This design comes from an exercise in tuning for small area and a short achievable clock period on the open sky130 flow, not from production work. At most, simulation tests tie the RTL to the original design; equivalence was not proved. The series may have gaps, and a smaller design here may also do less where the tests do not look. Function not checked in runs 1, 2 and 15 to 17: the RTL went through the layout flow alone.

==> flow/design.v, too long to show whole: its modules and the start of the top module <==
// module bitonic_comp: 18 lines
// module bitonic_top: 3354 lines
module bitonic_top #(parameter NUM_INPUT = 16, DATA_WIDTH = 8)
(clk, reset, data_in, valid, done, data_out);
  // ...
==> flow/flow/run.sh <==
#!/bin/bash
# Own layout flow: the standard layout, except that the synthesis maps the
# combinational logic with flow/abc.script (an area-recovering ABC script) in place of
# ORFS's speed script. Registers, their names and everything after synthesis are as in
# the standard flow. Ports are buffered with buf_2 cells.
set -euo pipefail
W=$(pwd)
{
  head -n 1 synth_recipe.tcl
  cat <<EOF
proc abc {args} {
  set i [lsearch -exact \$args -script]
  if { \$i >= 0 } { set args [lreplace \$args [expr {\$i+1}] [expr {\$i+1}] $W/flow/abc.script] }
  yosys abc {*}\$args
}
EOF
  tail -n +2 synth_recipe.tcl
} > my_synth.tcl
sed "s#SYNTH_SCRIPT=[^ ]*#SYNTH_SCRIPT=$W/my_synth.tcl#" standard.sh > my_standard.sh
grep -q "SYNTH_SCRIPT=$W/my_synth.tcl" my_standard.sh
bash my_standard.sh "BUFFER_PORTS_ARGS=-buffer_cell sky130_fd_sc_hd__buf_2" finish > flow.log 2>&1
==> flow/flow/abc.script <==
strash
dc2
strash
&get -n
&dch -f
&nf -R 100 -p
&put
==> flow/standard.sh <==
#!/bin/bash
# synth_recipe.tcl (not shown) runs the flow's synth.tcl, then flattens the netlist and writes it again
# the make line also repeats each setting of config.mk as NAME=value (left out here)
make -C /OpenROAD-flow-scripts/flow DESIGN_CONFIG=/design/flow/config.mk WORK_HOME=/design/flow/orfs CLKGATE_MAP_FILE= SYNTH_SCRIPT=/design/flow/synth_recipe.tcl "${@:-finish}"
==> flow/config.mk <==
export PLATFORM = sky130hd
export DESIGN_NAME = bitonic_top
export DESIGN_NICKNAME = bitonic_top
export VERILOG_FILES = /design/flow/design.v
export SDC_FILE = /design/flow/constraint.sdc
export NUM_CORES = 4
export LEC_CHECK = 0
export CAP_MARGIN = 20
export CORE_MARGIN = 2
export CORE_UTILIZATION = 60
export CTS_CLUSTER_DIAMETER = 60
export CTS_CLUSTER_SIZE = 30
export SETUP_SLACK_MARGIN = 1.1
export SLEW_MARGIN = 20
==> flow/constraint.sdc <==
create_clock -name core_clock -period 3.0 [get_ports {clk}]
set_input_delay 0.6000 -clock core_clock [delete_from_list [all_inputs] [get_ports {clk}]]
set_output_delay 0.6000 -clock core_clock [all_outputs]
set_load 0.01 [all_outputs]
### Final layout, run 1

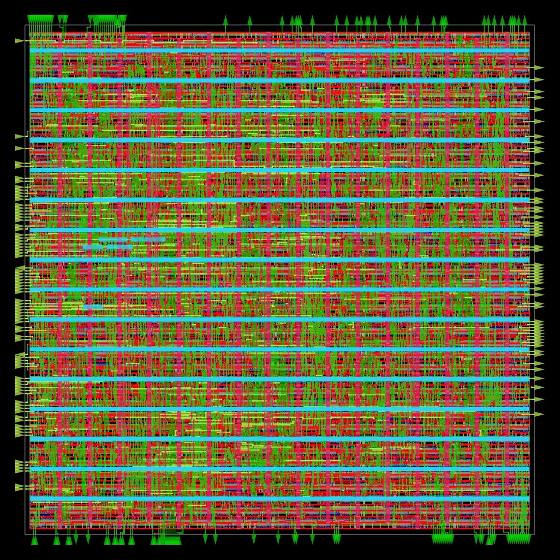
site row count: 83
Routed WL: 86350 um
fin area: 0.03668 mm2

### Cell classes on the final placement, run 1

Scale: 2 px per um.
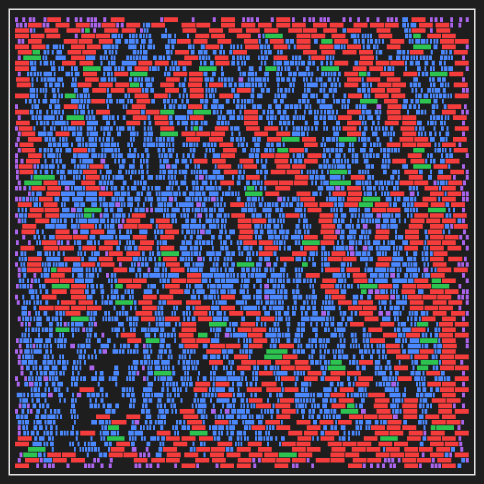
| colour | class | cells | share of their area |
|---|---|---|---|
| green | clock drivers and dummy loads | 77 | 4.4% |
| blue | remaining logic cells | 3290 | 51% |
| red | sequential cells | 708 | 40% |
| purple | remaining buffers and delay cells | 312 | 4.7% |
Post-Route Utilization: 71.50%
Core ar.: 0.05130 mm2
flip-flop and latch share of the layout cell area: 38.93%

### Drive-strength map, run 1

Scale: 1.5 px per um.
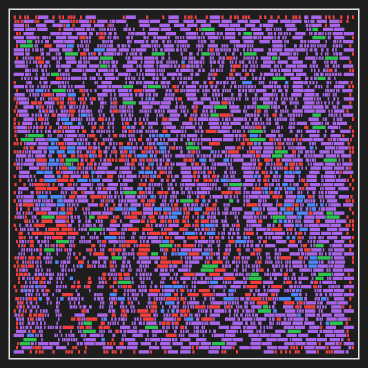
| colour | size | cells | most used |
|---|---|---|---|
| green | x6 and larger | 72 | clkbuf_16 |
| red | x2 | 688 | buf_2 |
| purple | x1 and smaller | 3482 | dfxtp_1 |
| blue | x3 and x4 | 145 | buf_4 |
worst setup margin: 1.022 ns
area delta synth->final: 17.65%
Non-clock buffers: 312

==> flow_summary.toml, run 1 <==
[outcome]
status = "complete, no violations"

[sta]
worst_pin_slew_ns = 0.6262
report.final.hold_viol_count = 0
timing.slew.headroom_pct = 57.87
fmax_mhz = 505.5

[global_route]
use_met1_pct = 37.75
antenna_found_initial = 9
busiest_layer = "met2"
first_global_vias = 24990

[cts]
htree_levels = 2
numCtsBuffers = 42

[final_layout]
multiInputGateArea_mm2 = 0.01705
register_area_mm2 = 0.01428
num-multi-input-gates = 2965
multi_input_area_share_pct = 46.49
num-nets-final = 4485
final_cell_mix = "dfxtp_1 (632), nand2_1 (628), nor2_1 (581)"
seq_cell_count = 708
mostFrequentLayoutCell = "dfxtp_1"
drive_gt1_share_pct = 20.63
largest_reg_flops = 4
clock_cell_area_share_pct = 4.298

[synthesis]
synthAdderAreaFrac_pct = 0
synth_flop_cell = "dfxtp_1"
synth_compound_area_share_pct = 23.18
synthMuxAreaShare_pct = 0
syn-mean-instance-area_um2 = 7.556

[setup_path]
cp.depth = 6
path_buf_inv = 0
worst_path_largest_cell_delay_ns = 0.41
path_cells = "o22ai_2 > nand2_1 > o21ai_4 > o22ai_2 > or3_1 > o21ai_0"
ff2ff_setup_slack_ns = 1.02
crit_top_cell = "o22ai_2"

[die]
start_util_pct = 60.77
ios = 260

[route]
met3_length_um = 5105
postRouteAntennaNets = 0
viasPerCell = 5.607

[job]
maxCapViolCount = 0

[worst_hold_path]
hold_depth = 1
### M3 wires, run 1

Scale: 1.5 px per um.
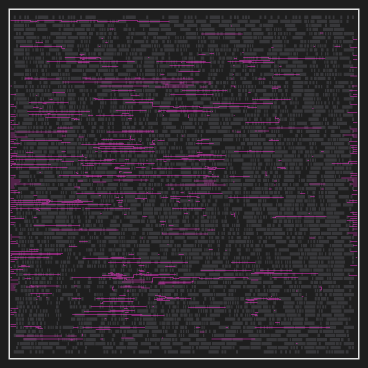

==> run 1 -> run 2 <==
--- a/flow/config.mk
+++ b/flow/config.mk
@@ -12,3 +12,3 @@
 export CTS_CLUSTER_SIZE = 30
-export SETUP_SLACK_MARGIN = 1.1
+export SETUP_SLACK_MARGIN = 1.25
 export SLEW_MARGIN = 20
### M3 wires, run 2

Scale: 1.5 px per um.
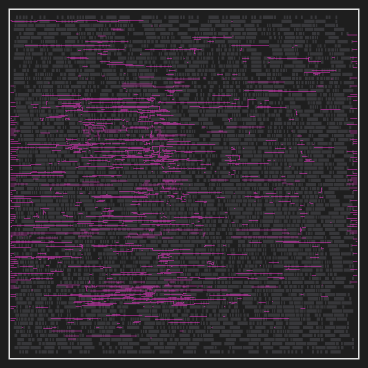
share of all routed wire: 6.9%
longest straight run: 61.6 um
M3 GR Usage: 4.077%
Routed WL: 97870 um

### Ports around the boundary, run 2

Scale: 2 px per um. Pins as bars across the die edge, other pins in grey.
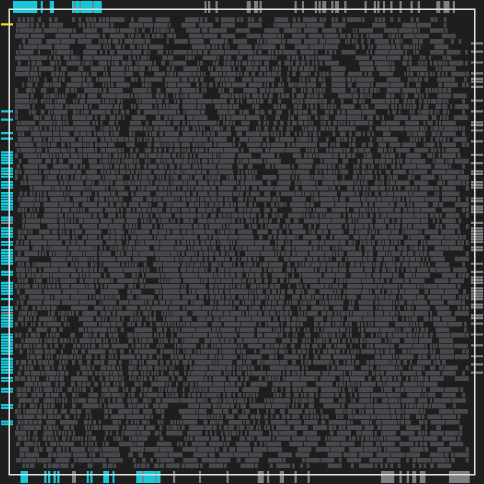
| colour | port | pins | direction | edge |
|---|---|---|---|---|
| yellow | clk | 1 | input | left |
| cyan | data_in | 128 | input | 74 left, 29 top, 25 bottom |
all pins by edge: 77 left, 65 bottom, 64 top, 54 right
Die W: 231.9 um
PortBufs: 259
Die Y: 231.9 um

### Drive-strength map, run 2

Scale: 1.5 px per um.
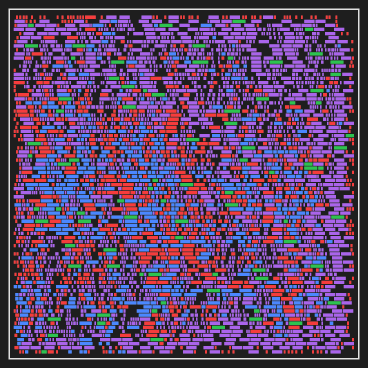
| colour | size | cells | most used |
|---|---|---|---|
| green | x6 and larger | 83 | clkbuf_16 |
| blue | x3 and x4 | 592 | buf_4 |
| red | x2 | 979 | buf_2 |
| purple | x1 and smaller | 2907 | nand2_1 |
area delta synth->final: 31.80%
worst setup margin: 1.041 ns

==> flow_summary.toml, run 2 <==
[final_layout]
final_cell_mix = "nand2_1 (584), dfxtp_1 (491), nor2_1 (469)"
num-nets-final = 4659
signal_buffers = 486
drive_gt1_share_pct = 36.26
postLayoutCoreUtil_pct = 80.09
seq-cell-share_pct = 35.57
largest_reg_flops = 4
postLayoutCellArea_mm2 = 0.04109
fillers = 3383
num-multi-input-gates = 2965
register_area_mm2 = 0.01462
multiInputGateArea_mm2 = 0.01971
clock_cell_area_share_pct = 3.861
seq_cell_count = 708

[route]
met3_length_um = 6739
postRouteAntennaNets = 0
vias = 30700

[synthesis]
synthMuxAreaShare_pct = 0
synth_flop_cell = "dfxtp_1"
syn-mean-instance-area_um2 = 7.556
synth_top_family_by_area = "simple AND/OR/NAND/NOR gates"

[setup_path]
path_cells = "nor2_1 > nor2_1 > nor2b_2 > a21oi_4 > a31oi_4 > nand2_1 > clkinv_1 > o21a_1"
worst_path_largest_cell_delay_ns = 0.39
crit_required_ns = 3.50
slowest_stage = "dfxtp_1"
ff2ff_setup_slack_ns = 1.04
cp.depth = 8
path_buf_inv = 1
crit_top_cell = "nor2_1"

[sta]
fmax_mhz = 510.4
report.final.hold_viol_count = 0
timing.slew.headroom_pct = 60.45
worst_pin_slew_ns = 0.5910

[global_route]
antenna_found_initial = 9
busiest_layer = "met2"
first_global_vias = 26430

[outcome]
status = "complete, no violations"

[worst_hold_path]
hold_depth = 1

[job]
maxCapViolCount = 0

[die]
placementRows = 83
start_util_pct = 60.77
ios = 260
core_mm2 = 0.05130

[cts]
numCtsBuffers = 42
htree_levels = 2
### Final layout, run 2

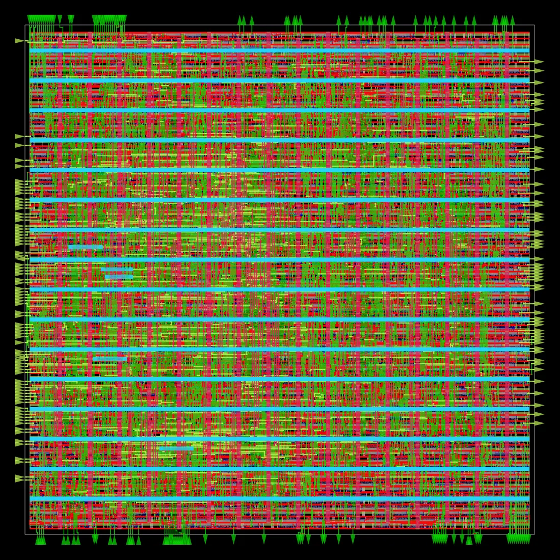

## Run 3: large edit since run 2, in outline
flow/design.v: 3372 -> 4056 lines; modules unchanged: 1
  bitonic_top: edited, 3354 -> 4038 lines
==> flow/run.sh (new file) <==
#!/bin/bash
# synth_recipe.tcl (not shown) runs the flow's synth.tcl, then flattens the netlist and writes it again
# the make line also repeats each setting of config.mk as NAME=value (left out here)
make -C /OpenROAD-flow-scripts/flow DESIGN_CONFIG=/design/flow/config.mk WORK_HOME=/design/flow/orfs CLKGATE_MAP_FILE= SYNTH_SCRIPT=/design/flow/synth_recipe.tcl finish
--- a/flow/config.mk
+++ b/flow/config.mk
@@ -8,7 +8,5 @@
 export CAP_MARGIN = 20
 export CORE_MARGIN = 2
-export CORE_UTILIZATION = 60
-export CTS_CLUSTER_DIAMETER = 60
-export CTS_CLUSTER_SIZE = 30
-export SETUP_SLACK_MARGIN = 1.25
+export CORE_UTILIZATION = 55
+export SETUP_SLACK_MARGIN = 1.0
 export SLEW_MARGIN = 20
removed: flow/flow/run.sh
removed: flow/flow/abc.script
removed: flow/standard.sh
### Final layout, run 3

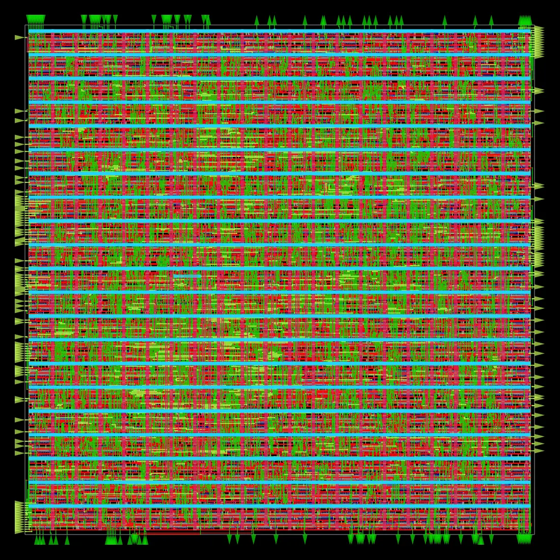
Die W: 291.7 um
Post-Route Utilization: 63.44%
final cell count without fillers: 6477
Ports: 260
Routed WL: 125300 um

### M3 wires, run 3

Scale: 1 px per um.
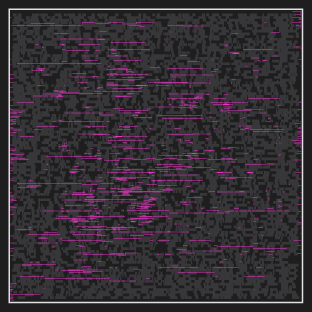
share of all routed wire: 5.7%
longest straight run: 84.4 um
main direction: horizontal
wire length on this layer: 7150 um
M3 GR Usage: 3.311%
vias: 39.27k

==> flow_summary.toml, run 3 <==
[outcome]
status = "complete, no violations"

[die]
placementRows = 105
start_util_pct = 55.55
core_mm2 = 0.08198

[worst_hold_path]
hold_depth = 0

[final_layout]
num-nets-final = 5449
inv_count = 303
final-nonclk-buf-share_pct = 5.021
fillers = 7024
area_growth_pct = 14.21
multiInputGateArea_mm2 = 0.02223
seq-cell-share_pct = 40.52
signal_buffers = 283
multi_input_area_share_pct = 42.74
drive_gt1_share_pct = 7.123
seq_cell_count = 1052
final_cell_mix = "dfxtp_1 (1043), nor2_1 (482), nand2_1 (345)"
register_area_mm2 = 0.02107
mostFrequentLayoutCell = "dfxtp_1"
postLayoutCellArea_mm2 = 0.05201
largest_reg_flops = 6
clock_cell_area_share_pct = 6.948
num-multi-input-gates = 3573

[synthesis]
synth_top_family_by_area = "compound AO/OA/AOI/OAI gates"
yosysTopAreaCell = "dfxtp_1"
netlist_instances = 5182
ys_ff_latch = 1052
synth_flop_cell = "dfxtp_1"
synth_compound_area_share_pct = 28.82
yosysMostFrequentCell = "dfxtp_1"
synth-simple-area-share_pct = 18.82
synthMuxAreaShare_pct = 0.04396
synth_top_area_share_pct = 46.25
syn-mean-instance-area_um2 = 8.787
synthTopCellsByArea = "dfxtp_1 (46%), nor2_1 (4.0%), o22ai_1 (4.0%)"
synthesis.area_mm2 = 0.04554
synthAdderAreaFrac_pct = 0.3517
async_reset_ff_share_pct = 0

[global_route]
gr-usage-all-layers_pct = 28.40
antenna_found_initial = 3
grt-ovfl-total = 0
grt_max_degree = 24
use_met2_pct = 48.80
use_met1_pct = 35.75
first_global_vias = 35150
busiest_layer = "met2"

[placed_design]
port_buffers = 259

[cts]
cts-root-buf = "clkbuf_16"
cts_tree = "done"
post_cts_resized = 143
ctsHoldBuffers = 0
numCtsBuffers = 105
clk_pin_slew_ns = 0.06
clock-sinks = 1052
htree_levels = 3

[sta]
skew_ns = 0.01910
worst_slack_ns = 0.9766
timing.slew.headroom_pct = 39.17
worst_pin_slew_ns = 0.9064
timing.hold.ws_ns = 0.3185
report.final.hold_viol_count = 0
fmax_mhz = 494.2
grt_setup_unrepaired = "true"

[setup_path]
slowest_stage = "o41ai_1"
crit_required_ns = 3.53
cp.depth = 5
path_buf_inv = 0
worst_path_largest_cell_delay_ns = 0.54
reg2reg_depth = 5
end_kind = "flip-flop"
ff2ff_setup_slack_ns = 0.98
path_cells = "nor2b_1 > nor2_1 > o41ai_1 > nand2b_1 > a21boi_0"

[route]
viasPerCell = 6.063
drc = 0
met3_length_um = 7147
postRouteAntennaNets = 0
drt-pass1-iter-count = 6

[job]
maxCapViolCount = 0
### Ports around the boundary, run 3

Scale: 1.5 px per um. Pins as bars across the die edge, other pins in grey.
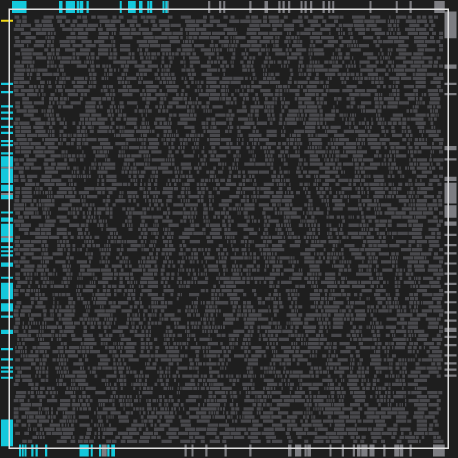
| colour | port | pins | direction | edge |
|---|---|---|---|---|
| yellow | clk | 1 | input | left |
| cyan | data_in | 128 | input | 77 left, 34 top, 17 bottom |
all pins by edge: 81 left, 61 bottom, 60 top, 58 right

### Cell classes on the final placement, run 3

Scale: 1.5 px per um.
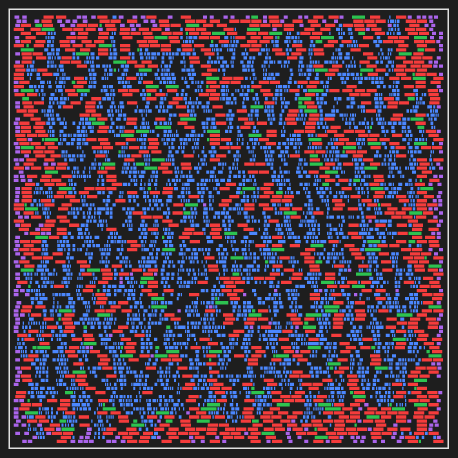

==> run 3 -> run 4 <==
==> flow/flow/run.sh (new file) <==
#!/bin/bash
# Own layout flow: the standard layout, except that the synthesis maps the
# combinational logic with flow/abc.script (an area-recovering ABC script) in place of
# ORFS's speed script. Registers, their names and everything after synthesis are as in
# the standard flow.
set -euo pipefail
W=$(pwd)
{
  head -n 1 synth_recipe.tcl
  cat <<EOF
proc abc {args} {
  set i [lsearch -exact \$args -script]
  if { \$i >= 0 } { set args [lreplace \$args [expr {\$i+1}] [expr {\$i+1}] $W/flow/abc.script] }
  yosys abc {*}\$args
}
EOF
  tail -n +2 synth_recipe.tcl
} > my_synth.tcl
sed "s#SYNTH_SCRIPT=[^ ]*#SYNTH_SCRIPT=$W/my_synth.tcl#" standard.sh > my_standard.sh
grep -q "SYNTH_SCRIPT=$W/my_synth.tcl" my_standard.sh
bash my_standard.sh > flow.log 2>&1
==> flow/flow/abc.script (new file) <==
strash
dc2
strash
&get -n
&dch -f
&nf {D}
&put
==> flow/standard.sh (new file) <==
#!/bin/bash
# synth_recipe.tcl (not shown) runs the flow's synth.tcl, then flattens the netlist and writes it again
# the make line also repeats each setting of config.mk as NAME=value (left out here)
make -C /OpenROAD-flow-scripts/flow DESIGN_CONFIG=/design/flow/config.mk WORK_HOME=/design/flow/orfs CLKGATE_MAP_FILE= SYNTH_SCRIPT=/design/flow/synth_recipe.tcl "${@:-finish}"
removed: flow/run.sh
### Cell classes on the final placement, run 4

Scale: 1.5 px per um.
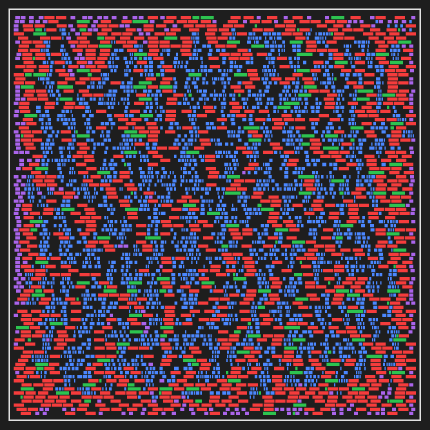
| colour | class | cells | share of their area |
|---|---|---|---|
| purple | remaining buffers and delay cells | 265 | 5.5% |
| blue | remaining logic cells | 2861 | 40% |
| red | sequential cells | 1052 | 47% |
| green | clock drivers and dummy loads | 186 | 8.1% |

### Wires after detailed routing, run 4

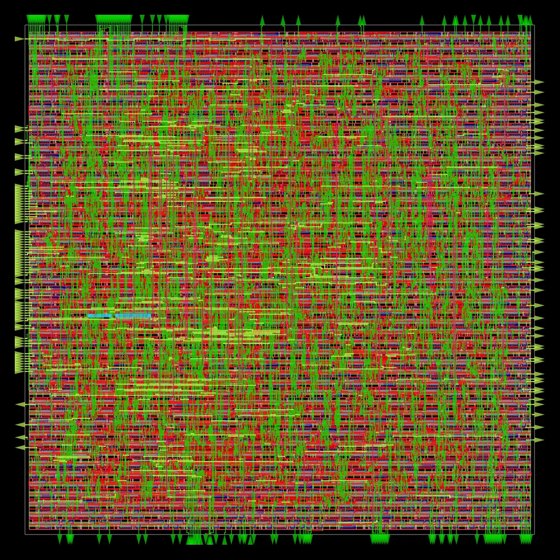
DR top layer: met5
vias: 30.79k
Routed WL: 103900 um
M1 wire length: 46580 um

==> flow_summary.toml, run 4 <==
[final_layout]
signal_buffers = 265
clock_cell_area_share_pct = 7.870
multiInputGateArea_mm2 = 0.01720
inv_count = 164
drive_gt1_share_pct = 4.102
fillers = 5933
num-nets-final = 4414
area_growth_pct = 16.04
final_cell_mix = "dfxtp_1 (1052), nor2_1 (353), nand2_1 (205)"
postLayoutCellArea_mm2 = 0.04618
seq_cell_count = 1052
mostFrequentLayoutCell = "dfxtp_1"

[global_route]
gr-usage-all-layers_pct = 27.32
antenna_found_initial = 3
use_met3_pct = 3.857

[die]
start_util_pct = 55.58
core_mm2 = 0.07161
placementRows = 98
die_w_um = 273.0
die_h_um = 273.0

[synthesis]
synthesis.area_mm2 = 0.03980
synthMuxAreaShare_pct = 0
yosysTopAreaCell = "dfxtp_1"
async_reset_ff_share_pct = 0
synth_top_area_share_pct = 52.91
syn-mean-instance-area_um2 = 9.849
yosysMostFrequentCell = "dfxtp_1"
synth_compound_area_share_pct = 25.49
synthTopCellsByArea = "dfxtp_1 (53%), nor2_1 (3.3%), nand2b_1 (3.1%)"
synth_top_family_by_area = "compound AO/OA/AOI/OAI gates"
synthAdderAreaFrac_pct = 0

[sta]
timing.slew.headroom_pct = 32.85
fmax_mhz = 527.1
skew_ns = 0.02171
timing.hold.ws_ns = 0.3200
worst_slack_ns = 1.103

[cts]
post_cts_resized = 130
cts_tree = "done"
cts-root-buf = "clkbuf_16"
htree_levels = 3
clock-sinks = 1052

[job]
maxCapViolCount = 0

[setup_path]
path_cells = "nor2b_1 > a2111oi_1 > nor2_1 > o31ai_1"
cp.depth = 4
path_buf_inv = 0
slowest_stage = "a2111oi_1"
end_kind = "flip-flop"

[route]
drc = 0
viasPerCell = 5.790
drt-pass1-iter-count = 8
met3_length_um = 5838

[outcome]
status = "complete, no violations"

[worst_hold_path]
hold_depth = 0
### Drive-strength map, run 4

Scale: 1.5 px per um.
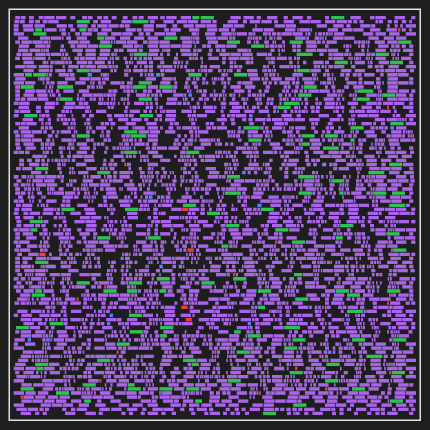
| colour | size | cells |
|---|---|---|
| purple | x1 and smaller | 4185 |
| green | x6 and larger | 144 |
| red | x2 | 20 |
| blue | x3 and x4 | 15 |

### Final layout, run 4

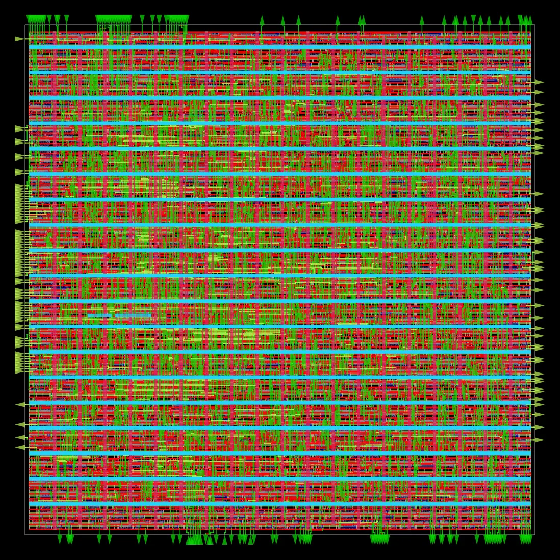

==> run 4 -> run 5 <==
--- a/flow/config.mk
+++ b/flow/config.mk
@@ -9,4 +9,6 @@
 export CORE_MARGIN = 2
-export CORE_UTILIZATION = 55
-export SETUP_SLACK_MARGIN = 1.0
+export CORE_UTILIZATION = 65
+export CTS_CLUSTER_DIAMETER = 60
+export CTS_CLUSTER_SIZE = 30
+export SETUP_SLACK_MARGIN = 1.3
 export SLEW_MARGIN = 20
### Final layout, run 5

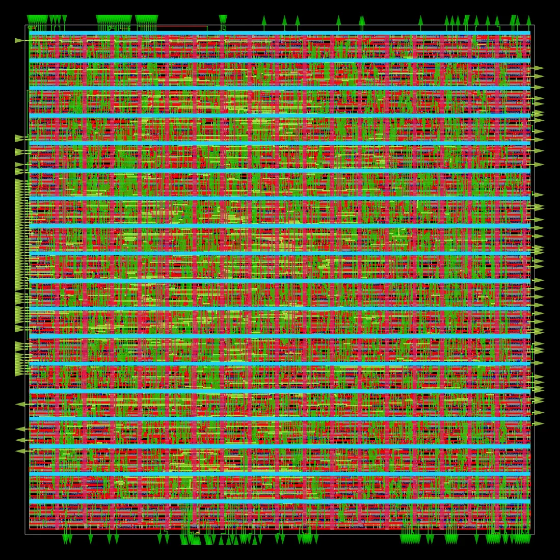
Die W: 251.5 um
Post-Route Utilization: 73.93%
site row count: 90
fin area: 0.04471 mm2
Die Y: 251.5 um

### Cell classes on the final placement, run 5

Scale: 2 px per um.
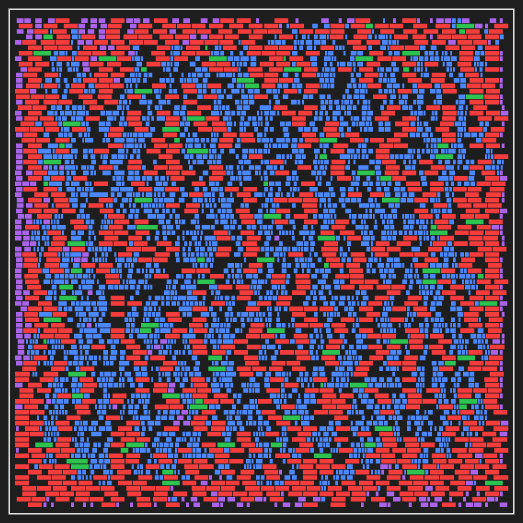
| colour | class | cells | share of their area |
|---|---|---|---|
| purple | remaining buffers and delay cells | 267 | 5.2% |
| green | clock drivers and dummy loads | 88 | 4.1% |
| red | sequential cells | 1052 | 48% |
| blue | remaining logic cells | 2861 | 42% |

==> flow_summary.toml, run 5 <==
[cts]
ctsHoldBuffers = 0
clock-sinks = 1052
numCtsBuffers = 51
htree_levels = 2
cts_tree = "done"
post_cts_resized = 629
clk_pin_slew_ns = 0.10
clk_latency_ns = 0.65
cts-root-buf = "clkbuf_16"

[global_route]
gr-usage-all-layers_pct = 30.70
antenna_found_initial = 5
use_met2_pct = 52.13
first_global_vias = 28010
use_met1_pct = 40.20
busiest_layer = "met2"
grt_pass1_wl_um = 151600
grt-ovfl-total = 0
grt_max_degree = 31

[synthesis]
synthesis.area_mm2 = 0.03980
synth_flop_cell = "dfxtp_1"
ys_ff_latch = 1052
yosysTopAreaCell = "dfxtp_1"
synth_compound_area_share_pct = 25.49
syn-mean-instance-area_um2 = 9.849
synth_top_area_share_pct = 52.91
synth_top_family_by_area = "compound AO/OA/AOI/OAI gates"
yosysMostFrequentCell = "dfxtp_1"
synthMuxAreaShare_pct = 0
synth-simple-area-share_pct = 17.64
synthTopCellsByArea = "dfxtp_1 (53%), nor2_1 (3.3%), nand2b_1 (3.1%)"
ys_seq_area_share_pct = 52.91
async_reset_ff_share_pct = 0
synthAdderAreaFrac_pct = 0
netlist_instances = 4041
ys_types = 63

[final_layout]
largest_reg_flops = 6
fin_cells = 5053
multi_input_area_share_pct = 40.06
inv_count = 164
area_dominant_class = "flip-flops and latches"
area_growth_pct = 12.32
seq-cell-share_pct = 47.34
drive_gt1_share_pct = 10.00
seq_cell_count = 1052
mostFrequentLayoutCell = "dfxtp_1"
multiInputGateArea_mm2 = 0.01791
final-nonclk-buf-share_pct = 5.049
signal_buffers = 267
nClkBuffers = 54
clock_cell_area_share_pct = 3.971
register_area_mm2 = 0.02116
num-multi-input-gates = 2697
final_cell_mix = "dfxtp_1 (973), nor2_1 (348), nand2_1 (205)"
fillers = 4381
num-nets-final = 4364
antenna_cells = 3

[route]
met3_length_um = 6727
drt-pass1-iter-count = 5
wirelength_met1_um = 42890
drc = 0
viasPerCell = 6.192
postRouteAntennaNets = 0
top_layer = "met4"
detail_route.wl_per_cell_um = 19.91

[setup_path]
worst_path_largest_cell_delay_ns = 0.56
slowest_stage = "a2111oi_1"
path_buf_inv = 0
cp.depth = 4
crit_required_ns = 3.56
cp-start-kind = "flip-flop"
path_cells = "nor3b_4 > nor3_1 > a2111oi_1 > a21bo_1"
reg2reg_depth = 4
end_kind = "flip-flop"
worstPathMaxFanout = 4
ff2ff_setup_slack_ns = 1.24

[sta]
worst_slack_ns = 1.243
worst_pin_slew_ns = 0.9618
timing.slew.headroom_pct = 35.29
skew_ns = 0.02982
finalSetupViolCount = 0
report.final.hold_viol_count = 0
grt_setup_unrepaired = "true"
fmax_mhz = 569.2
final_max_slew_viol_count = 0
timing.hold.ws_ns = 0.3148
tns_ns = 0

[worst_hold_path]
hold_path.class = "reg -> reg"
hold_depth = 0

[die]
core_mm2 = 0.06047
dieArea_mm2 = 0.06323
ios = 260
start_util_pct = 65.82

[placed_design]
port_buffers = 259
gp_congestion = 0.9868

[job]
maxCapViolCount = 0

[outcome]
status = "complete, no violations"
### M3 wires, run 5

Scale: 1.5 px per um.
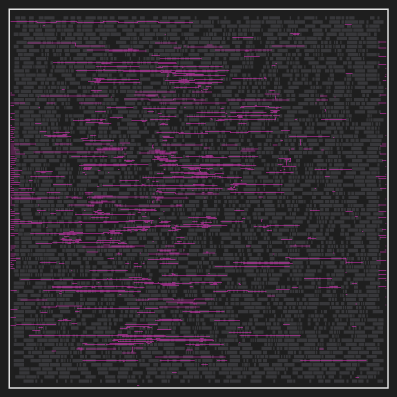
main direction: horizontal
longest straight run: 102 um
vias: 31.29k
M3 GR Usage: 4.312%
Routed WL: 100600 um

### Ports around the boundary, run 5

Scale: 2 px per um. Pins as bars across the die edge, other pins in grey.
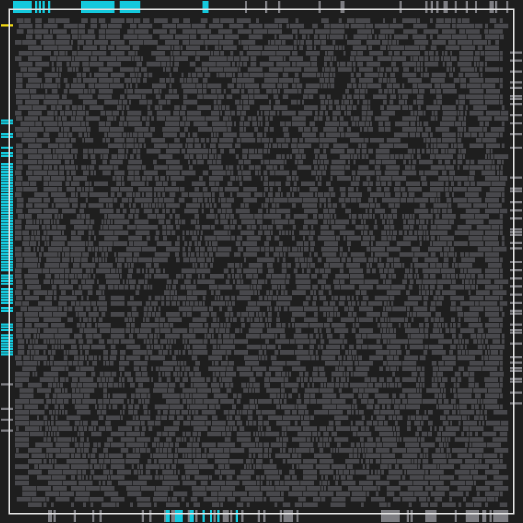

==> run 5 -> run 6 <==
--- a/flow/flow/run.sh
+++ b/flow/flow/run.sh
@@ -4,3 +4,3 @@
 # ORFS's speed script. Registers, their names and everything after synthesis are as in
-# the standard flow.
+# the standard flow. Ports are buffered with buf_2 cells.
 set -euo pipefail
@@ -20,2 +20,2 @@
 grep -q "SYNTH_SCRIPT=$W/my_synth.tcl" my_standard.sh
-bash my_standard.sh > flow.log 2>&1
+bash my_standard.sh "BUFFER_PORTS_ARGS=-buffer_cell sky130_fd_sc_hd__buf_2" finish > flow.log 2>&1
### Ports around the boundary, run 6

Scale: 2 px per um. Pins as bars across the die edge, other pins in grey.
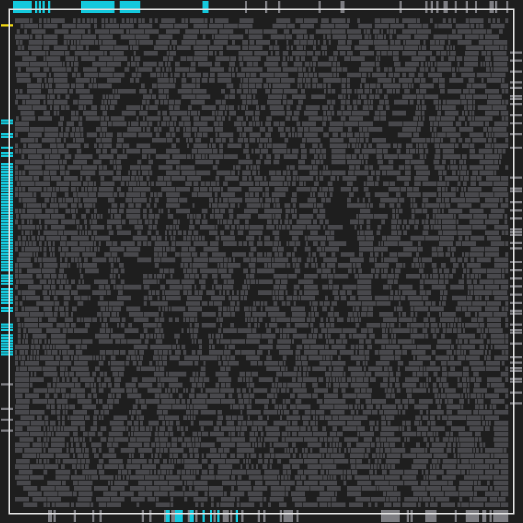
| colour | port | pins | direction | edge |
|---|---|---|---|---|
| cyan | data_in | 128 | input | 70 left, 46 top, 12 bottom |
| yellow | clk | 1 | input | left |

### Drive-strength map, run 6

Scale: 1.5 px per um.
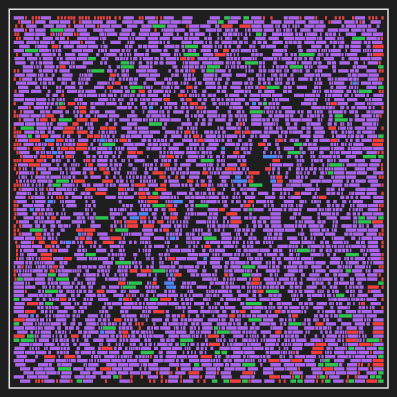
| colour | size | cells | most used |
|---|---|---|---|
| green | x6 and larger | 118 | clkbuf_16 |
| blue | x3 and x4 | 27 | or4_4 |
| purple | x1 and smaller | 3699 | dfxtp_1 |
| red | x2 | 427 | buf_2 |
worst setup margin: 1.242 ns
Non-clock buffers: 264
fin area: 0.04416 mm2
area delta synth->final: 10.96%

### Wires after detailed routing, run 6

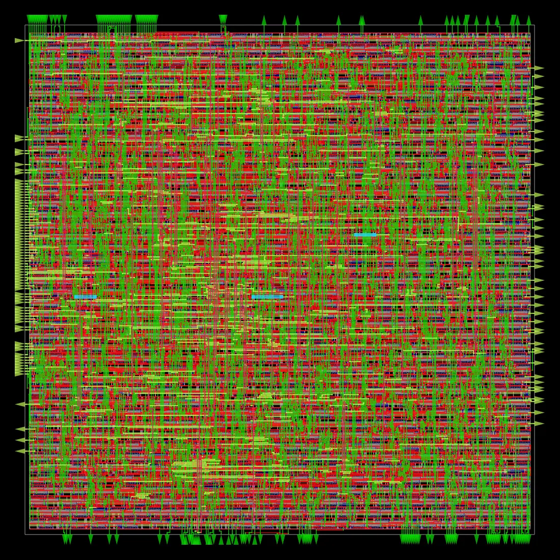
vias: 31.24k
M1 wire length: 43810 um
GRT Util Overall: 31.11%

==> flow_summary.toml, run 6 <==
[outcome]
status = "complete, no violations"

[final_layout]
nClkBuffers = 59
mostFrequentLayoutCell = "dfxtp_1"
area_dominant_class = "flip-flops and latches"
final_cell_mix = "dfxtp_1 (981), nor2_1 (349), buf_2 (223)"
fillers = 4455
postLayoutCoreUtil_pct = 73.03

[route]
drt-pass1-iter-count = 6
wl_um = 102400
top_layer = "met5"
detail_route.wl_per_cell_um = 20.26
drc = 0
viasPerCell = 6.179

[sta]
grt_setup_unrepaired = "true"
worst_pin_slew_ns = 1.022
report.final.hold_viol_count = 0
skew_ns = 0.03458
timing.hold.ws_ns = 0.03123

[synthesis]
ys_seq_area_share_pct = 52.91
syn-mean-instance-area_um2 = 9.849
ys_ff_latch = 1052
synthesis.area_mm2 = 0.03980
yosysTopAreaCell = "dfxtp_1"
synth_compound_area_share_pct = 25.49
netlist_instances = 4041
synthAdderAreaFrac_pct = 0

[cts]
ctsHoldBuffers = 0
cts-root-buf = "clkbuf_16"
clk_pin_slew_ns = 0.10
clock-sinks = 1052

[job]
maxCapViolCount = 0

[global_route]
antenna_found_initial = 7
grt_max_degree = 31

[setup_path]
worst_path_largest_cell_delay_ns = 0.59
reg2reg_depth = 4
end_kind = "flip-flop"
ff2ff_setup_slack_ns = 1.24
worstPathMaxFanout = 10
crit_required_ns = 3.48

[die]
die_h_um = 251.5
dieArea_mm2 = 0.06323
ios = 260

[placed_design]
port_buffers = 259

[worst_hold_path]
hold_depth = 1
==> run 6 -> run 7 <==
--- a/flow/config.mk
+++ b/flow/config.mk
@@ -9,6 +9,6 @@
 export CORE_MARGIN = 2
-export CORE_UTILIZATION = 65
+export CORE_UTILIZATION = 70
 export CTS_CLUSTER_DIAMETER = 60
 export CTS_CLUSTER_SIZE = 30
-export SETUP_SLACK_MARGIN = 1.3
+export SETUP_SLACK_MARGIN = 1.6
 export SLEW_MARGIN = 20
==> flow_summary.toml, run 7 <==
[synthesis]
synth_warnings = 1
ys_types = 63
synth_top_area_share_pct = 52.91
synth_xor_area_share_pct = 0
synthesis.area_mm2 = 0.03980
synth_nets = 4172
synth_edf_count = 0
yosysMostFrequentCell = "dfxtp_1"
synthAdderAreaFrac_pct = 0
synth_top_family_by_area = "compound AO/OA/AOI/OAI gates"
ys_seq_area_share_pct = 52.91
netlist_instances = 4041
synthTopCellsByArea = "dfxtp_1 (53%), nor2_1 (3.3%), nand2b_1 (3.1%)"
ys_ff_latch = 1052
synth_top_cells_by_count = "dfxtp_1 (1052), nor2_1 (353), nand2_1 (205)"
yosysTopAreaCell = "dfxtp_1"
synth-simple-area-share_pct = 17.64
syn-mean-instance-area_um2 = 9.849
async_reset_ff_share_pct = 0
synthMuxAreaShare_pct = 0
synth_flop_cell = "dfxtp_1"
synth_compound_area_share_pct = 25.49

[outcome]
status = "did not finish"
first-error = "[ERROR GRT-0232] Routing congestion too high. Check the congestion heatmap in the GUI."
haltStage = "global routing"

[cts]
numCtsBuffers = 50
cts_setup_buffers = 114
ctsHoldBuffers = 0
htree_levels = 2
clockBufferDepth = 3
clock-sinks = 1052
cts-root-buf = "clkbuf_16"
post_cts_resized = 1174

[global_route]
grt_max_degree = 31

[die]
ios = 260
die_h_um = 242.5
die_w_um = 242.5
start_util_pct = 70.72
placementRows = 87

[placed_design]
gp_congestion = 0.9923
dpl_cell_area_mm2 = 0.04136
placed_cells_incl_taps = 4929
place_ws_ns = 1.127
hpwl_um = 79360
port_buffers = 259

[sta]
endpoint_type = "primary output"
==> run 7 -> run 8 <==
==> flow/flow/abc.script (replaced) <==
strash
dc2
strash
&get -n
&dch -f
&nf -R 100 -p
&put
--- a/flow/config.mk
+++ b/flow/config.mk
@@ -9,6 +9,6 @@
 export CORE_MARGIN = 2
-export CORE_UTILIZATION = 70
+export CORE_UTILIZATION = 60
 export CTS_CLUSTER_DIAMETER = 60
 export CTS_CLUSTER_SIZE = 30
-export SETUP_SLACK_MARGIN = 1.6
+export SETUP_SLACK_MARGIN = 1.5
 export SLEW_MARGIN = 20
### Drive-strength map, run 8

Scale: 1.5 px per um.
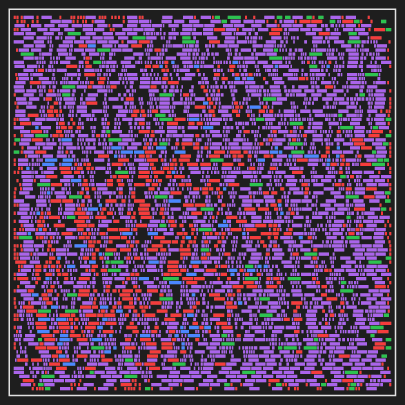
| colour | size | cells | most used |
|---|---|---|---|
| green | x6 and larger | 119 | clkbuf_16 |
| red | x2 | 830 | buf_2 |
| purple | x1 and smaller | 3692 | dfxtp_1 |
| blue | x3 and x4 | 101 | buf_4 |

### Cell classes on the final placement, run 8

Scale: 2 px per um.
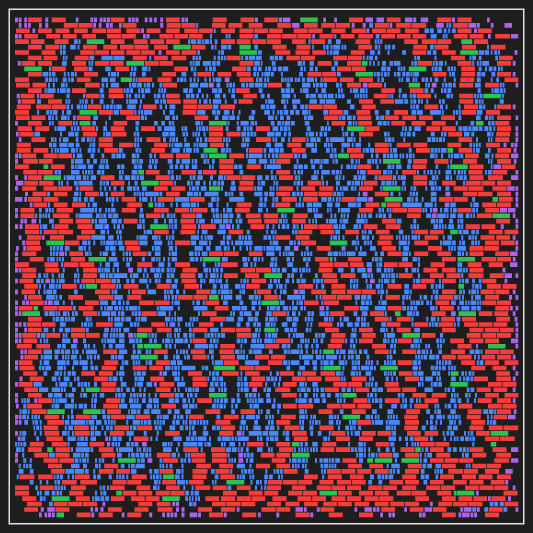
| colour | class | cells | share of their area |
|---|---|---|---|
| red | sequential cells | 1052 | 49% |
| green | clock drivers and dummy loads | 93 | 4.2% |
| blue | remaining logic cells | 3309 | 43% |
| purple | remaining buffers and delay cells | 288 | 4.0% |
fin area: 0.04450 mm2
site row count: 92
flip-flop and latch share of the layout cell area: 47.95%

### M3 wires, run 8

Scale: 1.5 px per um.
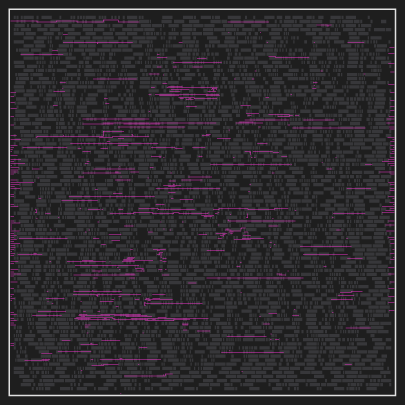
nets with wire on the layer: 358
longest straight run: 64.4 um
share of all routed wire: 4.0%
wire length on this layer: 3710 um
M3 GR Usage: 2.807%
Routed WL: 93510 um
vias: 30.22k

==> flow_summary.toml, run 8 <==
[cts]
clock-sinks = 1052
cts_tree = "done"
htree_levels = 2
cts_setup_buffers = 2
clk_latency_ns = 0.66
ctsHoldBuffers = 0
clockBufferDepth = 3

[synthesis]
synth_top_area_share_pct = 55.04
synth_compound_area_share_pct = 20.60
synthTopCellsByArea = "dfxtp_1 (55%), nor2_1 (6.1%), a21oi_1 (5.7%)"
synth_nets = 4620
syn-mean-instance-area_um2 = 8.525
netlist_instances = 4489
synthMuxAreaShare_pct = 0
synthesis.area_mm2 = 0.03827
ys_ff_latch = 1052
ys_types = 37
synth_top_family_by_area = "compound AO/OA/AOI/OAI gates"
async_reset_ff_share_pct = 0
yosysTopAreaCell = "dfxtp_1"
synth_warnings = 1
yosysMostFrequentCell = "dfxtp_1"
ys_seq_area_share_pct = 55.04
synth_edf_count = 0

[global_route]
busiest_layer = "met2"
grt-ovfl-total = 0
use_met1_pct = 32.89
grt_max_degree = 31
use_met2_pct = 47.95
antenna_found_initial = 3
grt_pass1_wl_um = 137200

[final_layout]
fin_cells = 5591
mostFrequentLayoutCell = "dfxtp_1"
inv_count = 421
area_dominant_class = "flip-flops and latches"
final_cell_mix = "dfxtp_1 (849), nor2_1 (536), nand2_1 (535)"
antenna_cells = 3
multi_input_area_share_pct = 38.13
final-nonclk-buf-share_pct = 3.866
num-nets-final = 4834
drive_gt1_share_pct = 22.14
num-multi-input-gates = 2888
fillers = 5016
seq_cell_count = 1052
clock_cell_area_share_pct = 4.102
nClkBuffers = 55
largest_reg_flops = 6
postLayoutCoreUtil_pct = 70.55

[sta]
finalSetupViolCount = 0
timing.hold.ws_ns = 0.04489
final_max_slew_viol_count = 0
fmax_mhz = 590.1
timing.slew.headroom_pct = 56.01
worst_pin_slew_ns = 0.6538
worst_slack_ns = 1.305
grt_setup_unrepaired = "true"
skew_ns = 0.03160

[placed_design]
hpwl_um = 72480
place_ws_ns = 1.209
placed_cells_incl_taps = 5467
gp_congestion = 0.8928

[setup_path]
path_buf_inv = 1
slowest_stage = "dfxtp_2"
worstPathMaxFanout = 1
worst_path_largest_cell_delay_ns = 0.34
path_cells = "buf_6"
cp.depth = 1
crit_required_ns = 2.40

[route]
met3_length_um = 3709
detail_route.wl_per_cell_um = 16.73
drc = 0
postRouteAntennaNets = 0
viasPerCell = 5.405
top_layer = "met5"

[worst_hold_path]
hold_path.class = "in -> reg"

[job]
maxCapViolCount = 0

[die]
die_w_um = 256.5
dieArea_mm2 = 0.06581
core_mm2 = 0.06308

[outcome]
status = "complete, no violations"
### Ports around the boundary, run 8

Scale: 2 px per um. Pins as bars across the die edge, other pins in grey.
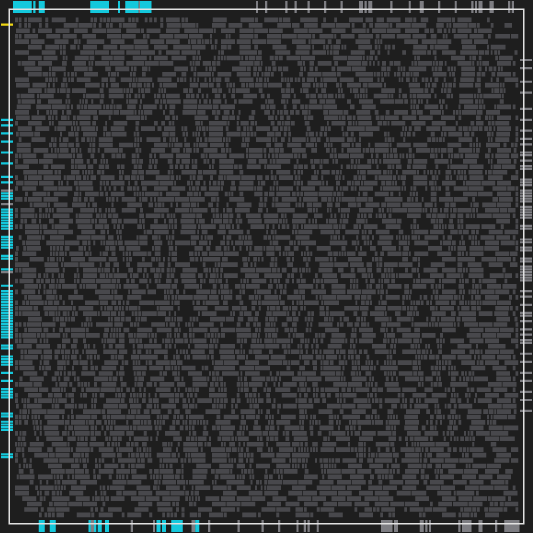

==> run 8 -> run 9 <==
--- a/flow/config.mk
+++ b/flow/config.mk
@@ -9,6 +9,6 @@
 export CORE_MARGIN = 2
-export CORE_UTILIZATION = 60
+export CORE_UTILIZATION = 65
 export CTS_CLUSTER_DIAMETER = 60
 export CTS_CLUSTER_SIZE = 30
-export SETUP_SLACK_MARGIN = 1.5
+export SETUP_SLACK_MARGIN = 1.15
 export SLEW_MARGIN = 20
### Ports around the boundary, run 9

Scale: 2 px per um. Pins as bars across the die edge, other pins in grey.
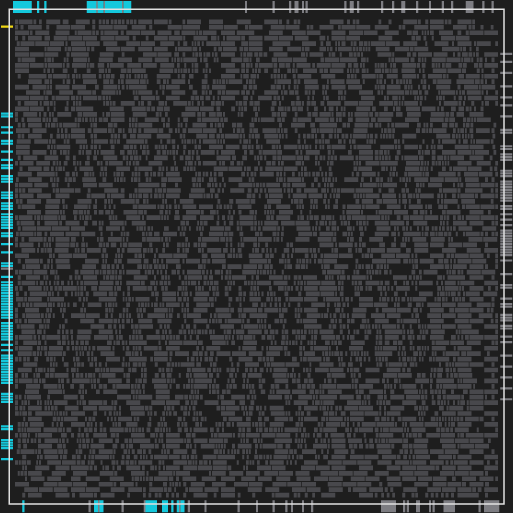
| colour | port | pins | direction | edge |
|---|---|---|---|---|
| cyan | data_in | 128 | input | 77 left, 33 top, 18 bottom |
| yellow | clk | 1 | input | left |
all pins by edge: 79 left, 61 top, 61 bottom, 59 right

### Drive-strength map, run 9

Scale: 1.5 px per um.
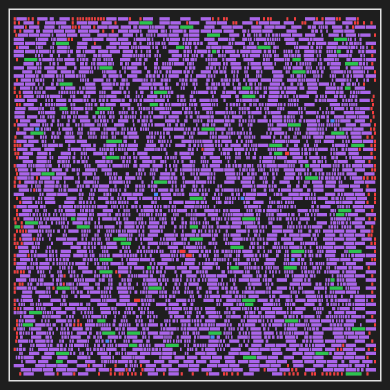
| colour | size | cells | most used |
|---|---|---|---|
| green | x6 and larger | 77 | clkbuf_16 |
| blue | x3 and x4 | 7 | clkinv_4 |
| purple | x1 and smaller | 4360 | dfxtp_1 |
| red | x2 | 264 | buf_2 |

### M3 wires, run 9

Scale: 1.5 px per um.
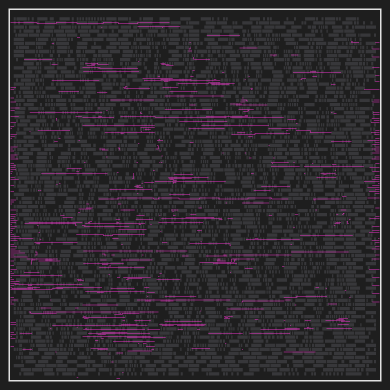
wire length on this layer: 4620 um
nets with wire on the layer: 403
longest straight run: 76.6 um
main direction: horizontal

==> flow_summary.toml, run 9 <==
[route]
met3_length_um = 4619
drc = 0
wl_um = 89100
postRouteAntennaNets = 0
wirelength_met1_um = 37320

[die]
ios = 260
core_mm2 = 0.05792
placementRows = 88

[setup_path]
crit_required_ns = 3.55
cp-start-kind = "flip-flop"
path_cells = "nor2_1 > a21oi_1 > nand2_1 > o21ai_0 > nor2_1 > a21o_1"
ff2ff_setup_slack_ns = 1.24
path_buf_inv = 0
reg2reg_depth = 6
slowest_stage = "o21ai_0"

[global_route]
gr-usage-all-layers_pct = 28.92
grt_max_degree = 31
antenna_found_initial = 3
use_met3_pct = 3.148
use_met1_pct = 35.30

[final_layout]
register_area_mm2 = 0.02106
area_growth_pct = 7.998
signal_buffers = 260
num-multi-input-gates = 2888
clock_cell_area_share_pct = 4.199
postLayoutCoreUtil_pct = 71.36
postLayoutCellArea_mm2 = 0.04133
antenna_cells = 1
largest_reg_flops = 6
multiInputGateArea_mm2 = 0.01469
drive_gt1_share_pct = 7.392
area_dominant_class = "flip-flops and latches"
mostFrequentLayoutCell = "dfxtp_1"
nClkBuffers = 55
seq-cell-share_pct = 50.96

[cts]
ctsHoldBuffers = 0
cts-root-buf = "clkbuf_16"
clk_latency_ns = 0.65
numCtsBuffers = 50
clockBufferDepth = 3
cts_tree = "done"

[synthesis]
async_reset_ff_share_pct = 0
yosysMostFrequentCell = "dfxtp_1"
synth_top_family_by_area = "compound AO/OA/AOI/OAI gates"
yosysTopAreaCell = "dfxtp_1"
synth_top_area_share_pct = 55.04
ys_ff_latch = 1052
synth_xor_area_share_pct = 0
synth_edf_count = 0
ys_seq_area_share_pct = 55.04
synth_top_cells_by_count = "dfxtp_1 (1052), nor2_1 (623), nand2_1 (539)"

[job]
maxCapViolCount = 0

[placed_design]
place_ws_ns = 1.186
dpl_cell_area_mm2 = 0.03957
hpwl_um = 71590

[sta]
tns_ns = 0
timing.slew.headroom_pct = 54.88
worst_pin_slew_ns = 0.6698
fmax_mhz = 569.0

[worst_hold_path]
hold_depth = 1

[outcome]
status = "complete, no violations"
### Cell classes on the final placement, run 9

Scale: 2 px per um.
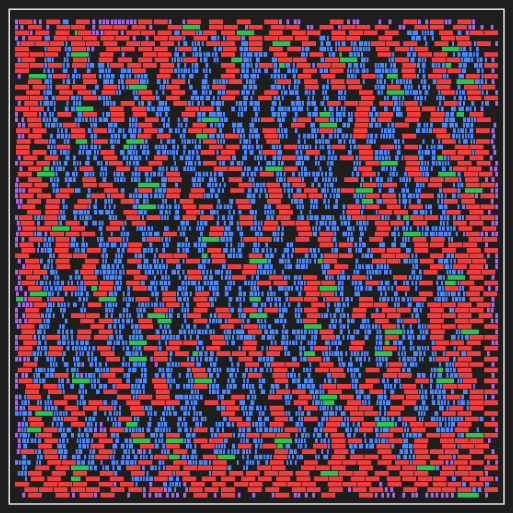

==> run 9 -> run 10 <==
--- a/flow/config.mk
+++ b/flow/config.mk
@@ -12,3 +12,3 @@
 export CTS_CLUSTER_SIZE = 30
-export SETUP_SLACK_MARGIN = 1.15
+export SETUP_SLACK_MARGIN = 1.4
 export SLEW_MARGIN = 20
### Cell classes on the final placement, run 10

Scale: 2 px per um.
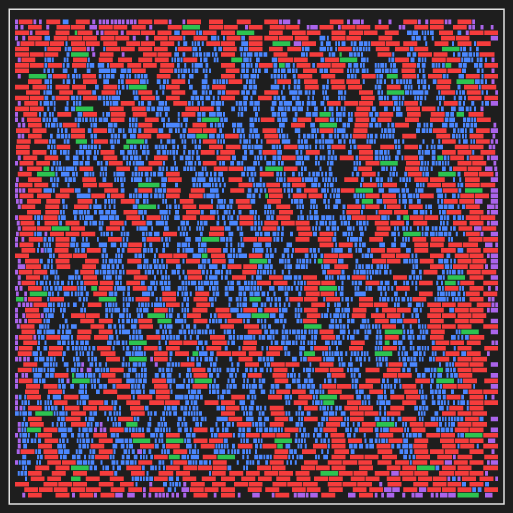
| colour | class | cells | share of their area |
|---|---|---|---|
| red | sequential cells | 1052 | 51% |
| purple | remaining buffers and delay cells | 261 | 3.9% |
| blue | remaining logic cells | 3309 | 41% |
| green | clock drivers and dummy loads | 87 | 4.2% |
fin area: 0.04264 mm2
Post-Route Utilization: 73.62%
flip-flop and latch share of the layout cell area: 49.64%
Core ar.: 0.05792 mm2
site row count: 88

### Drive-strength map, run 10

Scale: 1.5 px per um.
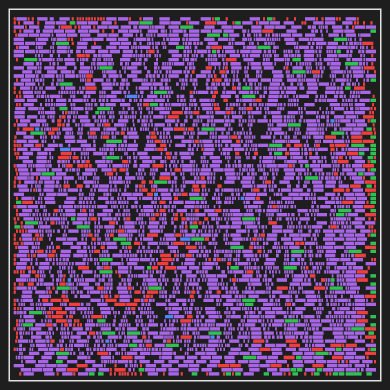
| colour | size | cells | most used |
|---|---|---|---|
| purple | x1 and smaller | 4088 | dfxtp_1 |
| green | x6 and larger | 130 | buf_6 |
| red | x2 | 479 | buf_2 |
| blue | x3 and x4 | 12 | clkinv_4 |

### Ports around the boundary, run 10

Scale: 2 px per um. Pins as bars across the die edge, other pins in grey.
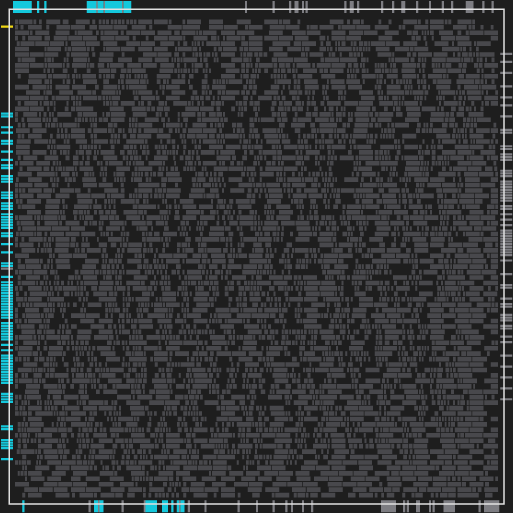
| colour | port | pins | direction | edge |
|---|---|---|---|---|
| cyan | data_in | 128 | input | 77 left, 33 top, 18 bottom |
| yellow | clk | 1 | input | left |
Die Y: 246.6 um
Die W: 246.6 um

==> flow_summary.toml, run 10 <==
[synthesis]
synthMuxAreaShare_pct = 0
synthAdderAreaFrac_pct = 0
ys_types = 37
synth_compound_area_share_pct = 20.60
yosysMostFrequentCell = "dfxtp_1"
synth_warnings = 1
ys_ff_latch = 1052
synthesis.area_mm2 = 0.03827
synth_top_cells_by_count = "dfxtp_1 (1052), nor2_1 (623), nand2_1 (539)"
yosysTopAreaCell = "dfxtp_1"
syn-mean-instance-area_um2 = 8.525

[cts]
cts-root-buf = "clkbuf_16"
cts_setup_buffers = 0
clk_pin_slew_ns = 0.11
clk_latency_ns = 0.65
clock-sinks = 1052

[global_route]
antenna_found_initial = 4
grt_pass1_wl_um = 136700
grt_max_degree = 31
first_global_vias = 27170
use_met1_pct = 35.37

[route]
met3_length_um = 4650
drc = 0
detail_route.wl_per_cell_um = 16.58
drt-pass1-iter-count = 6
postRouteAntennaNets = 0

[setup_path]
cp.depth = 1
path_cells = "buf_2"
worst_path_largest_cell_delay_ns = 0.33
crit_required_ns = 2.40
worstPathMaxFanout = 1
slowest_stage = "dfxtp_1"
cp-start-kind = "flip-flop"

[final_layout]
signal_buffers = 261
fillers = 4431
area_growth_pct = 11.42
fin_cells = 5477
register_area_mm2 = 0.02117
final-nonclk-buf-share_pct = 3.853
clock_cell_area_share_pct = 4.070
multiInputGateArea_mm2 = 0.01555
final_cell_mix = "dfxtp_1 (966), nor2_1 (599), nand2_1 (539)"
largest_reg_flops = 6

[sta]
report.final.hold_viol_count = 0
timing.slew.headroom_pct = 55.15
worst_pin_slew_ns = 0.6666

[worst_hold_path]
hold_path.class = "in -> reg"

[placed_design]
gp_congestion = 0.9237
port_buffers = 259

[outcome]
status = "complete, no violations"
==> run 10 -> run 11 <==
--- a/flow/config.mk
+++ b/flow/config.mk
@@ -12,2 +12,3 @@
 export CTS_CLUSTER_SIZE = 30
+export PLACE_DENSITY = 0.75
 export SETUP_SLACK_MARGIN = 1.4
### M3 wires, run 11

Scale: 1.5 px per um.
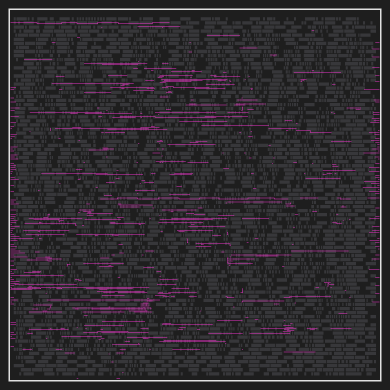
main direction: horizontal
nets with wire on the layer: 419
wire length on this layer: 4650 um
share of all routed wire: 5.1%

### Wires after detailed routing, run 11

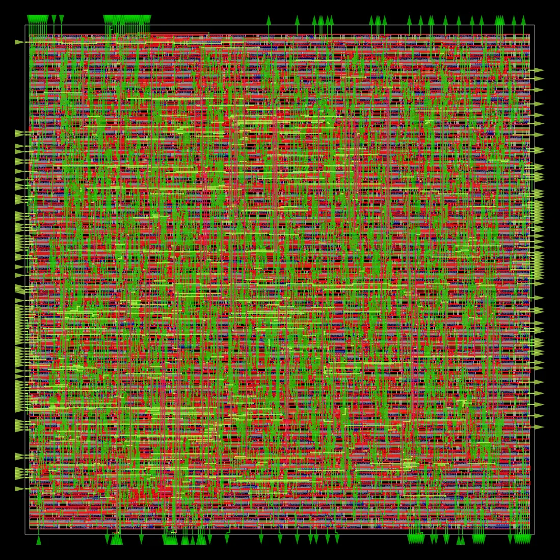
routed wl met3: 4650 um
Avg WL per Cell: 16.58 um

==> flow_summary.toml, run 11 <==
[placed_design]
placed_cells_incl_taps = 5386
dpl_cell_area_mm2 = 0.03957
port_buffers = 259
hpwl_um = 71590
gp_congestion = 0.9237
place_ws_ns = 1.186

[sta]
skew_ns = 0.01929
timing.hold.ws_ns = 0.04378
final_max_slew_viol_count = 0
worst_pin_slew_ns = 0.6666
fmax_mhz = 589.7
timing.slew.headroom_pct = 55.15
grt_setup_unrepaired = "true"
finalSetupViolCount = 0

[final_layout]
antenna_cells = 3
inv_count = 421
fillers = 4431
num-multi-input-gates = 2888
area_growth_pct = 11.42
final-nonclk-buf-share_pct = 3.853
postLayoutCoreUtil_pct = 73.62
largest_reg_flops = 6
register_area_mm2 = 0.02117
mostFrequentLayoutCell = "dfxtp_1"
seq_cell_count = 1052
drive_gt1_share_pct = 13.19
multi_input_area_share_pct = 36.46
final_cell_mix = "dfxtp_1 (966), nor2_1 (599), nand2_1 (539)"
seq-cell-share_pct = 49.64
postLayoutCellArea_mm2 = 0.04264
nClkBuffers = 55

[setup_path]
end_kind = "primary output"
slowest_stage = "dfxtp_1"
worstPathMaxFanout = 1
cp.depth = 1
worst_path_largest_cell_delay_ns = 0.33
crit_required_ns = 2.40
path_cells = "buf_2"
path_buf_inv = 1
ff2ff_setup_slack_ns = 1.37
cp-start-kind = "flip-flop"

[global_route]
grt_max_degree = 31
grt-ovfl-total = 0
antenna_found_initial = 4
use_met1_pct = 35.37
gr-usage-all-layers_pct = 28.98
grt_pass1_wl_um = 136700
use_met3_pct = 3.137
use_met2_pct = 51.52
busiest_layer = "met2"
first_global_vias = 27170

[route]
top_layer = "met4"
viasPerCell = 5.517
drt-pass1-iter-count = 6
vias = 30220
drc = 0
postRouteAntennaNets = 0
wirelength_met1_um = 37720

[cts]
htree_levels = 2
ctsHoldBuffers = 0
cts_setup_buffers = 0
numCtsBuffers = 50
clockBufferDepth = 3
cts-root-buf = "clkbuf_16"
post_cts_resized = 67
clock-sinks = 1052
clk_pin_slew_ns = 0.11
clk_latency_ns = 0.65

[die]
die_w_um = 246.6
die_h_um = 246.6
placementRows = 88
core_mm2 = 0.05792
start_util_pct = 66.07
ios = 260

[synthesis]
ys_seq_area_share_pct = 55.04
syn-mean-instance-area_um2 = 8.525
synth_nets = 4620
synth_flop_cell = "dfxtp_1"
synth_top_area_share_pct = 55.04
ys_types = 37
ys_ff_latch = 1052
synth-simple-area-share_pct = 17.73
synthesis.area_mm2 = 0.03827
synthTopCellsByArea = "dfxtp_1 (55%), nor2_1 (6.1%), a21oi_1 (5.7%)"
synth_compound_area_share_pct = 20.60
yosysTopAreaCell = "dfxtp_1"
async_reset_ff_share_pct = 0
synth_top_family_by_area = "compound AO/OA/AOI/OAI gates"
synth_top_cells_by_count = "dfxtp_1 (1052), nor2_1 (623), nand2_1 (539)"
synthAdderAreaFrac_pct = 0

[job]
maxCapViolCount = 0

[worst_hold_path]
hold_depth = 1

[outcome]
status = "complete, no violations"
### Final layout, run 11

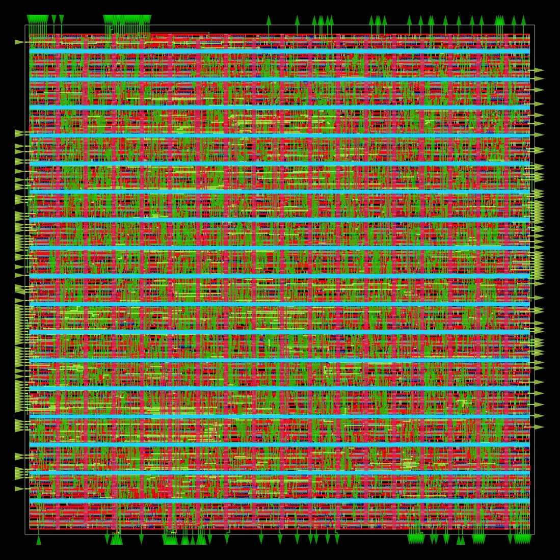
final cell count without fillers: 5477
Die ar.: 0.06083 mm2
Routed WL: 90810 um

==> run 11 -> run 12 <==
--- a/flow/config.mk
+++ b/flow/config.mk
@@ -10,5 +10,4 @@
 export CORE_UTILIZATION = 65
-export CTS_CLUSTER_DIAMETER = 60
-export CTS_CLUSTER_SIZE = 30
-export PLACE_DENSITY = 0.75
+export CTS_CLUSTER_DIAMETER = 45
+export CTS_CLUSTER_SIZE = 25
 export SETUP_SLACK_MARGIN = 1.4
### Drive-strength map, run 12

Scale: 1.5 px per um.
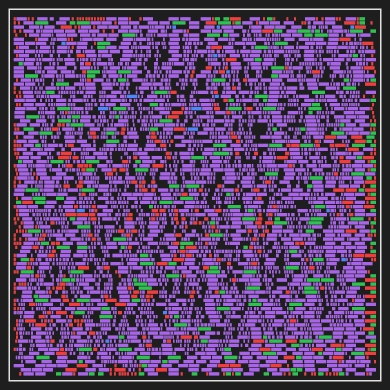
| colour | size | cells |
|---|---|---|
| red | x2 | 472 |
| blue | x3 and x4 | 16 |
| green | x6 and larger | 224 |
| purple | x1 and smaller | 4091 |
Non-clock buffers: 262
fin area: 0.04439 mm2
worst setup margin: 1.294 ns
area delta synth->final: 16.00%

### Ports around the boundary, run 12

Scale: 2 px per um. Pins as bars across the die edge, other pins in grey.
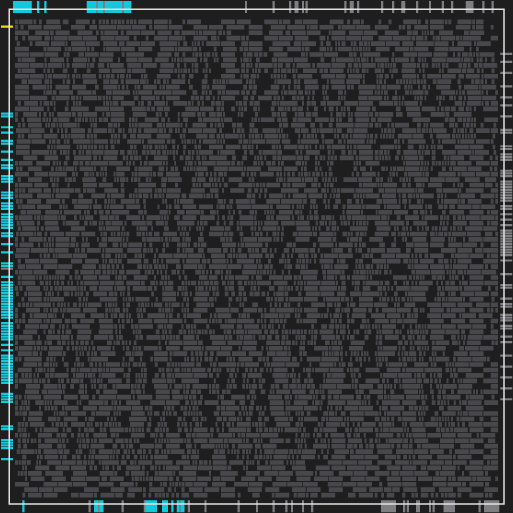
| colour | port | pins | direction | edge |
|---|---|---|---|---|
| yellow | clk | 1 | input | left |
| cyan | data_in | 128 | input | 77 left, 33 top, 18 bottom |

### Cell classes on the final placement, run 12

Scale: 2 px per um.
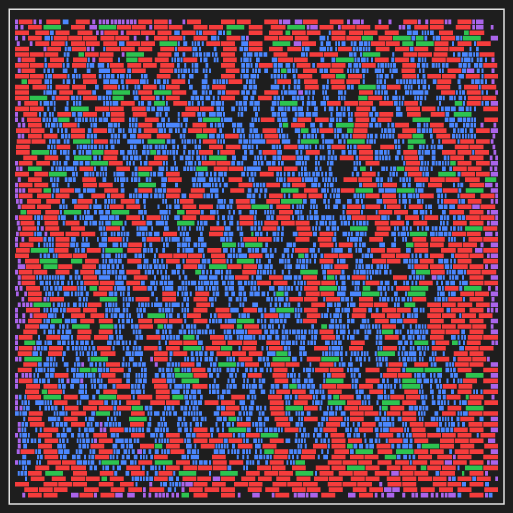
| colour | class | cells | share of their area |
|---|---|---|---|
| red | sequential cells | 1052 | 49% |
| purple | remaining buffers and delay cells | 262 | 3.8% |
| blue | remaining logic cells | 3309 | 39% |
| green | clock drivers and dummy loads | 180 | 8.0% |
flip-flop and latch share of the layout cell area: 47.65%
Post-Route Utilization: 76.65%

==> flow_summary.toml, run 12 <==
[outcome]
status = "complete, no violations"

[final_layout]
final-nonclk-buf-share_pct = 3.732
nClkBuffers = 103
num-multi-input-gates = 2888
register_area_mm2 = 0.02115
clock_cell_area_share_pct = 7.870
fin_cells = 5569
fillers = 4118
inv_count = 421
drive_gt1_share_pct = 14.82
multi_input_area_share_pct = 35.02
multiInputGateArea_mm2 = 0.01555
seq_cell_count = 1052
antenna_cells = 1
num-nets-final = 4852
largest_reg_flops = 6
area_dominant_class = "flip-flops and latches"
final_cell_mix = "dfxtp_1 (978), nor2_1 (591), nand2_1 (539)"

[global_route]
grt_pass1_wl_um = 142000
gr-usage-all-layers_pct = 30.10
antenna_found_initial = 3
grt_max_degree = 25
grt-ovfl-total = 0
use_met2_pct = 54.14

[die]
start_util_pct = 66.07
die_w_um = 246.6
ios = 260
core_mm2 = 0.05792
die_h_um = 246.6
placementRows = 88
dieArea_mm2 = 0.06083

[cts]
clock-sinks = 1052
cts-root-buf = "clkbuf_16"
cts_setup_buffers = 0
cts_tree = "done"
post_cts_resized = 73
clk_pin_slew_ns = 0.08
numCtsBuffers = 96
htree_levels = 3

[sta]
final_max_slew_viol_count = 0
tns_ns = 0
timing.hold.ws_ns = 0.02867
grt_setup_unrepaired = "true"
fmax_mhz = 586.2
finalSetupViolCount = 0
report.final.hold_viol_count = 0
timing.slew.headroom_pct = 56.66
skew_ns = 0.02468

[synthesis]
synthTopCellsByArea = "dfxtp_1 (55%), nor2_1 (6.1%), a21oi_1 (5.7%)"
ys_types = 37
ys_ff_latch = 1052
synthMuxAreaShare_pct = 0
synthesis.area_mm2 = 0.03827
synth_compound_area_share_pct = 20.60
synth_nets = 4620
synth_edf_count = 0
synth_flop_cell = "dfxtp_1"
synth-simple-area-share_pct = 17.73
async_reset_ff_share_pct = 0
synth_warnings = 1
synth_xor_area_share_pct = 0
synthAdderAreaFrac_pct = 0
yosysTopAreaCell = "dfxtp_1"

[placed_design]
gp_congestion = 0.9237
place_ws_ns = 1.186
port_buffers = 259

[setup_path]
crit_required_ns = 2.40
cp-start-kind = "flip-flop"
worstPathMaxFanout = 1
slowest_stage = "dfxtp_1"
path_cells = "buf_2"
reg2reg_depth = 5
ff2ff_setup_slack_ns = 1.41
worst_path_largest_cell_delay_ns = 0.32
path_buf_inv = 1

[route]
viasPerCell = 5.534
met3_length_um = 4866
top_layer = "met4"
wirelength_met1_um = 38390
postRouteAntennaNets = 0
vias = 30820
detail_route.wl_per_cell_um = 16.96
drt-pass1-iter-count = 6

[job]
maxCapViolCount = 0

[worst_hold_path]
hold_path.class = "in -> reg"
### Wires after detailed routing, run 12

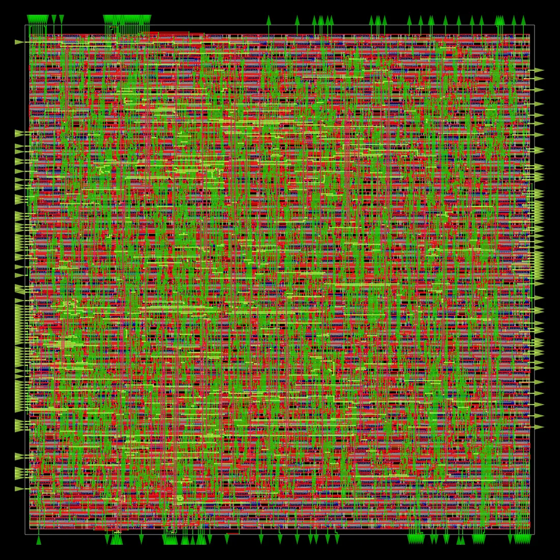

==> run 12 -> run 13 <==
--- a/flow/config.mk
+++ b/flow/config.mk
@@ -10,4 +10,4 @@
 export CORE_UTILIZATION = 65
-export CTS_CLUSTER_DIAMETER = 45
-export CTS_CLUSTER_SIZE = 25
+export CTS_CLUSTER_DIAMETER = 70
+export CTS_CLUSTER_SIZE = 36
 export SETUP_SLACK_MARGIN = 1.4
### Wires after detailed routing, run 13

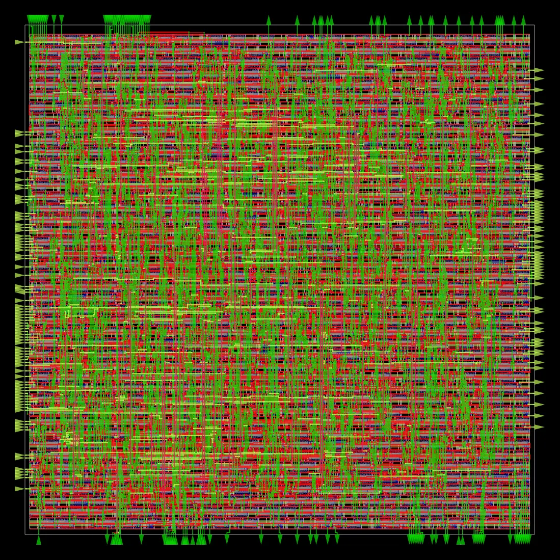
Avg WL per Cell: 16.67 um
GRT Util Overall: 28.93%
met2 routed WL: 44440 um
Routed WL: 91040 um

### Ports around the boundary, run 13

Scale: 2 px per um. Pins as bars across the die edge, other pins in grey.
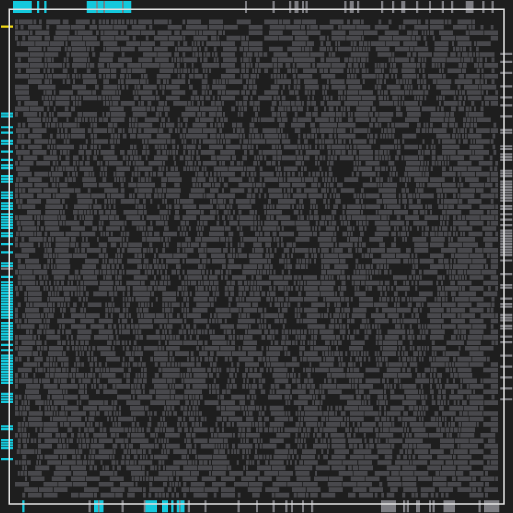
| colour | port | pins | direction | edge |
|---|---|---|---|---|
| cyan | data_in | 128 | input | 77 left, 33 top, 18 bottom |
| yellow | clk | 1 | input | left |
all pins by edge: 79 left, 61 top, 61 bottom, 59 right

### Cell classes on the final placement, run 13

Scale: 2 px per um.
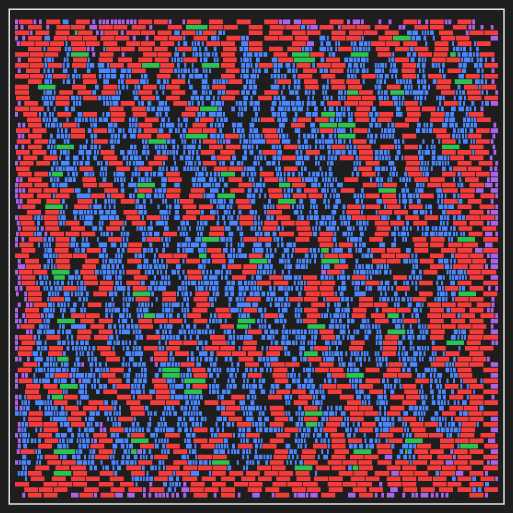
| colour | class | cells | share of their area |
|---|---|---|---|
| red | sequential cells | 1052 | 51% |
| purple | remaining buffers and delay cells | 262 | 3.9% |
| blue | remaining logic cells | 3309 | 41% |
| green | clock drivers and dummy loads | 72 | 3.8% |

==> flow_summary.toml, run 13 <==
[outcome]
status = "complete, no violations"

[die]
start_util_pct = 66.07
dieArea_mm2 = 0.06083
ios = 260

[sta]
tns_ns = 0
final_max_slew_viol_count = 0
worst_slack_ns = 1.310
report.final.hold_viol_count = 0
skew_ns = 0.02526
grt_setup_unrepaired = "true"
fmax_mhz = 591.8
timing.hold.ws_ns = 0.05663

[cts]
ctsHoldBuffers = 0
cts-root-buf = "clkbuf_16"
htree_levels = 2
post_cts_resized = 71
cts_tree = "done"
clk_pin_slew_ns = 0.12

[route]
vias = 30160
postRouteAntennaNets = 0
wirelength_met1_um = 37880

[synthesis]
synth-simple-area-share_pct = 17.73
synth_compound_area_share_pct = 20.60
synth_edf_count = 0
synth_top_cells_by_count = "dfxtp_1 (1052), nor2_1 (623), nand2_1 (539)"
synth_top_family_by_area = "compound AO/OA/AOI/OAI gates"
synth_top_area_share_pct = 55.04
netlist_instances = 4489
ys_types = 37
async_reset_ff_share_pct = 0
yosysMostFrequentCell = "dfxtp_1"
synth_xor_area_share_pct = 0

[global_route]
use_met3_pct = 3.061
use_met1_pct = 35.22
grt_max_degree = 37
antenna_found_initial = 2

[final_layout]
nClkBuffers = 47
num-multi-input-gates = 2888
inv_count = 421
postLayoutCellArea_mm2 = 0.04253
area_dominant_class = "flip-flops and latches"
postLayoutCoreUtil_pct = 73.44
multiInputGateArea_mm2 = 0.01561
final-nonclk-buf-share_pct = 3.821
drive_gt1_share_pct = 13.25
num-nets-final = 4799
antenna_cells = 1

[setup_path]
end_kind = "flip-flop"
cp.depth = 6
ff2ff_setup_slack_ns = 1.31
worstPathMaxFanout = 4
path_cells = "clkinv_1 > a21oi_2 > nand2_1 > nand2_1 > nand2_1 > o21ai_0"
worst_path_largest_cell_delay_ns = 0.46
path_buf_inv = 1

[placed_design]
gp_congestion = 0.9237
port_buffers = 259
placed_cells_incl_taps = 5386
hpwl_um = 71590
### Final layout, run 13

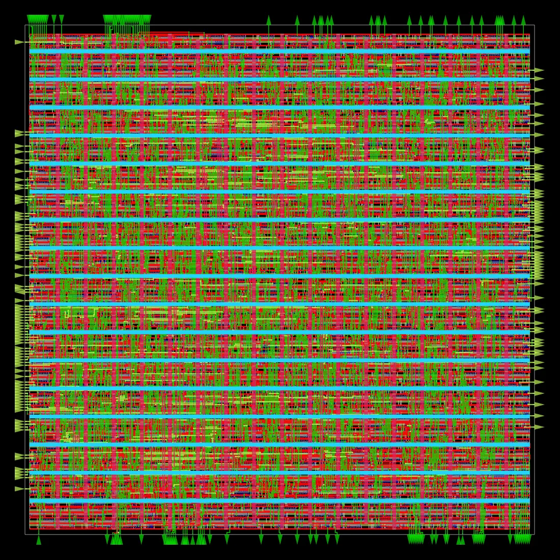

==> run 13 -> run 14 <==
--- a/flow/config.mk
+++ b/flow/config.mk
@@ -10,5 +10,5 @@
 export CORE_UTILIZATION = 65
-export CTS_CLUSTER_DIAMETER = 70
-export CTS_CLUSTER_SIZE = 36
-export SETUP_SLACK_MARGIN = 1.4
+export CTS_CLUSTER_DIAMETER = 60
+export CTS_CLUSTER_SIZE = 30
+export SETUP_SLACK_MARGIN = 1.3
 export SLEW_MARGIN = 20
### Final layout, run 14

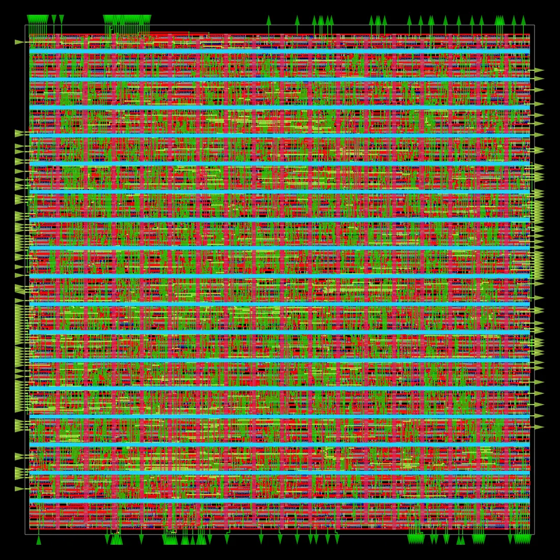
Routed WL: 89800 um
fin area: 0.04197 mm2
Post-Route Utilization: 72.47%
final cell count without fillers: 5474

### Cell classes on the final placement, run 14

Scale: 2 px per um.
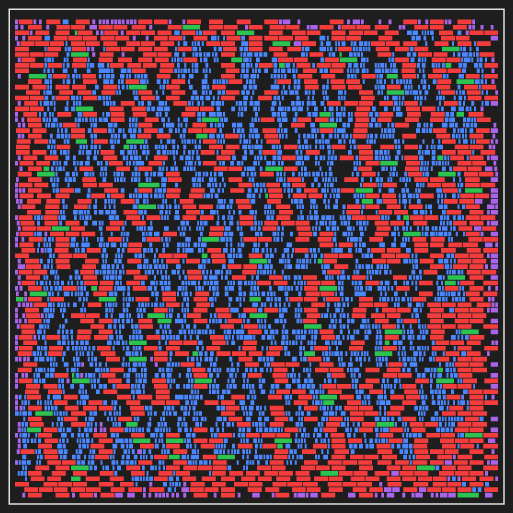
| colour | class | cells | share of their area |
|---|---|---|---|
| purple | remaining buffers and delay cells | 260 | 4.0% |
| green | clock drivers and dummy loads | 87 | 4.2% |
| blue | remaining logic cells | 3309 | 40% |
| red | sequential cells | 1052 | 52% |
flip-flop and latch share of the layout cell area: 50.35%

==> flow_summary.toml, run 14 <==
[synthesis]
synth_flop_cell = "dfxtp_1"
synth_nets = 4620
synthMuxAreaShare_pct = 0
synth_top_area_share_pct = 55.04
netlist_instances = 4489
synth_compound_area_share_pct = 20.60
synthAdderAreaFrac_pct = 0
ys_seq_area_share_pct = 55.04
synth_xor_area_share_pct = 0

[global_route]
grt-ovfl-total = 0
busiest_layer = "met2"
gr-usage-all-layers_pct = 28.94

[cts]
htree_levels = 2
cts_tree = "done"
clk_latency_ns = 0.65
cts-root-buf = "clkbuf_16"

[worst_hold_path]
hold_path.class = "in -> reg"

[final_layout]
inv_count = 421
multiInputGateArea_mm2 = 0.01493
clock_cell_area_share_pct = 4.135
num-multi-input-gates = 2888
multi_input_area_share_pct = 35.57
drive_gt1_share_pct = 9.728
area_dominant_class = "flip-flops and latches"

[route]
drt-pass1-iter-count = 6
vias = 30030
top_layer = "met4"
postRouteAntennaNets = 0
viasPerCell = 5.487
detail_route.wl_per_cell_um = 16.40

[sta]
timing.hold.ws_ns = 0.04254
grt_setup_unrepaired = "true"
tns_ns = 0

[die]
core_mm2 = 0.05792
ios = 260

[setup_path]
end_kind = "primary output"
cp.depth = 1
slowest_stage = "dfxtp_1"
worstPathMaxFanout = 1

[placed_design]
hpwl_um = 71590

[outcome]
status = "complete, no violations"

[job]
maxCapViolCount = 0
### Drive-strength map, run 14

Scale: 1.5 px per um.
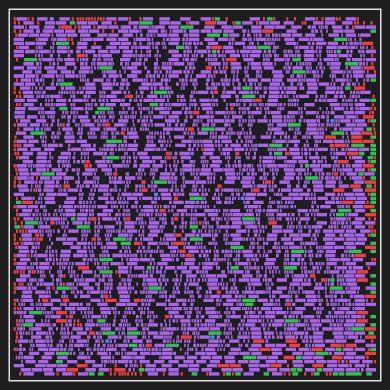
| colour | size | cells | most used |
|---|---|---|---|
| purple | x1 and smaller | 4250 | dfxtp_1 |
| blue | x3 and x4 | 7 | clkinv_4 |
| red | x2 | 321 | buf_2 |
| green | x6 and larger | 130 | buf_6 |
area delta synth->final: 9.678%
worst setup margin: 1.306 ns
Non-clock buffers: 260

### Wires after detailed routing, run 14

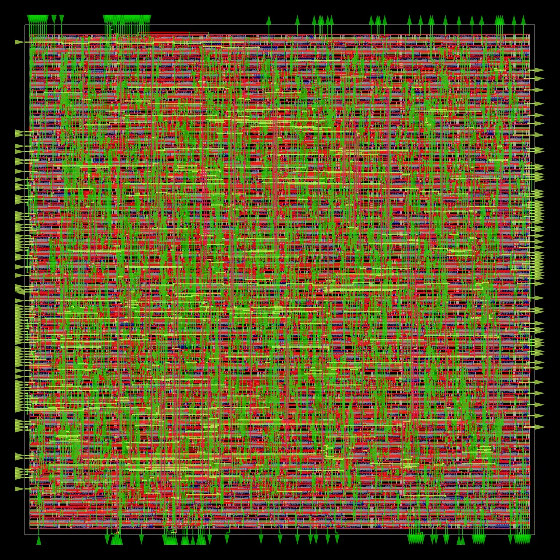

--- run 15: outline of the changes from run 14 ---
flow/design.v: 4056 -> 3676 lines; modules unchanged: 1
  bitonic_top: edited, 4038 -> 3658 lines
==> flow/run.sh (new file) <==
#!/bin/bash
# synth_recipe.tcl (not shown) runs the flow's synth.tcl, then flattens the netlist and writes it again
# the make line also repeats each setting of config.mk as NAME=value (left out here)
make -C /OpenROAD-flow-scripts/flow DESIGN_CONFIG=/design/flow/config.mk WORK_HOME=/design/flow/orfs CLKGATE_MAP_FILE= SYNTH_SCRIPT=/design/flow/synth_recipe.tcl finish
--- a/flow/config.mk
+++ b/flow/config.mk
@@ -8,7 +8,4 @@
 export CAP_MARGIN = 20
 export CORE_MARGIN = 2
-export CORE_UTILIZATION = 65
-export CTS_CLUSTER_DIAMETER = 60
-export CTS_CLUSTER_SIZE = 30
-export SETUP_SLACK_MARGIN = 1.3
+export CORE_UTILIZATION = 40
 export SLEW_MARGIN = 20
removed: flow/flow/run.sh
removed: flow/flow/abc.script
removed: flow/standard.sh
### Wires after detailed routing, run 15

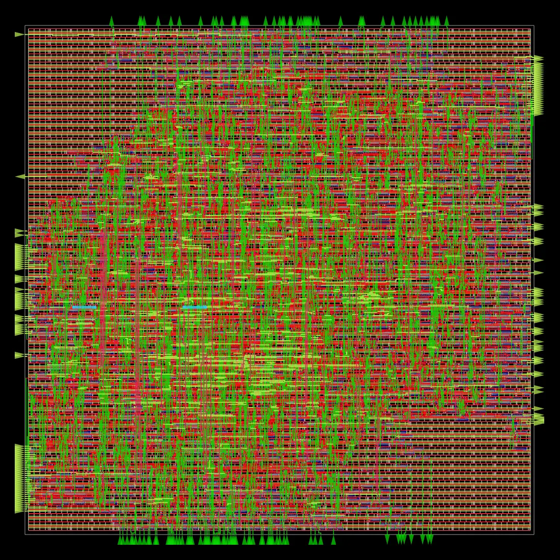
routed wl met3: 7736 um
Avg WL per Cell: 18.65 um

### Cell classes on the final placement, run 15

Scale: 1.5 px per um.
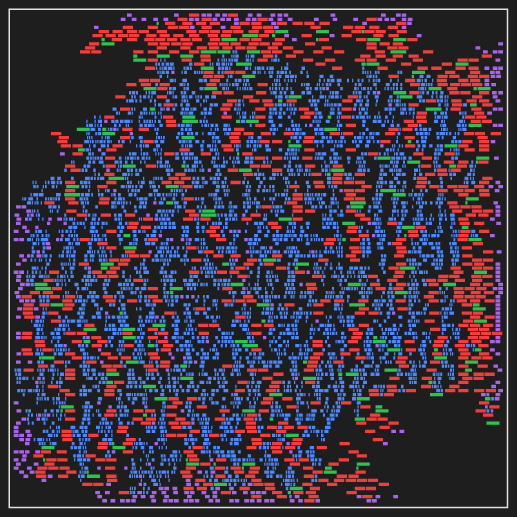
| colour | class | cells | share of their area |
|---|---|---|---|
| red | sequential cells | 861 | 36% |
| green | clock drivers and dummy loads | 176 | 7.2% |
| blue | remaining logic cells | 4146 | 50% |
| purple | remaining buffers and delay cells | 352 | 6.8% |
fin area: 0.04991 mm2
Core ar.: 0.1066 mm2
Post-Route Utilization: 46.82%
site row count: 120

==> flow_summary.toml, run 15 <==
[outcome]
status = "complete, no violations"

[sta]
timing.hold.ws_ns = 0.3229
finalSetupViolCount = 0
grt_setup_unrepaired = "false"
worst_pin_slew_ns = 1.002
tns_ns = 0
final_max_slew_viol_count = 0
worst_slack_ns = 0.4231
report.final.hold_viol_count = 0
skew_ns = 0.02813
timing.slew.headroom_pct = 32.47

[synthesis]
synthMuxAreaShare_pct = 0.04966
netlist_instances = 5262
ys_ff_latch = 861
syn-mean-instance-area_um2 = 8.140
synth-simple-area-share_pct = 21.07
async_reset_ff_share_pct = 0
synth_top_family_by_area = "compound AO/OA/AOI/OAI gates"
synth_xor_area_share_pct = 0
synth_top_area_share_pct = 40.24
ys_types = 80
synth_flop_cell = "dfxtp_1"
yosysTopAreaCell = "dfxtp_1"
synthesis.area_mm2 = 0.04283
synth_nets = 5393
yosysMostFrequentCell = "dfxtp_1"
ys_seq_area_share_pct = 40.24
synth_top_cells_by_count = "dfxtp_1 (861), nor2_1 (492), nand2_1 (444)"
synthAdderAreaFrac_pct = 1.986
synth_warnings = 1

[setup_path]
reg2reg_depth = 7
path_buf_inv = 0
slowest_stage = "o22ai_1"
cp-start-kind = "flip-flop"
path_cells = "o22ai_1 > a22o_1 > o221ai_1 > a22oi_1 > a221o_1 > or3b_2 > and3_1"
worst_path_largest_cell_delay_ns = 0.65
ff2ff_setup_slack_ns = 0.42
worstPathMaxFanout = 5
cp.depth = 7
crit_required_ns = 3.58
end_kind = "flip-flop"

[final_layout]
multi_input_area_share_pct = 46.04
fillers = 10300
mostFrequentLayoutCell = "dfxtp_1"
area_dominant_class = "multi-input gates"
seq_cell_count = 861
inv_count = 315
antenna_cells = 2
final-nonclk-buf-share_pct = 6.588
register_area_mm2 = 0.01724
nClkBuffers = 126
final_cell_mix = "dfxtp_1 (861), nor2_1 (492), nand2_1 (444)"
multiInputGateArea_mm2 = 0.02298
drive_gt1_share_pct = 6.631
clock_cell_area_share_pct = 6.939
num-nets-final = 5586
signal_buffers = 352
largest_reg_flops = 5
seq-cell-share_pct = 34.53
area_growth_pct = 16.52

[placed_design]
dpl_cell_area_mm2 = 0.04644
hpwl_um = 102500
gp_congestion = 0.9264
place_ws_ns = 0.3906
port_buffers = 259
placed_cells_incl_taps = 6762

[route]
viasPerCell = 5.712
vias = 39640
top_layer = "met5"
wirelength_met1_um = 57560
drc = 0
postRouteAntennaNets = 0
wl_met2_um = 58840
wl_um = 129400

[cts]
numCtsBuffers = 94
clk_latency_ns = 0.69
ctsHoldBuffers = 0
cts_tree = "done"
post_cts_resized = 0
clockBufferDepth = 3
htree_levels = 3
clk_pin_slew_ns = 0.07
cts-root-buf = "clkbuf_16"

[worst_hold_path]
hold_path.class = "reg -> reg"
hold_depth = 0

[die]
dieArea_mm2 = 0.1097
ios = 260
start_util_pct = 40.18

[global_route]
use_met3_pct = 2.771
busiest_layer = "met2"
first_global_vias = 35180
use_met2_pct = 37.44
grt-ovfl-total = 0
gr-usage-all-layers_pct = 22.44
antenna_found_initial = 8
use_met1_pct = 29.32
grt_pass1_wl_um = 196100

[job]
maxCapViolCount = 0
### Final layout, run 15

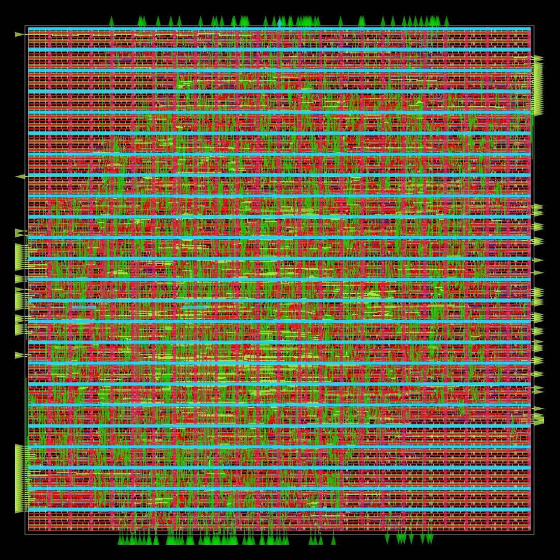
Die Y: 331.2 um
Die W: 331.2 um
final cell count without fillers: 6940

### Ports around the boundary, run 15

Scale: 1.5 px per um. Pins as bars across the die edge, other pins in grey.
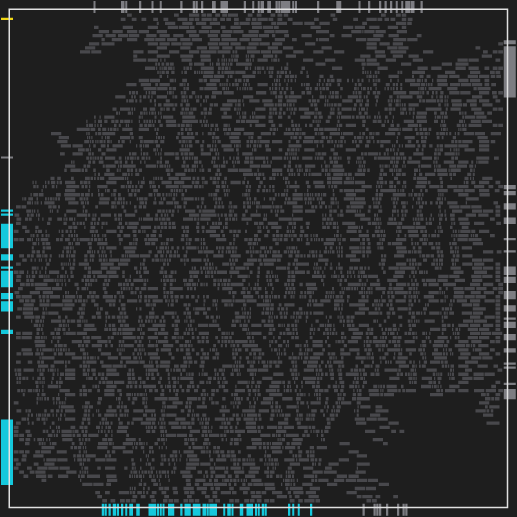

==> run 15 -> run 16 <==
--- a/flow/config.mk
+++ b/flow/config.mk
@@ -9,3 +9,4 @@
 export CORE_MARGIN = 2
-export CORE_UTILIZATION = 40
+export CORE_UTILIZATION = 55
+export SETUP_SLACK_MARGIN = 1.0
 export SLEW_MARGIN = 20
### Ports around the boundary, run 16

Scale: 1.5 px per um. Pins as bars across the die edge, other pins in grey.
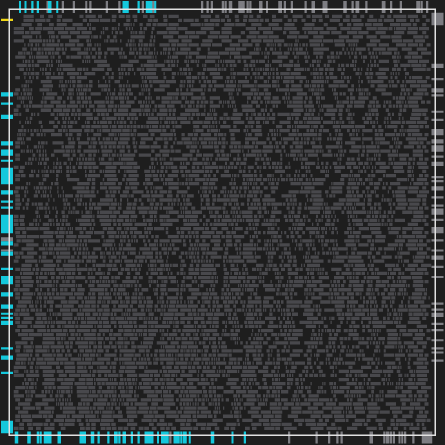
| colour | port | pins | direction | edge |
|---|---|---|---|---|
| cyan | data_in | 128 | input | 59 left, 52 bottom, 17 top |
| yellow | clk | 1 | input | left |

### Final layout, run 16

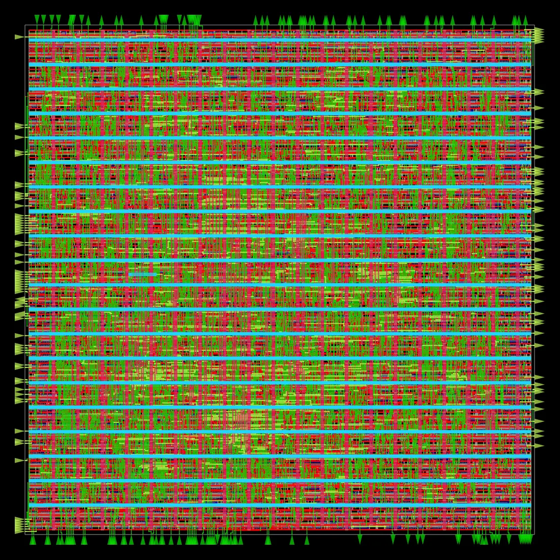
Die ar.: 0.08013 mm2
fin area: 0.05629 mm2
Die W: 283.1 um
site row count: 102
Routed WL: 137100 um

==> flow_summary.toml, run 16 <==
[outcome]
status = "complete, no violations"

[global_route]
busiest_layer = "met2"
grt_pass1_wl_um = 199600
antenna_found_initial = 5
first_global_vias = 36630
grt_max_degree = 23
use_met2_pct = 52.35
use_met3_pct = 4.010
grt-ovfl-total = 0
gr-usage-all-layers_pct = 30.96

[final_layout]
fillers = 5862
signal_buffers = 536
num-multi-input-gates = 3831
nClkBuffers = 110
final_cell_mix = "dfxtp_1 (623), nor2_1 (443), nand2_1 (431)"
final-nonclk-buf-share_pct = 8.244
largest_reg_flops = 5
antenna_cells = 4
area_dominant_class = "multi-input gates"
register_area_mm2 = 0.01777
seq-cell-share_pct = 31.57
mostFrequentLayoutCell = "dfxtp_1"
area_growth_pct = 31.42
fin_cells = 6749
num-nets-final = 5764
postLayoutCoreUtil_pct = 72.79
multiInputGateArea_mm2 = 0.02823
drive_gt1_share_pct = 27.29
multi_input_area_share_pct = 50.16

[sta]
worst_pin_slew_ns = 0.9704
timing.slew.headroom_pct = 35.31
final_max_slew_viol_count = 0
tns_ns = 0
grt_setup_unrepaired = "true"
fmax_mhz = 460.3
worst_slack_ns = 0.8277
report.final.hold_viol_count = 0
skew_ns = 0.02900
timing.hold.ws_ns = 0.3183

[synthesis]
synth_edf_count = 0
ys_types = 80
synth_compound_area_share_pct = 30.53
synth_top_family_by_area = "compound AO/OA/AOI/OAI gates"
ys_seq_area_share_pct = 40.24
yosysTopAreaCell = "dfxtp_1"
synthTopCellsByArea = "dfxtp_1 (40%), a21oi_1 (4.4%), nor2_1 (4.3%)"
synth_top_area_share_pct = 40.24
netlist_instances = 5262
synthMuxAreaShare_pct = 0.04966
synth-simple-area-share_pct = 21.07
synth_xor_area_share_pct = 0
synth_nets = 5393
synth_warnings = 1
async_reset_ff_share_pct = 0
synth_flop_cell = "dfxtp_1"
synth_top_cells_by_count = "dfxtp_1 (861), nor2_1 (492), nand2_1 (444)"
syn-mean-instance-area_um2 = 8.140
ys_ff_latch = 861

[worst_hold_path]
hold_path.class = "reg -> reg"
hold_depth = 0

[placed_design]
gp_congestion = 0.9531
place_ws_ns = 0.04881
dpl_cell_area_mm2 = 0.04608
port_buffers = 259

[setup_path]
crit_required_ns = 3.58
slowest_stage = "nor4_1"
path_buf_inv = 0
worstPathMaxFanout = 10
crit_top_cell = "nand2_1"
end_kind = "flip-flop"
cp-start-kind = "flip-flop"
ff2ff_setup_slack_ns = 0.83
path_cells = "o22a_1 > nor4_1 > a22oi_1 > nand2_1 > nand2_1 > maj3_1 > o21bai_2"
worst_path_largest_cell_delay_ns = 0.42

[route]
vias = 41930
wl_met2_um = 64930
detail_route.wl_per_cell_um = 20.32
drc = 0
postRouteAntennaNets = 0
drt_iter0_drc = 3506
top_layer = "met5"

[cts]
clk_pin_slew_ns = 0.07
htree_levels = 3
numCtsBuffers = 88
cts_tree = "done"
ctsHoldBuffers = 0
clk_latency_ns = 0.66
clock-sinks = 861
post_cts_resized = 786
clockBufferDepth = 3
cts-root-buf = "clkbuf_16"
cts_setup_buffers = 75

[die]
ios = 260
start_util_pct = 55.39

[job]
maxCapViolCount = 0
### Drive-strength map, run 16

Scale: 1.5 px per um.
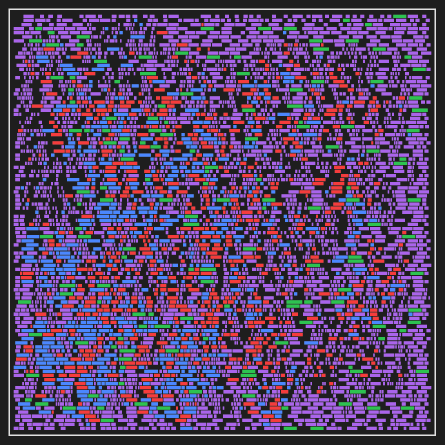
| colour | size | cells | most used |
|---|---|---|---|
| blue | x3 and x4 | 656 | buf_4 |
| green | x6 and larger | 153 | clkbuf_16 |
| purple | x1 and smaller | 4148 | dfxtp_1 |
| red | x2 | 748 | dfxtp_2 |

==> run 16 -> run 17 <==
==> flow/flow/run.sh (new file) <==
#!/bin/bash
# Own layout flow: the standard layout, except that the synthesis maps the
# combinational logic with flow/abc.script (an area-recovering ABC script) in place of
# ORFS's speed script. Registers, their names and everything after synthesis are as in
# the standard flow. Ports are buffered with buf_2 cells.
set -euo pipefail
W=$(pwd)
{
  head -n 1 synth_recipe.tcl
  cat <<EOF
proc abc {args} {
  set i [lsearch -exact \$args -script]
  if { \$i >= 0 } { set args [lreplace \$args [expr {\$i+1}] [expr {\$i+1}] $W/flow/abc.script] }
  yosys abc {*}\$args
}
EOF
  tail -n +2 synth_recipe.tcl
} > my_synth.tcl
sed "s#SYNTH_SCRIPT=[^ ]*#SYNTH_SCRIPT=$W/my_synth.tcl#" standard.sh > my_standard.sh
grep -q "SYNTH_SCRIPT=$W/my_synth.tcl" my_standard.sh
bash my_standard.sh "BUFFER_PORTS_ARGS=-buffer_cell sky130_fd_sc_hd__buf_2" finish > flow.log 2>&1
==> flow/flow/abc.script (new file) <==
strash
dc2
strash
&get -n
&dch -f
&nf -R 100 -p
&put
==> flow/standard.sh (new file) <==
#!/bin/bash
# synth_recipe.tcl (not shown) runs the flow's synth.tcl, then flattens the netlist and writes it again
# the make line also repeats each setting of config.mk as NAME=value (left out here)
make -C /OpenROAD-flow-scripts/flow DESIGN_CONFIG=/design/flow/config.mk WORK_HOME=/design/flow/orfs CLKGATE_MAP_FILE= SYNTH_SCRIPT=/design/flow/synth_recipe.tcl "${@:-finish}"
--- a/flow/config.mk
+++ b/flow/config.mk
@@ -9,4 +9,6 @@
 export CORE_MARGIN = 2
-export CORE_UTILIZATION = 55
-export SETUP_SLACK_MARGIN = 1.0
+export CORE_UTILIZATION = 65
+export CTS_CLUSTER_DIAMETER = 60
+export CTS_CLUSTER_SIZE = 30
+export SETUP_SLACK_MARGIN = 1.4
 export SLEW_MARGIN = 20
removed: flow/run.sh
==> flow_summary.toml, run 17 <==
[synthesis]
synthMuxAreaShare_pct = 0
synth-simple-area-share_pct = 22.24
yosysTopAreaCell = "dfxtp_1"
synth_top_cells_by_count = "dfxtp_1 (861), nand2_1 (653), nor2_1 (591)"
netlist_instances = 4262
synth_warnings = 1
synth_edf_count = 0
synth_top_family_by_area = "simple AND/OR/NAND/NOR gates"
synthAdderAreaFrac_pct = 0
synth_flop_cell = "dfxtp_1"
async_reset_ff_share_pct = 0
synth_compound_area_share_pct = 21.15
synthesis.area_mm2 = 0.03427
ys_seq_area_share_pct = 50.30
synth_xor_area_share_pct = 0
syn-mean-instance-area_um2 = 8.041
synth_top_area_share_pct = 50.30
synthTopCellsByArea = "dfxtp_1 (50%), nand2_1 (7.2%), nor2_1 (6.5%)"
ys_types = 41
ys_ff_latch = 861
synth_nets = 4393
yosysMostFrequentCell = "dfxtp_1"

[cts]
post_cts_resized = 1444
cts-root-buf = "clkbuf_16"
htree_levels = 2
cts_setup_buffers = 210
clock-sinks = 861
clockBufferDepth = 3
numCtsBuffers = 45
ctsHoldBuffers = 0

[global_route]
grt_max_degree = 31

[placed_design]
placed_cells_incl_taps = 5082
place_ws_ns = 0.8691
gp_congestion = 0.9241
dpl_cell_area_mm2 = 0.03560
hpwl_um = 67600
port_buffers = 259

[die]
die_w_um = 233.6
start_util_pct = 65.48
die_h_um = 233.6
placementRows = 84
ios = 260

[outcome]
haltStage = "global routing"
first-error = "[ERROR DPL-0038] Utilization greater than 100%, impossible to legalize"
status = "did not finish"

[sta]
endpoint_type = "register input"
==> run 18: too many edits to list; what changed since run 17 <==
flow/design.v: 3676 -> 3772 lines; modules unchanged: 1
  bitonic_top: edited, 3658 -> 3754 lines
--- a/flow/config.mk
+++ b/flow/config.mk
@@ -11,4 +11,4 @@
 export CTS_CLUSTER_DIAMETER = 60
 export CTS_CLUSTER_SIZE = 30
-export SETUP_SLACK_MARGIN = 1.4
+export SETUP_SLACK_MARGIN = 1.5
 export SLEW_MARGIN = 20
### Final layout, run 18

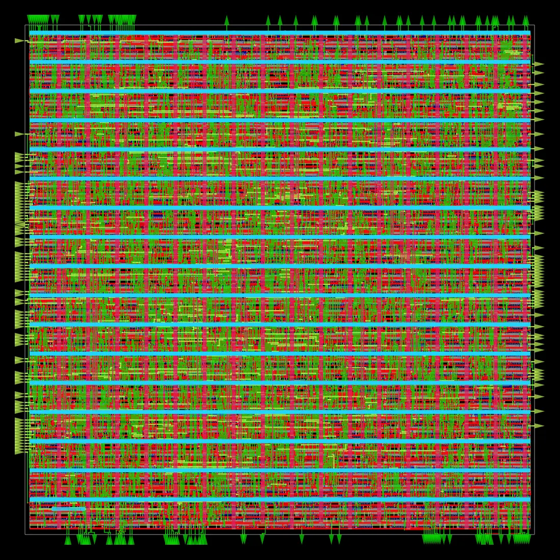
Routed WL: 93020 um
Die Y: 237.5 um
Die W: 237.5 um
site row count: 85
Die ar.: 0.05642 mm2

### Ports around the boundary, run 18

Scale: 2 px per um. Pins as bars across the die edge, other pins in grey.
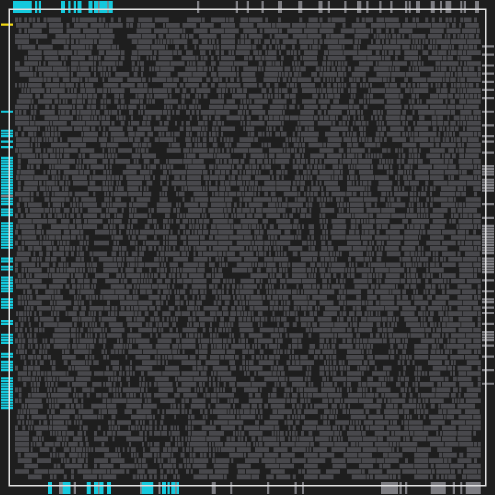
| colour | port | pins | direction | edge |
|---|---|---|---|---|
| cyan | data_in | 128 | input | 74 left, 28 top, 26 bottom |
| yellow | clk | 1 | input | left |
all pins by edge: 76 left, 68 bottom, 61 top, 55 right

==> flow_summary.toml, run 18 <==
[sta]
timing.hold.ws_ns = 0.05890
skew_ns = 0.02065
worst_pin_slew_ns = 0.8085
worst_slack_ns = 1.321
grt_setup_unrepaired = "true"
tns_ns = 0
report.final.hold_viol_count = 0
fmax_mhz = 595.4
final_max_slew_viol_count = 0
finalSetupViolCount = 0
timing.slew.headroom_pct = 45.60

[setup_path]
path_buf_inv = 1
path_cells = "buf_6"
ff2ff_setup_slack_ns = 1.41
cp.depth = 1
worst_path_largest_cell_delay_ns = 0.34
worstPathMaxFanout = 1
reg2reg_depth = 6

[final_layout]
final-nonclk-buf-share_pct = 4.425
clock_cell_area_share_pct = 4.052
postLayoutCellArea_mm2 = 0.04168
register_area_mm2 = 0.01844
final_cell_mix = "dfxtp_1 (735), nand2_1 (546), nor2_1 (527)"
num-multi-input-gates = 2905
antenna_cells = 0
num-nets-final = 4696
inv_count = 398
seq_cell_count = 909
signal_buffers = 304
drive_gt1_share_pct = 23.50
area_growth_pct = 17.59
seq-cell-share_pct = 44.23
largest_reg_flops = 5
postLayoutCoreUtil_pct = 77.30
area_dominant_class = "flip-flops and latches"
mostFrequentLayoutCell = "dfxtp_1"
fin_cells = 5296
nClkBuffers = 53
multi_input_area_share_pct = 41.61
fillers = 3795

[synthesis]
synth-simple-area-share_pct = 19.12
async_reset_ff_share_pct = 0
yosysTopAreaCell = "dfxtp_1"
synth_top_family_by_area = "compound AO/OA/AOI/OAI gates"
syn-mean-instance-area_um2 = 8.168
synth_top_area_share_pct = 51.34
synth_xor_area_share_pct = 0
synthAdderAreaFrac_pct = 0
ys_types = 37
ys_seq_area_share_pct = 51.34
yosysMostFrequentCell = "dfxtp_1"
synthesis.area_mm2 = 0.03545
synth_compound_area_share_pct = 22.61
ys_ff_latch = 909
synth_flop_cell = "dfxtp_1"
synth_top_cells_by_count = "dfxtp_1 (909), nor2_1 (623), nand2_1 (549)"
synthTopCellsByArea = "dfxtp_1 (51%), nor2_1 (6.6%), a21oi_1 (6.5%)"
synth_edf_count = 0
synth_warnings = 1

[placed_design]
place_ws_ns = 1.034
port_buffers = 259
dpl_cell_area_mm2 = 0.03689
gp_congestion = 0.9183
placed_cells_incl_taps = 5167

[route]
wl_met2_um = 46190
met3_length_um = 4467
detail_route.wl_per_cell_um = 17.56
viasPerCell = 5.705
wirelength_met1_um = 38210
postRouteAntennaNets = 0
drt-pass1-iter-count = 5
top_layer = "met5"
vias = 30210
drc = 0
drt_iter0_drc = 1961

[global_route]
busiest_layer = "met2"
grt_pass1_wl_um = 138400
use_met3_pct = 3.623
gr-usage-all-layers_pct = 31.36
use_met2_pct = 56.76
antenna_found_initial = 3
use_met1_pct = 37.78
grt-ovfl-total = 0
grt_max_degree = 31
first_global_vias = 27590

[die]
ios = 260
start_util_pct = 65.74
core_mm2 = 0.05392

[worst_hold_path]
hold_path.class = "in -> reg"

[outcome]
status = "complete, no violations"

[cts]
cts_setup_buffers = 12
clockBufferDepth = 3
clk_pin_slew_ns = 0.10
htree_levels = 2
ctsHoldBuffers = 0
post_cts_resized = 233
clock-sinks = 909
cts-root-buf = "clkbuf_16"
### Drive-strength map, run 18

Scale: 1.5 px per um.
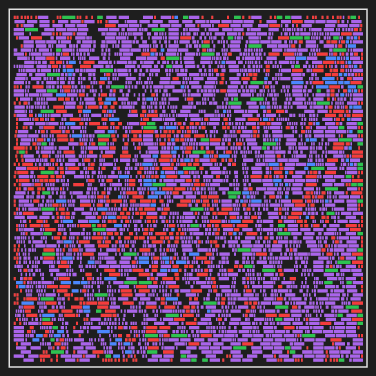
| colour | size | cells | most used |
|---|---|---|---|
| red | x2 | 831 | buf_2 |
| blue | x3 and x4 | 138 | buf_4 |
| purple | x1 and smaller | 3519 | dfxtp_1 |
| green | x6 and larger | 112 | clkbuf_16 |

### Cell classes on the final placement, run 18

Scale: 2 px per um.
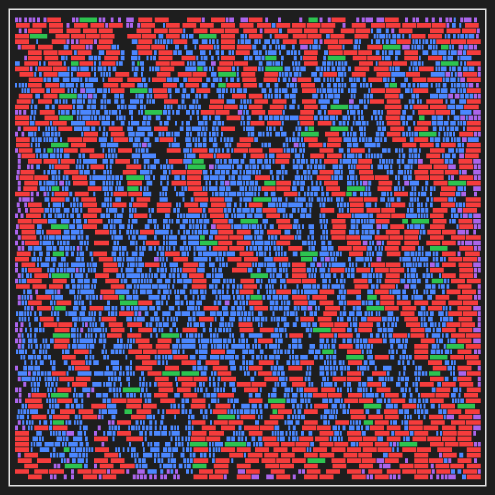

==> run 18 -> run 19 <==
--- a/flow/config.mk
+++ b/flow/config.mk
@@ -12,3 +12,3 @@
 export CTS_CLUSTER_SIZE = 30
-export SETUP_SLACK_MARGIN = 1.5
+export SETUP_SLACK_MARGIN = 1.2
 export SLEW_MARGIN = 20
### Cell classes on the final placement, run 19

Scale: 2 px per um.
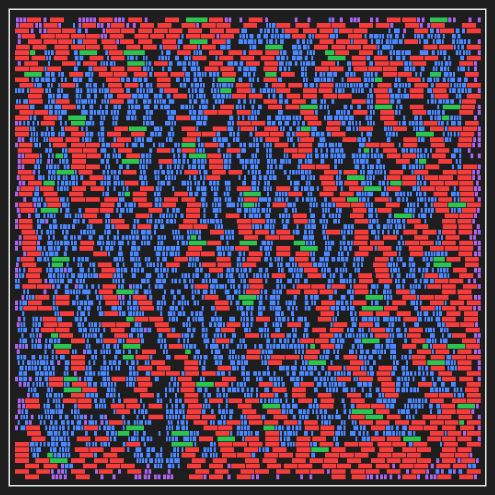
| colour | class | cells | share of their area |
|---|---|---|---|
| blue | remaining logic cells | 3303 | 43% |
| red | sequential cells | 909 | 48% |
| purple | remaining buffers and delay cells | 259 | 3.4% |
| green | clock drivers and dummy loads | 87 | 4.8% |

### Drive-strength map, run 19

Scale: 1.5 px per um.
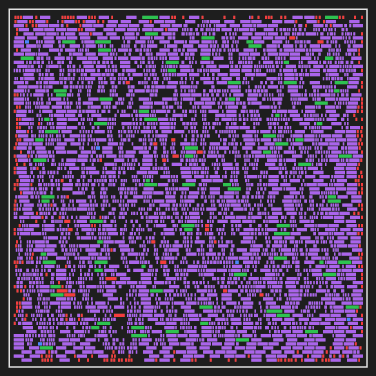
| colour | size | cells | most used |
|---|---|---|---|
| blue | x3 and x4 | 5 | clkinv_4 |
| red | x2 | 283 | buf_2 |
| purple | x1 and smaller | 4188 | dfxtp_1 |
| green | x6 and larger | 82 | clkbuf_16 |
area delta synth->final: 8.778%
worst setup margin: 1.180 ns

==> flow_summary.toml, run 19 <==
[cts]
numCtsBuffers = 48
clock-sinks = 909
cts_tree = "done"
cts_setup_buffers = 0
ctsHoldBuffers = 0
htree_levels = 2

[worst_hold_path]
hold_depth = 1
hold_path.class = "in -> reg"

[synthesis]
ys_types = 37
synth_top_family_by_area = "compound AO/OA/AOI/OAI gates"
synth_top_cells_by_count = "dfxtp_1 (909), nor2_1 (623), nand2_1 (549)"
synth_edf_count = 0
synthMuxAreaShare_pct = 0
yosysTopAreaCell = "dfxtp_1"
synth_nets = 4471
async_reset_ff_share_pct = 0
synth_compound_area_share_pct = 22.61

[final_layout]
inv_count = 398
fin_cells = 5257
nClkBuffers = 50
postLayoutCellArea_mm2 = 0.03856
multiInputGateArea_mm2 = 0.01488
postLayoutCoreUtil_pct = 71.51
antenna_cells = 3
mostFrequentLayoutCell = "dfxtp_1"
register_area_mm2 = 0.01820
clock_cell_area_share_pct = 4.695

[outcome]
status = "complete, no violations"

[setup_path]
reg2reg_depth = 5
ff2ff_setup_slack_ns = 1.18
slowest_stage = "dfxtp_1"
worstPathMaxFanout = 5

[die]
die_w_um = 237.5
core_mm2 = 0.05392
ios = 260
dieArea_mm2 = 0.05642

[placed_design]
place_ws_ns = 0.8513
dpl_cell_area_mm2 = 0.03665
gp_congestion = 0.9078

[sta]
timing.hold.ws_ns = 0.05849
finalSetupViolCount = 0
grt_setup_unrepaired = "true"
timing.slew.headroom_pct = 47.66
worst_pin_slew_ns = 0.7779
report.final.hold_viol_count = 0
final_max_slew_viol_count = 0
fmax_mhz = 549.5
skew_ns = 0.03769

[route]
postRouteAntennaNets = 0
drt_iter0_drc = 2040
drt-pass1-iter-count = 6

[global_route]
use_met3_pct = 3.414
antenna_found_initial = 3
### Wires after detailed routing, run 19

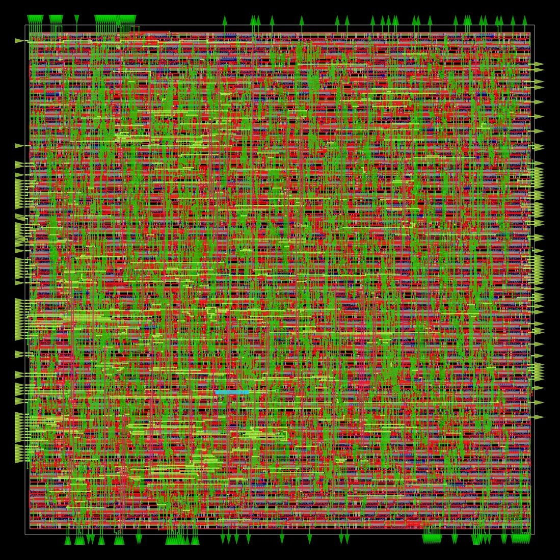
Routed WL: 87210 um
met2 routed WL: 42280 um
routed wl met3: 4746 um
vias: 29.49k

### Ports around the boundary, run 19

Scale: 2 px per um. Pins as bars across the die edge, other pins in grey.
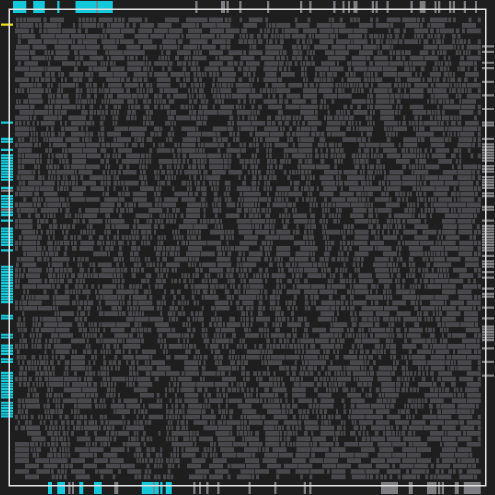

==> run 19 -> run 20 <==
--- a/flow/config.mk
+++ b/flow/config.mk
@@ -12,3 +12,3 @@
 export CTS_CLUSTER_SIZE = 30
-export SETUP_SLACK_MARGIN = 1.2
+export SETUP_SLACK_MARGIN = 1.1
 export SLEW_MARGIN = 20
### Ports around the boundary, run 20

Scale: 2 px per um. Pins as bars across the die edge, other pins in grey.
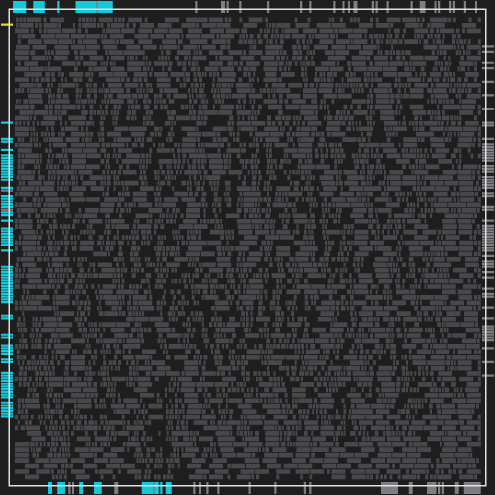
| colour | port | pins | direction | edge |
|---|---|---|---|---|
| yellow | clk | 1 | input | left |
| cyan | data_in | 128 | input | 71 left, 33 top, 24 bottom |

### M3 wires, run 20

Scale: 1.5 px per um.
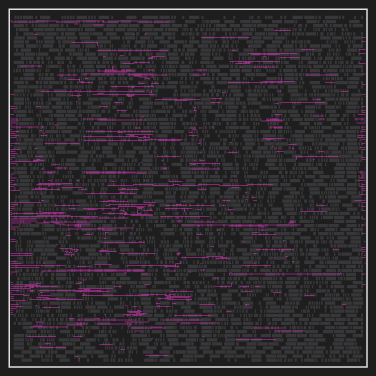
nets with wire on the layer: 429
wire length on this layer: 4650 um
longest straight run: 79.4 um

### Wires after detailed routing, run 20

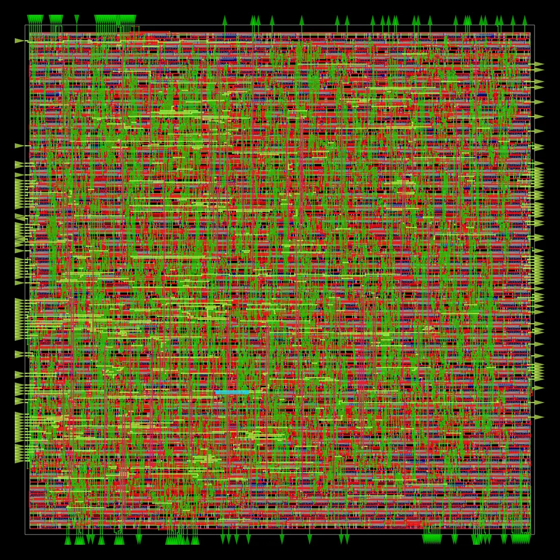
Routed WL: 86990 um
M1 wire length: 36640 um
Avg WL per Cell: 16.55 um
routed wl met3: 4647 um

==> flow_summary.toml, run 20 <==
[synthesis]
ys_types = 37
synth_top_cells_by_count = "dfxtp_1 (909), nor2_1 (623), nand2_1 (549)"
synth_top_area_share_pct = 51.34
yosysMostFrequentCell = "dfxtp_1"
yosysTopAreaCell = "dfxtp_1"
ys_ff_latch = 909
synth_compound_area_share_pct = 22.61
synth_flop_cell = "dfxtp_1"
synthMuxAreaShare_pct = 0
ys_seq_area_share_pct = 51.34
synth_top_family_by_area = "compound AO/OA/AOI/OAI gates"
synth_xor_area_share_pct = 0
async_reset_ff_share_pct = 0
netlist_instances = 4340
synth_nets = 4471
synthTopCellsByArea = "dfxtp_1 (51%), nor2_1 (6.6%), a21oi_1 (6.5%)"

[global_route]
grt_max_degree = 31
first_global_vias = 26720
grt-ovfl-total = 0
use_met2_pct = 54.47
gr-usage-all-layers_pct = 30.37
use_met3_pct = 3.414
antenna_found_initial = 3
busiest_layer = "met2"

[final_layout]
final_cell_mix = "dfxtp_1 (907), nor2_1 (623), nand2_1 (549)"
postLayoutCoreUtil_pct = 71.36
seq-cell-share_pct = 47.30
fin_cells = 5256
nClkBuffers = 50
multiInputGateArea_mm2 = 0.01480
multi_input_area_share_pct = 38.47
final-nonclk-buf-share_pct = 3.369
register_area_mm2 = 0.01820
inv_count = 398
area_dominant_class = "flip-flops and latches"
mostFrequentLayoutCell = "dfxtp_1"
drive_gt1_share_pct = 7.679
area_growth_pct = 8.552
fillers = 4302

[setup_path]
worstPathMaxFanout = 5
ff2ff_setup_slack_ns = 1.17
cp.depth = 5
crit_required_ns = 3.48
worst_path_largest_cell_delay_ns = 0.38
end_kind = "flip-flop"
path_buf_inv = 0
slowest_stage = "o21ai_0"

[cts]
clock-sinks = 909
ctsHoldBuffers = 0
cts-root-buf = "clkbuf_16"
cts_setup_buffers = 0
htree_levels = 2
post_cts_resized = 0

[placed_design]
port_buffers = 259
gp_congestion = 0.9078
hpwl_um = 70370

[sta]
report.final.hold_viol_count = 0
timing.hold.ws_ns = 0.05933
worst_slack_ns = 1.169
tns_ns = 0
timing.slew.headroom_pct = 46.70
fmax_mhz = 546.2
skew_ns = 0.03600
finalSetupViolCount = 0

[job]
maxCapViolCount = 0

[outcome]
status = "complete, no violations"

[route]
drt-pass1-iter-count = 5
drc = 0
vias = 29370
drt_iter0_drc = 2031
postRouteAntennaNets = 0
wl_met2_um = 42200

[die]
die_h_um = 237.5
ios = 260
placementRows = 85
dieArea_mm2 = 0.05642
start_util_pct = 65.74

[worst_hold_path]
hold_depth = 1
hold_path.class = "in -> reg"
### Cell classes on the final placement, run 20

Scale: 2 px per um.
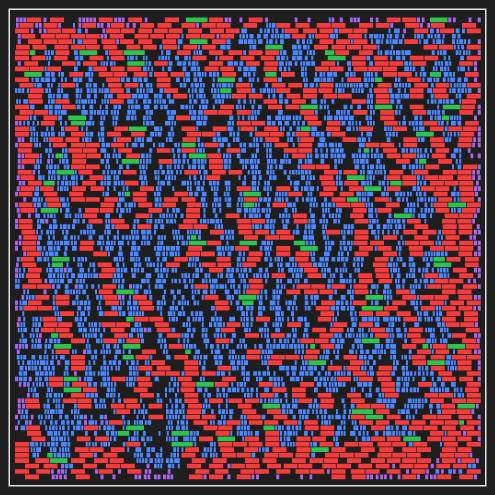

==> run 20 -> run 21 <==
--- a/flow/config.mk
+++ b/flow/config.mk
@@ -12,3 +12,3 @@
 export CTS_CLUSTER_SIZE = 30
-export SETUP_SLACK_MARGIN = 1.1
+export SETUP_SLACK_MARGIN = 1.35
 export SLEW_MARGIN = 20
### Cell classes on the final placement, run 21

Scale: 2 px per um.
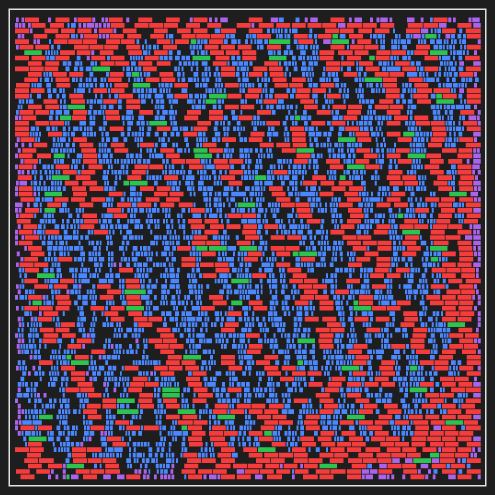
| colour | class | cells | share of their area |
|---|---|---|---|
| green | clock drivers and dummy loads | 83 | 4.4% |
| purple | remaining buffers and delay cells | 262 | 4.3% |
| red | sequential cells | 909 | 47% |
| blue | remaining logic cells | 3303 | 44% |

### Drive-strength map, run 21

Scale: 1.5 px per um.
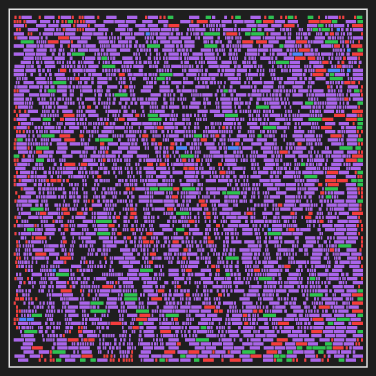
| colour | size | cells | most used |
|---|---|---|---|
| red | x2 | 402 | buf_2 |
| purple | x1 and smaller | 4013 | dfxtp_1 |
| green | x6 and larger | 130 | buf_6 |
| blue | x3 and x4 | 12 | buf_4 |
worst setup margin: 1.296 ns
fin area: 0.03940 mm2
Non-clock buffers: 262
area delta synth->final: 11.14%

### Wires after detailed routing, run 21

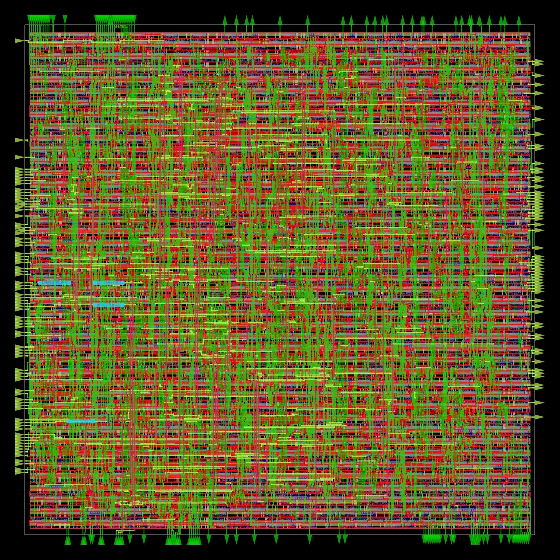
Avg WL per Cell: 17.01 um
met2 routed WL: 43820 um
vias: 29.63k
GRT Util Overall: 30.83%
Routed WL: 89440 um

==> flow_summary.toml, run 21 <==
[setup_path]
slowest_stage = "dfxtp_2"
end_kind = "primary output"
ff2ff_setup_slack_ns = 1.32
cp-start-kind = "flip-flop"
cp.depth = 1
worstPathMaxFanout = 1
reg2reg_depth = 6
worst_path_largest_cell_delay_ns = 0.37

[global_route]
antenna_found_initial = 8
busiest_layer = "met2"
first_global_vias = 26880
use_met1_pct = 37.72
use_met2_pct = 55.85

[synthesis]
synth_edf_count = 0
synthTopCellsByArea = "dfxtp_1 (51%), nor2_1 (6.6%), a21oi_1 (6.5%)"
synth-simple-area-share_pct = 19.12
synth_nets = 4471
synth_xor_area_share_pct = 0
synth_compound_area_share_pct = 22.61
synthAdderAreaFrac_pct = 0
ys_seq_area_share_pct = 51.34
ys_ff_latch = 909
synth_top_family_by_area = "compound AO/OA/AOI/OAI gates"
async_reset_ff_share_pct = 0
yosysTopAreaCell = "dfxtp_1"
netlist_instances = 4340
synth_top_area_share_pct = 51.34
synth_flop_cell = "dfxtp_1"
synth_warnings = 1

[final_layout]
fin_cells = 5258
final-nonclk-buf-share_pct = 4.157
postLayoutCoreUtil_pct = 73.06
mostFrequentLayoutCell = "dfxtp_1"
inv_count = 398
seq_cell_count = 909
drive_gt1_share_pct = 11.94
area_dominant_class = "flip-flops and latches"
num-nets-final = 4655
antenna_cells = 5
final_cell_mix = "dfxtp_1 (840), nor2_1 (611), nand2_1 (549)"
register_area_mm2 = 0.01829
clock_cell_area_share_pct = 4.294

[cts]
ctsHoldBuffers = 0
htree_levels = 2
clockBufferDepth = 3
cts_setup_buffers = 0
clk_pin_slew_ns = 0.10
clk_latency_ns = 0.63
clock-sinks = 909
cts-root-buf = "clkbuf_16"
numCtsBuffers = 48
post_cts_resized = 66

[die]
start_util_pct = 65.74
ios = 260
placementRows = 85
die_h_um = 237.5
die_w_um = 237.5
dieArea_mm2 = 0.05642

[route]
drt-pass1-iter-count = 7
met3_length_um = 4941
drc = 0
drt_iter0_drc = 2014
postRouteAntennaNets = 0
viasPerCell = 5.636
wirelength_met1_um = 36900
top_layer = "met5"

[sta]
timing.slew.headroom_pct = 37.33
fmax_mhz = 587.0
final_max_slew_viol_count = 0
tns_ns = 0
worst_pin_slew_ns = 0.9315
timing.hold.ws_ns = 0.06561
skew_ns = 0.02600
report.final.hold_viol_count = 0
grt_setup_unrepaired = "true"
finalSetupViolCount = 0

[placed_design]
place_ws_ns = 0.9342
placed_cells_incl_taps = 5167
dpl_cell_area_mm2 = 0.03668
port_buffers = 259
gp_congestion = 0.9171
hpwl_um = 70870

[outcome]
status = "complete, no violations"

[worst_hold_path]
hold_depth = 1

[what the ideal ports hide]
The flow's constraints put no driver on any port. The routed layouts listed below were extracted and timed again, unchanged, in two steps.
Step 1 sets driving cells, clkbuf_16 on the clock port and buf_2 on the other inputs (assumed; they add their load-dependent delay and slew).
Step 2 adds t to the input delays and takes it off the output delays; t is the mean of the earliest and latest rising clock arrival at the registers after step 1. Input paths then give back, and output paths get back, about the clock's delay inside the block.
Three values: no drivers, after step 1, after step 2; two values: the first two.
| run | shift t [ns] | setup slack, ns | hold slack, ns | clock arrival spread, ns | worst slew at a driven data input, ns |
|---|---|---|---|---|---|
| run 1 | 0.676 | 1.022 / 1.022 / 0.521 | 0.088 / 0.047 / 0.310 | 0.035 / 0.035 | 0.08 |
| run 2 | 0.674 | 1.041 / 1.041 / 0.545 | 0.071 / 0.030 / 0.320 | 0.039 / 0.038 | 0.10 |
| run 3 | 0.738 | 0.977 / 0.977 / 0.977 | 0.319 / 0.313 / 0.319 | 0.020 / 0.020 | 0.05 |
| run 4 | 0.727 | 1.103 / 1.077 / 1.103 | 0.320 / 0.320 / 0.320 | 0.022 / 0.022 | 0.09 |
| run 5 | 0.697 | 1.243 / 1.232 / 1.233 | 0.315 / 0.315 / 0.315 | 0.030 / 0.031 | 0.11 |
| run 6 | 0.710 | 1.242 / 1.213 / 1.242 | 0.031 / -0.014 / 0.329 | 0.036 / 0.036 | 0.09 |
| run 8 | 0.711 | 1.305 / 1.238 / 1.476 | 0.045 / -0.003 / 0.326 | 0.033 / 0.032 | 0.09 |
| run 9 | 0.700 | 1.243 / 1.227 / 1.243 | 0.041 / -0.002 / 0.321 | 0.027 / 0.026 | 0.09 |
| run 10 | 0.700 | 1.304 / 1.240 / 1.369 | 0.044 / 0.000 / 0.322 | 0.021 / 0.021 | 0.08 |
| run 11 | 0.700 | 1.304 / 1.240 / 1.369 | 0.044 / 0.000 / 0.322 | 0.021 / 0.021 | 0.08 |
| run 12 | 0.715 | 1.294 / 1.231 / 1.409 | 0.029 / -0.012 / 0.319 | 0.027 / 0.028 | 0.09 |
| run 13 | 0.687 | 1.310 / 1.248 / 1.310 | 0.057 / 0.012 / 0.330 | 0.026 / 0.026 | 0.08 |
| run 14 | 0.697 | 1.306 / 1.243 / 1.332 | 0.043 / 0.000 / 0.319 | 0.028 / 0.029 | 0.08 |
| run 15 | 0.752 | 0.423 / 0.423 / 0.298 | 0.323 / 0.304 / 0.323 | 0.029 / 0.030 | 0.06 |
| run 16 | 0.720 | 0.828 / 0.828 / 0.467 | 0.318 / 0.318 / 0.318 | 0.030 / 0.029 | 0.09 |
| run 18 | 0.682 | 1.321 / 1.261 / 0.988 | 0.059 / 0.020 / 0.322 | 0.025 / 0.025 | 0.11 |
| run 19 | 0.683 | 1.180 / 1.180 / 0.815 | 0.058 / 0.019 / 0.311 | 0.038 / 0.039 | 0.10 |
| run 20 | 0.681 | 1.169 / 1.169 / 0.837 | 0.059 / 0.020 / 0.311 | 0.037 / 0.037 | 0.09 |
| run 21 | 0.680 | 1.296 / 1.232 / 0.886 | 0.066 / 0.022 / 0.320 | 0.028 / 0.027 | 0.12 |
After both steps every run listed still meets setup and hold. For run 1, which loses most, drivers alone change the setup slack by 0.000 ns; drivers and shift together by -0.501 ns.
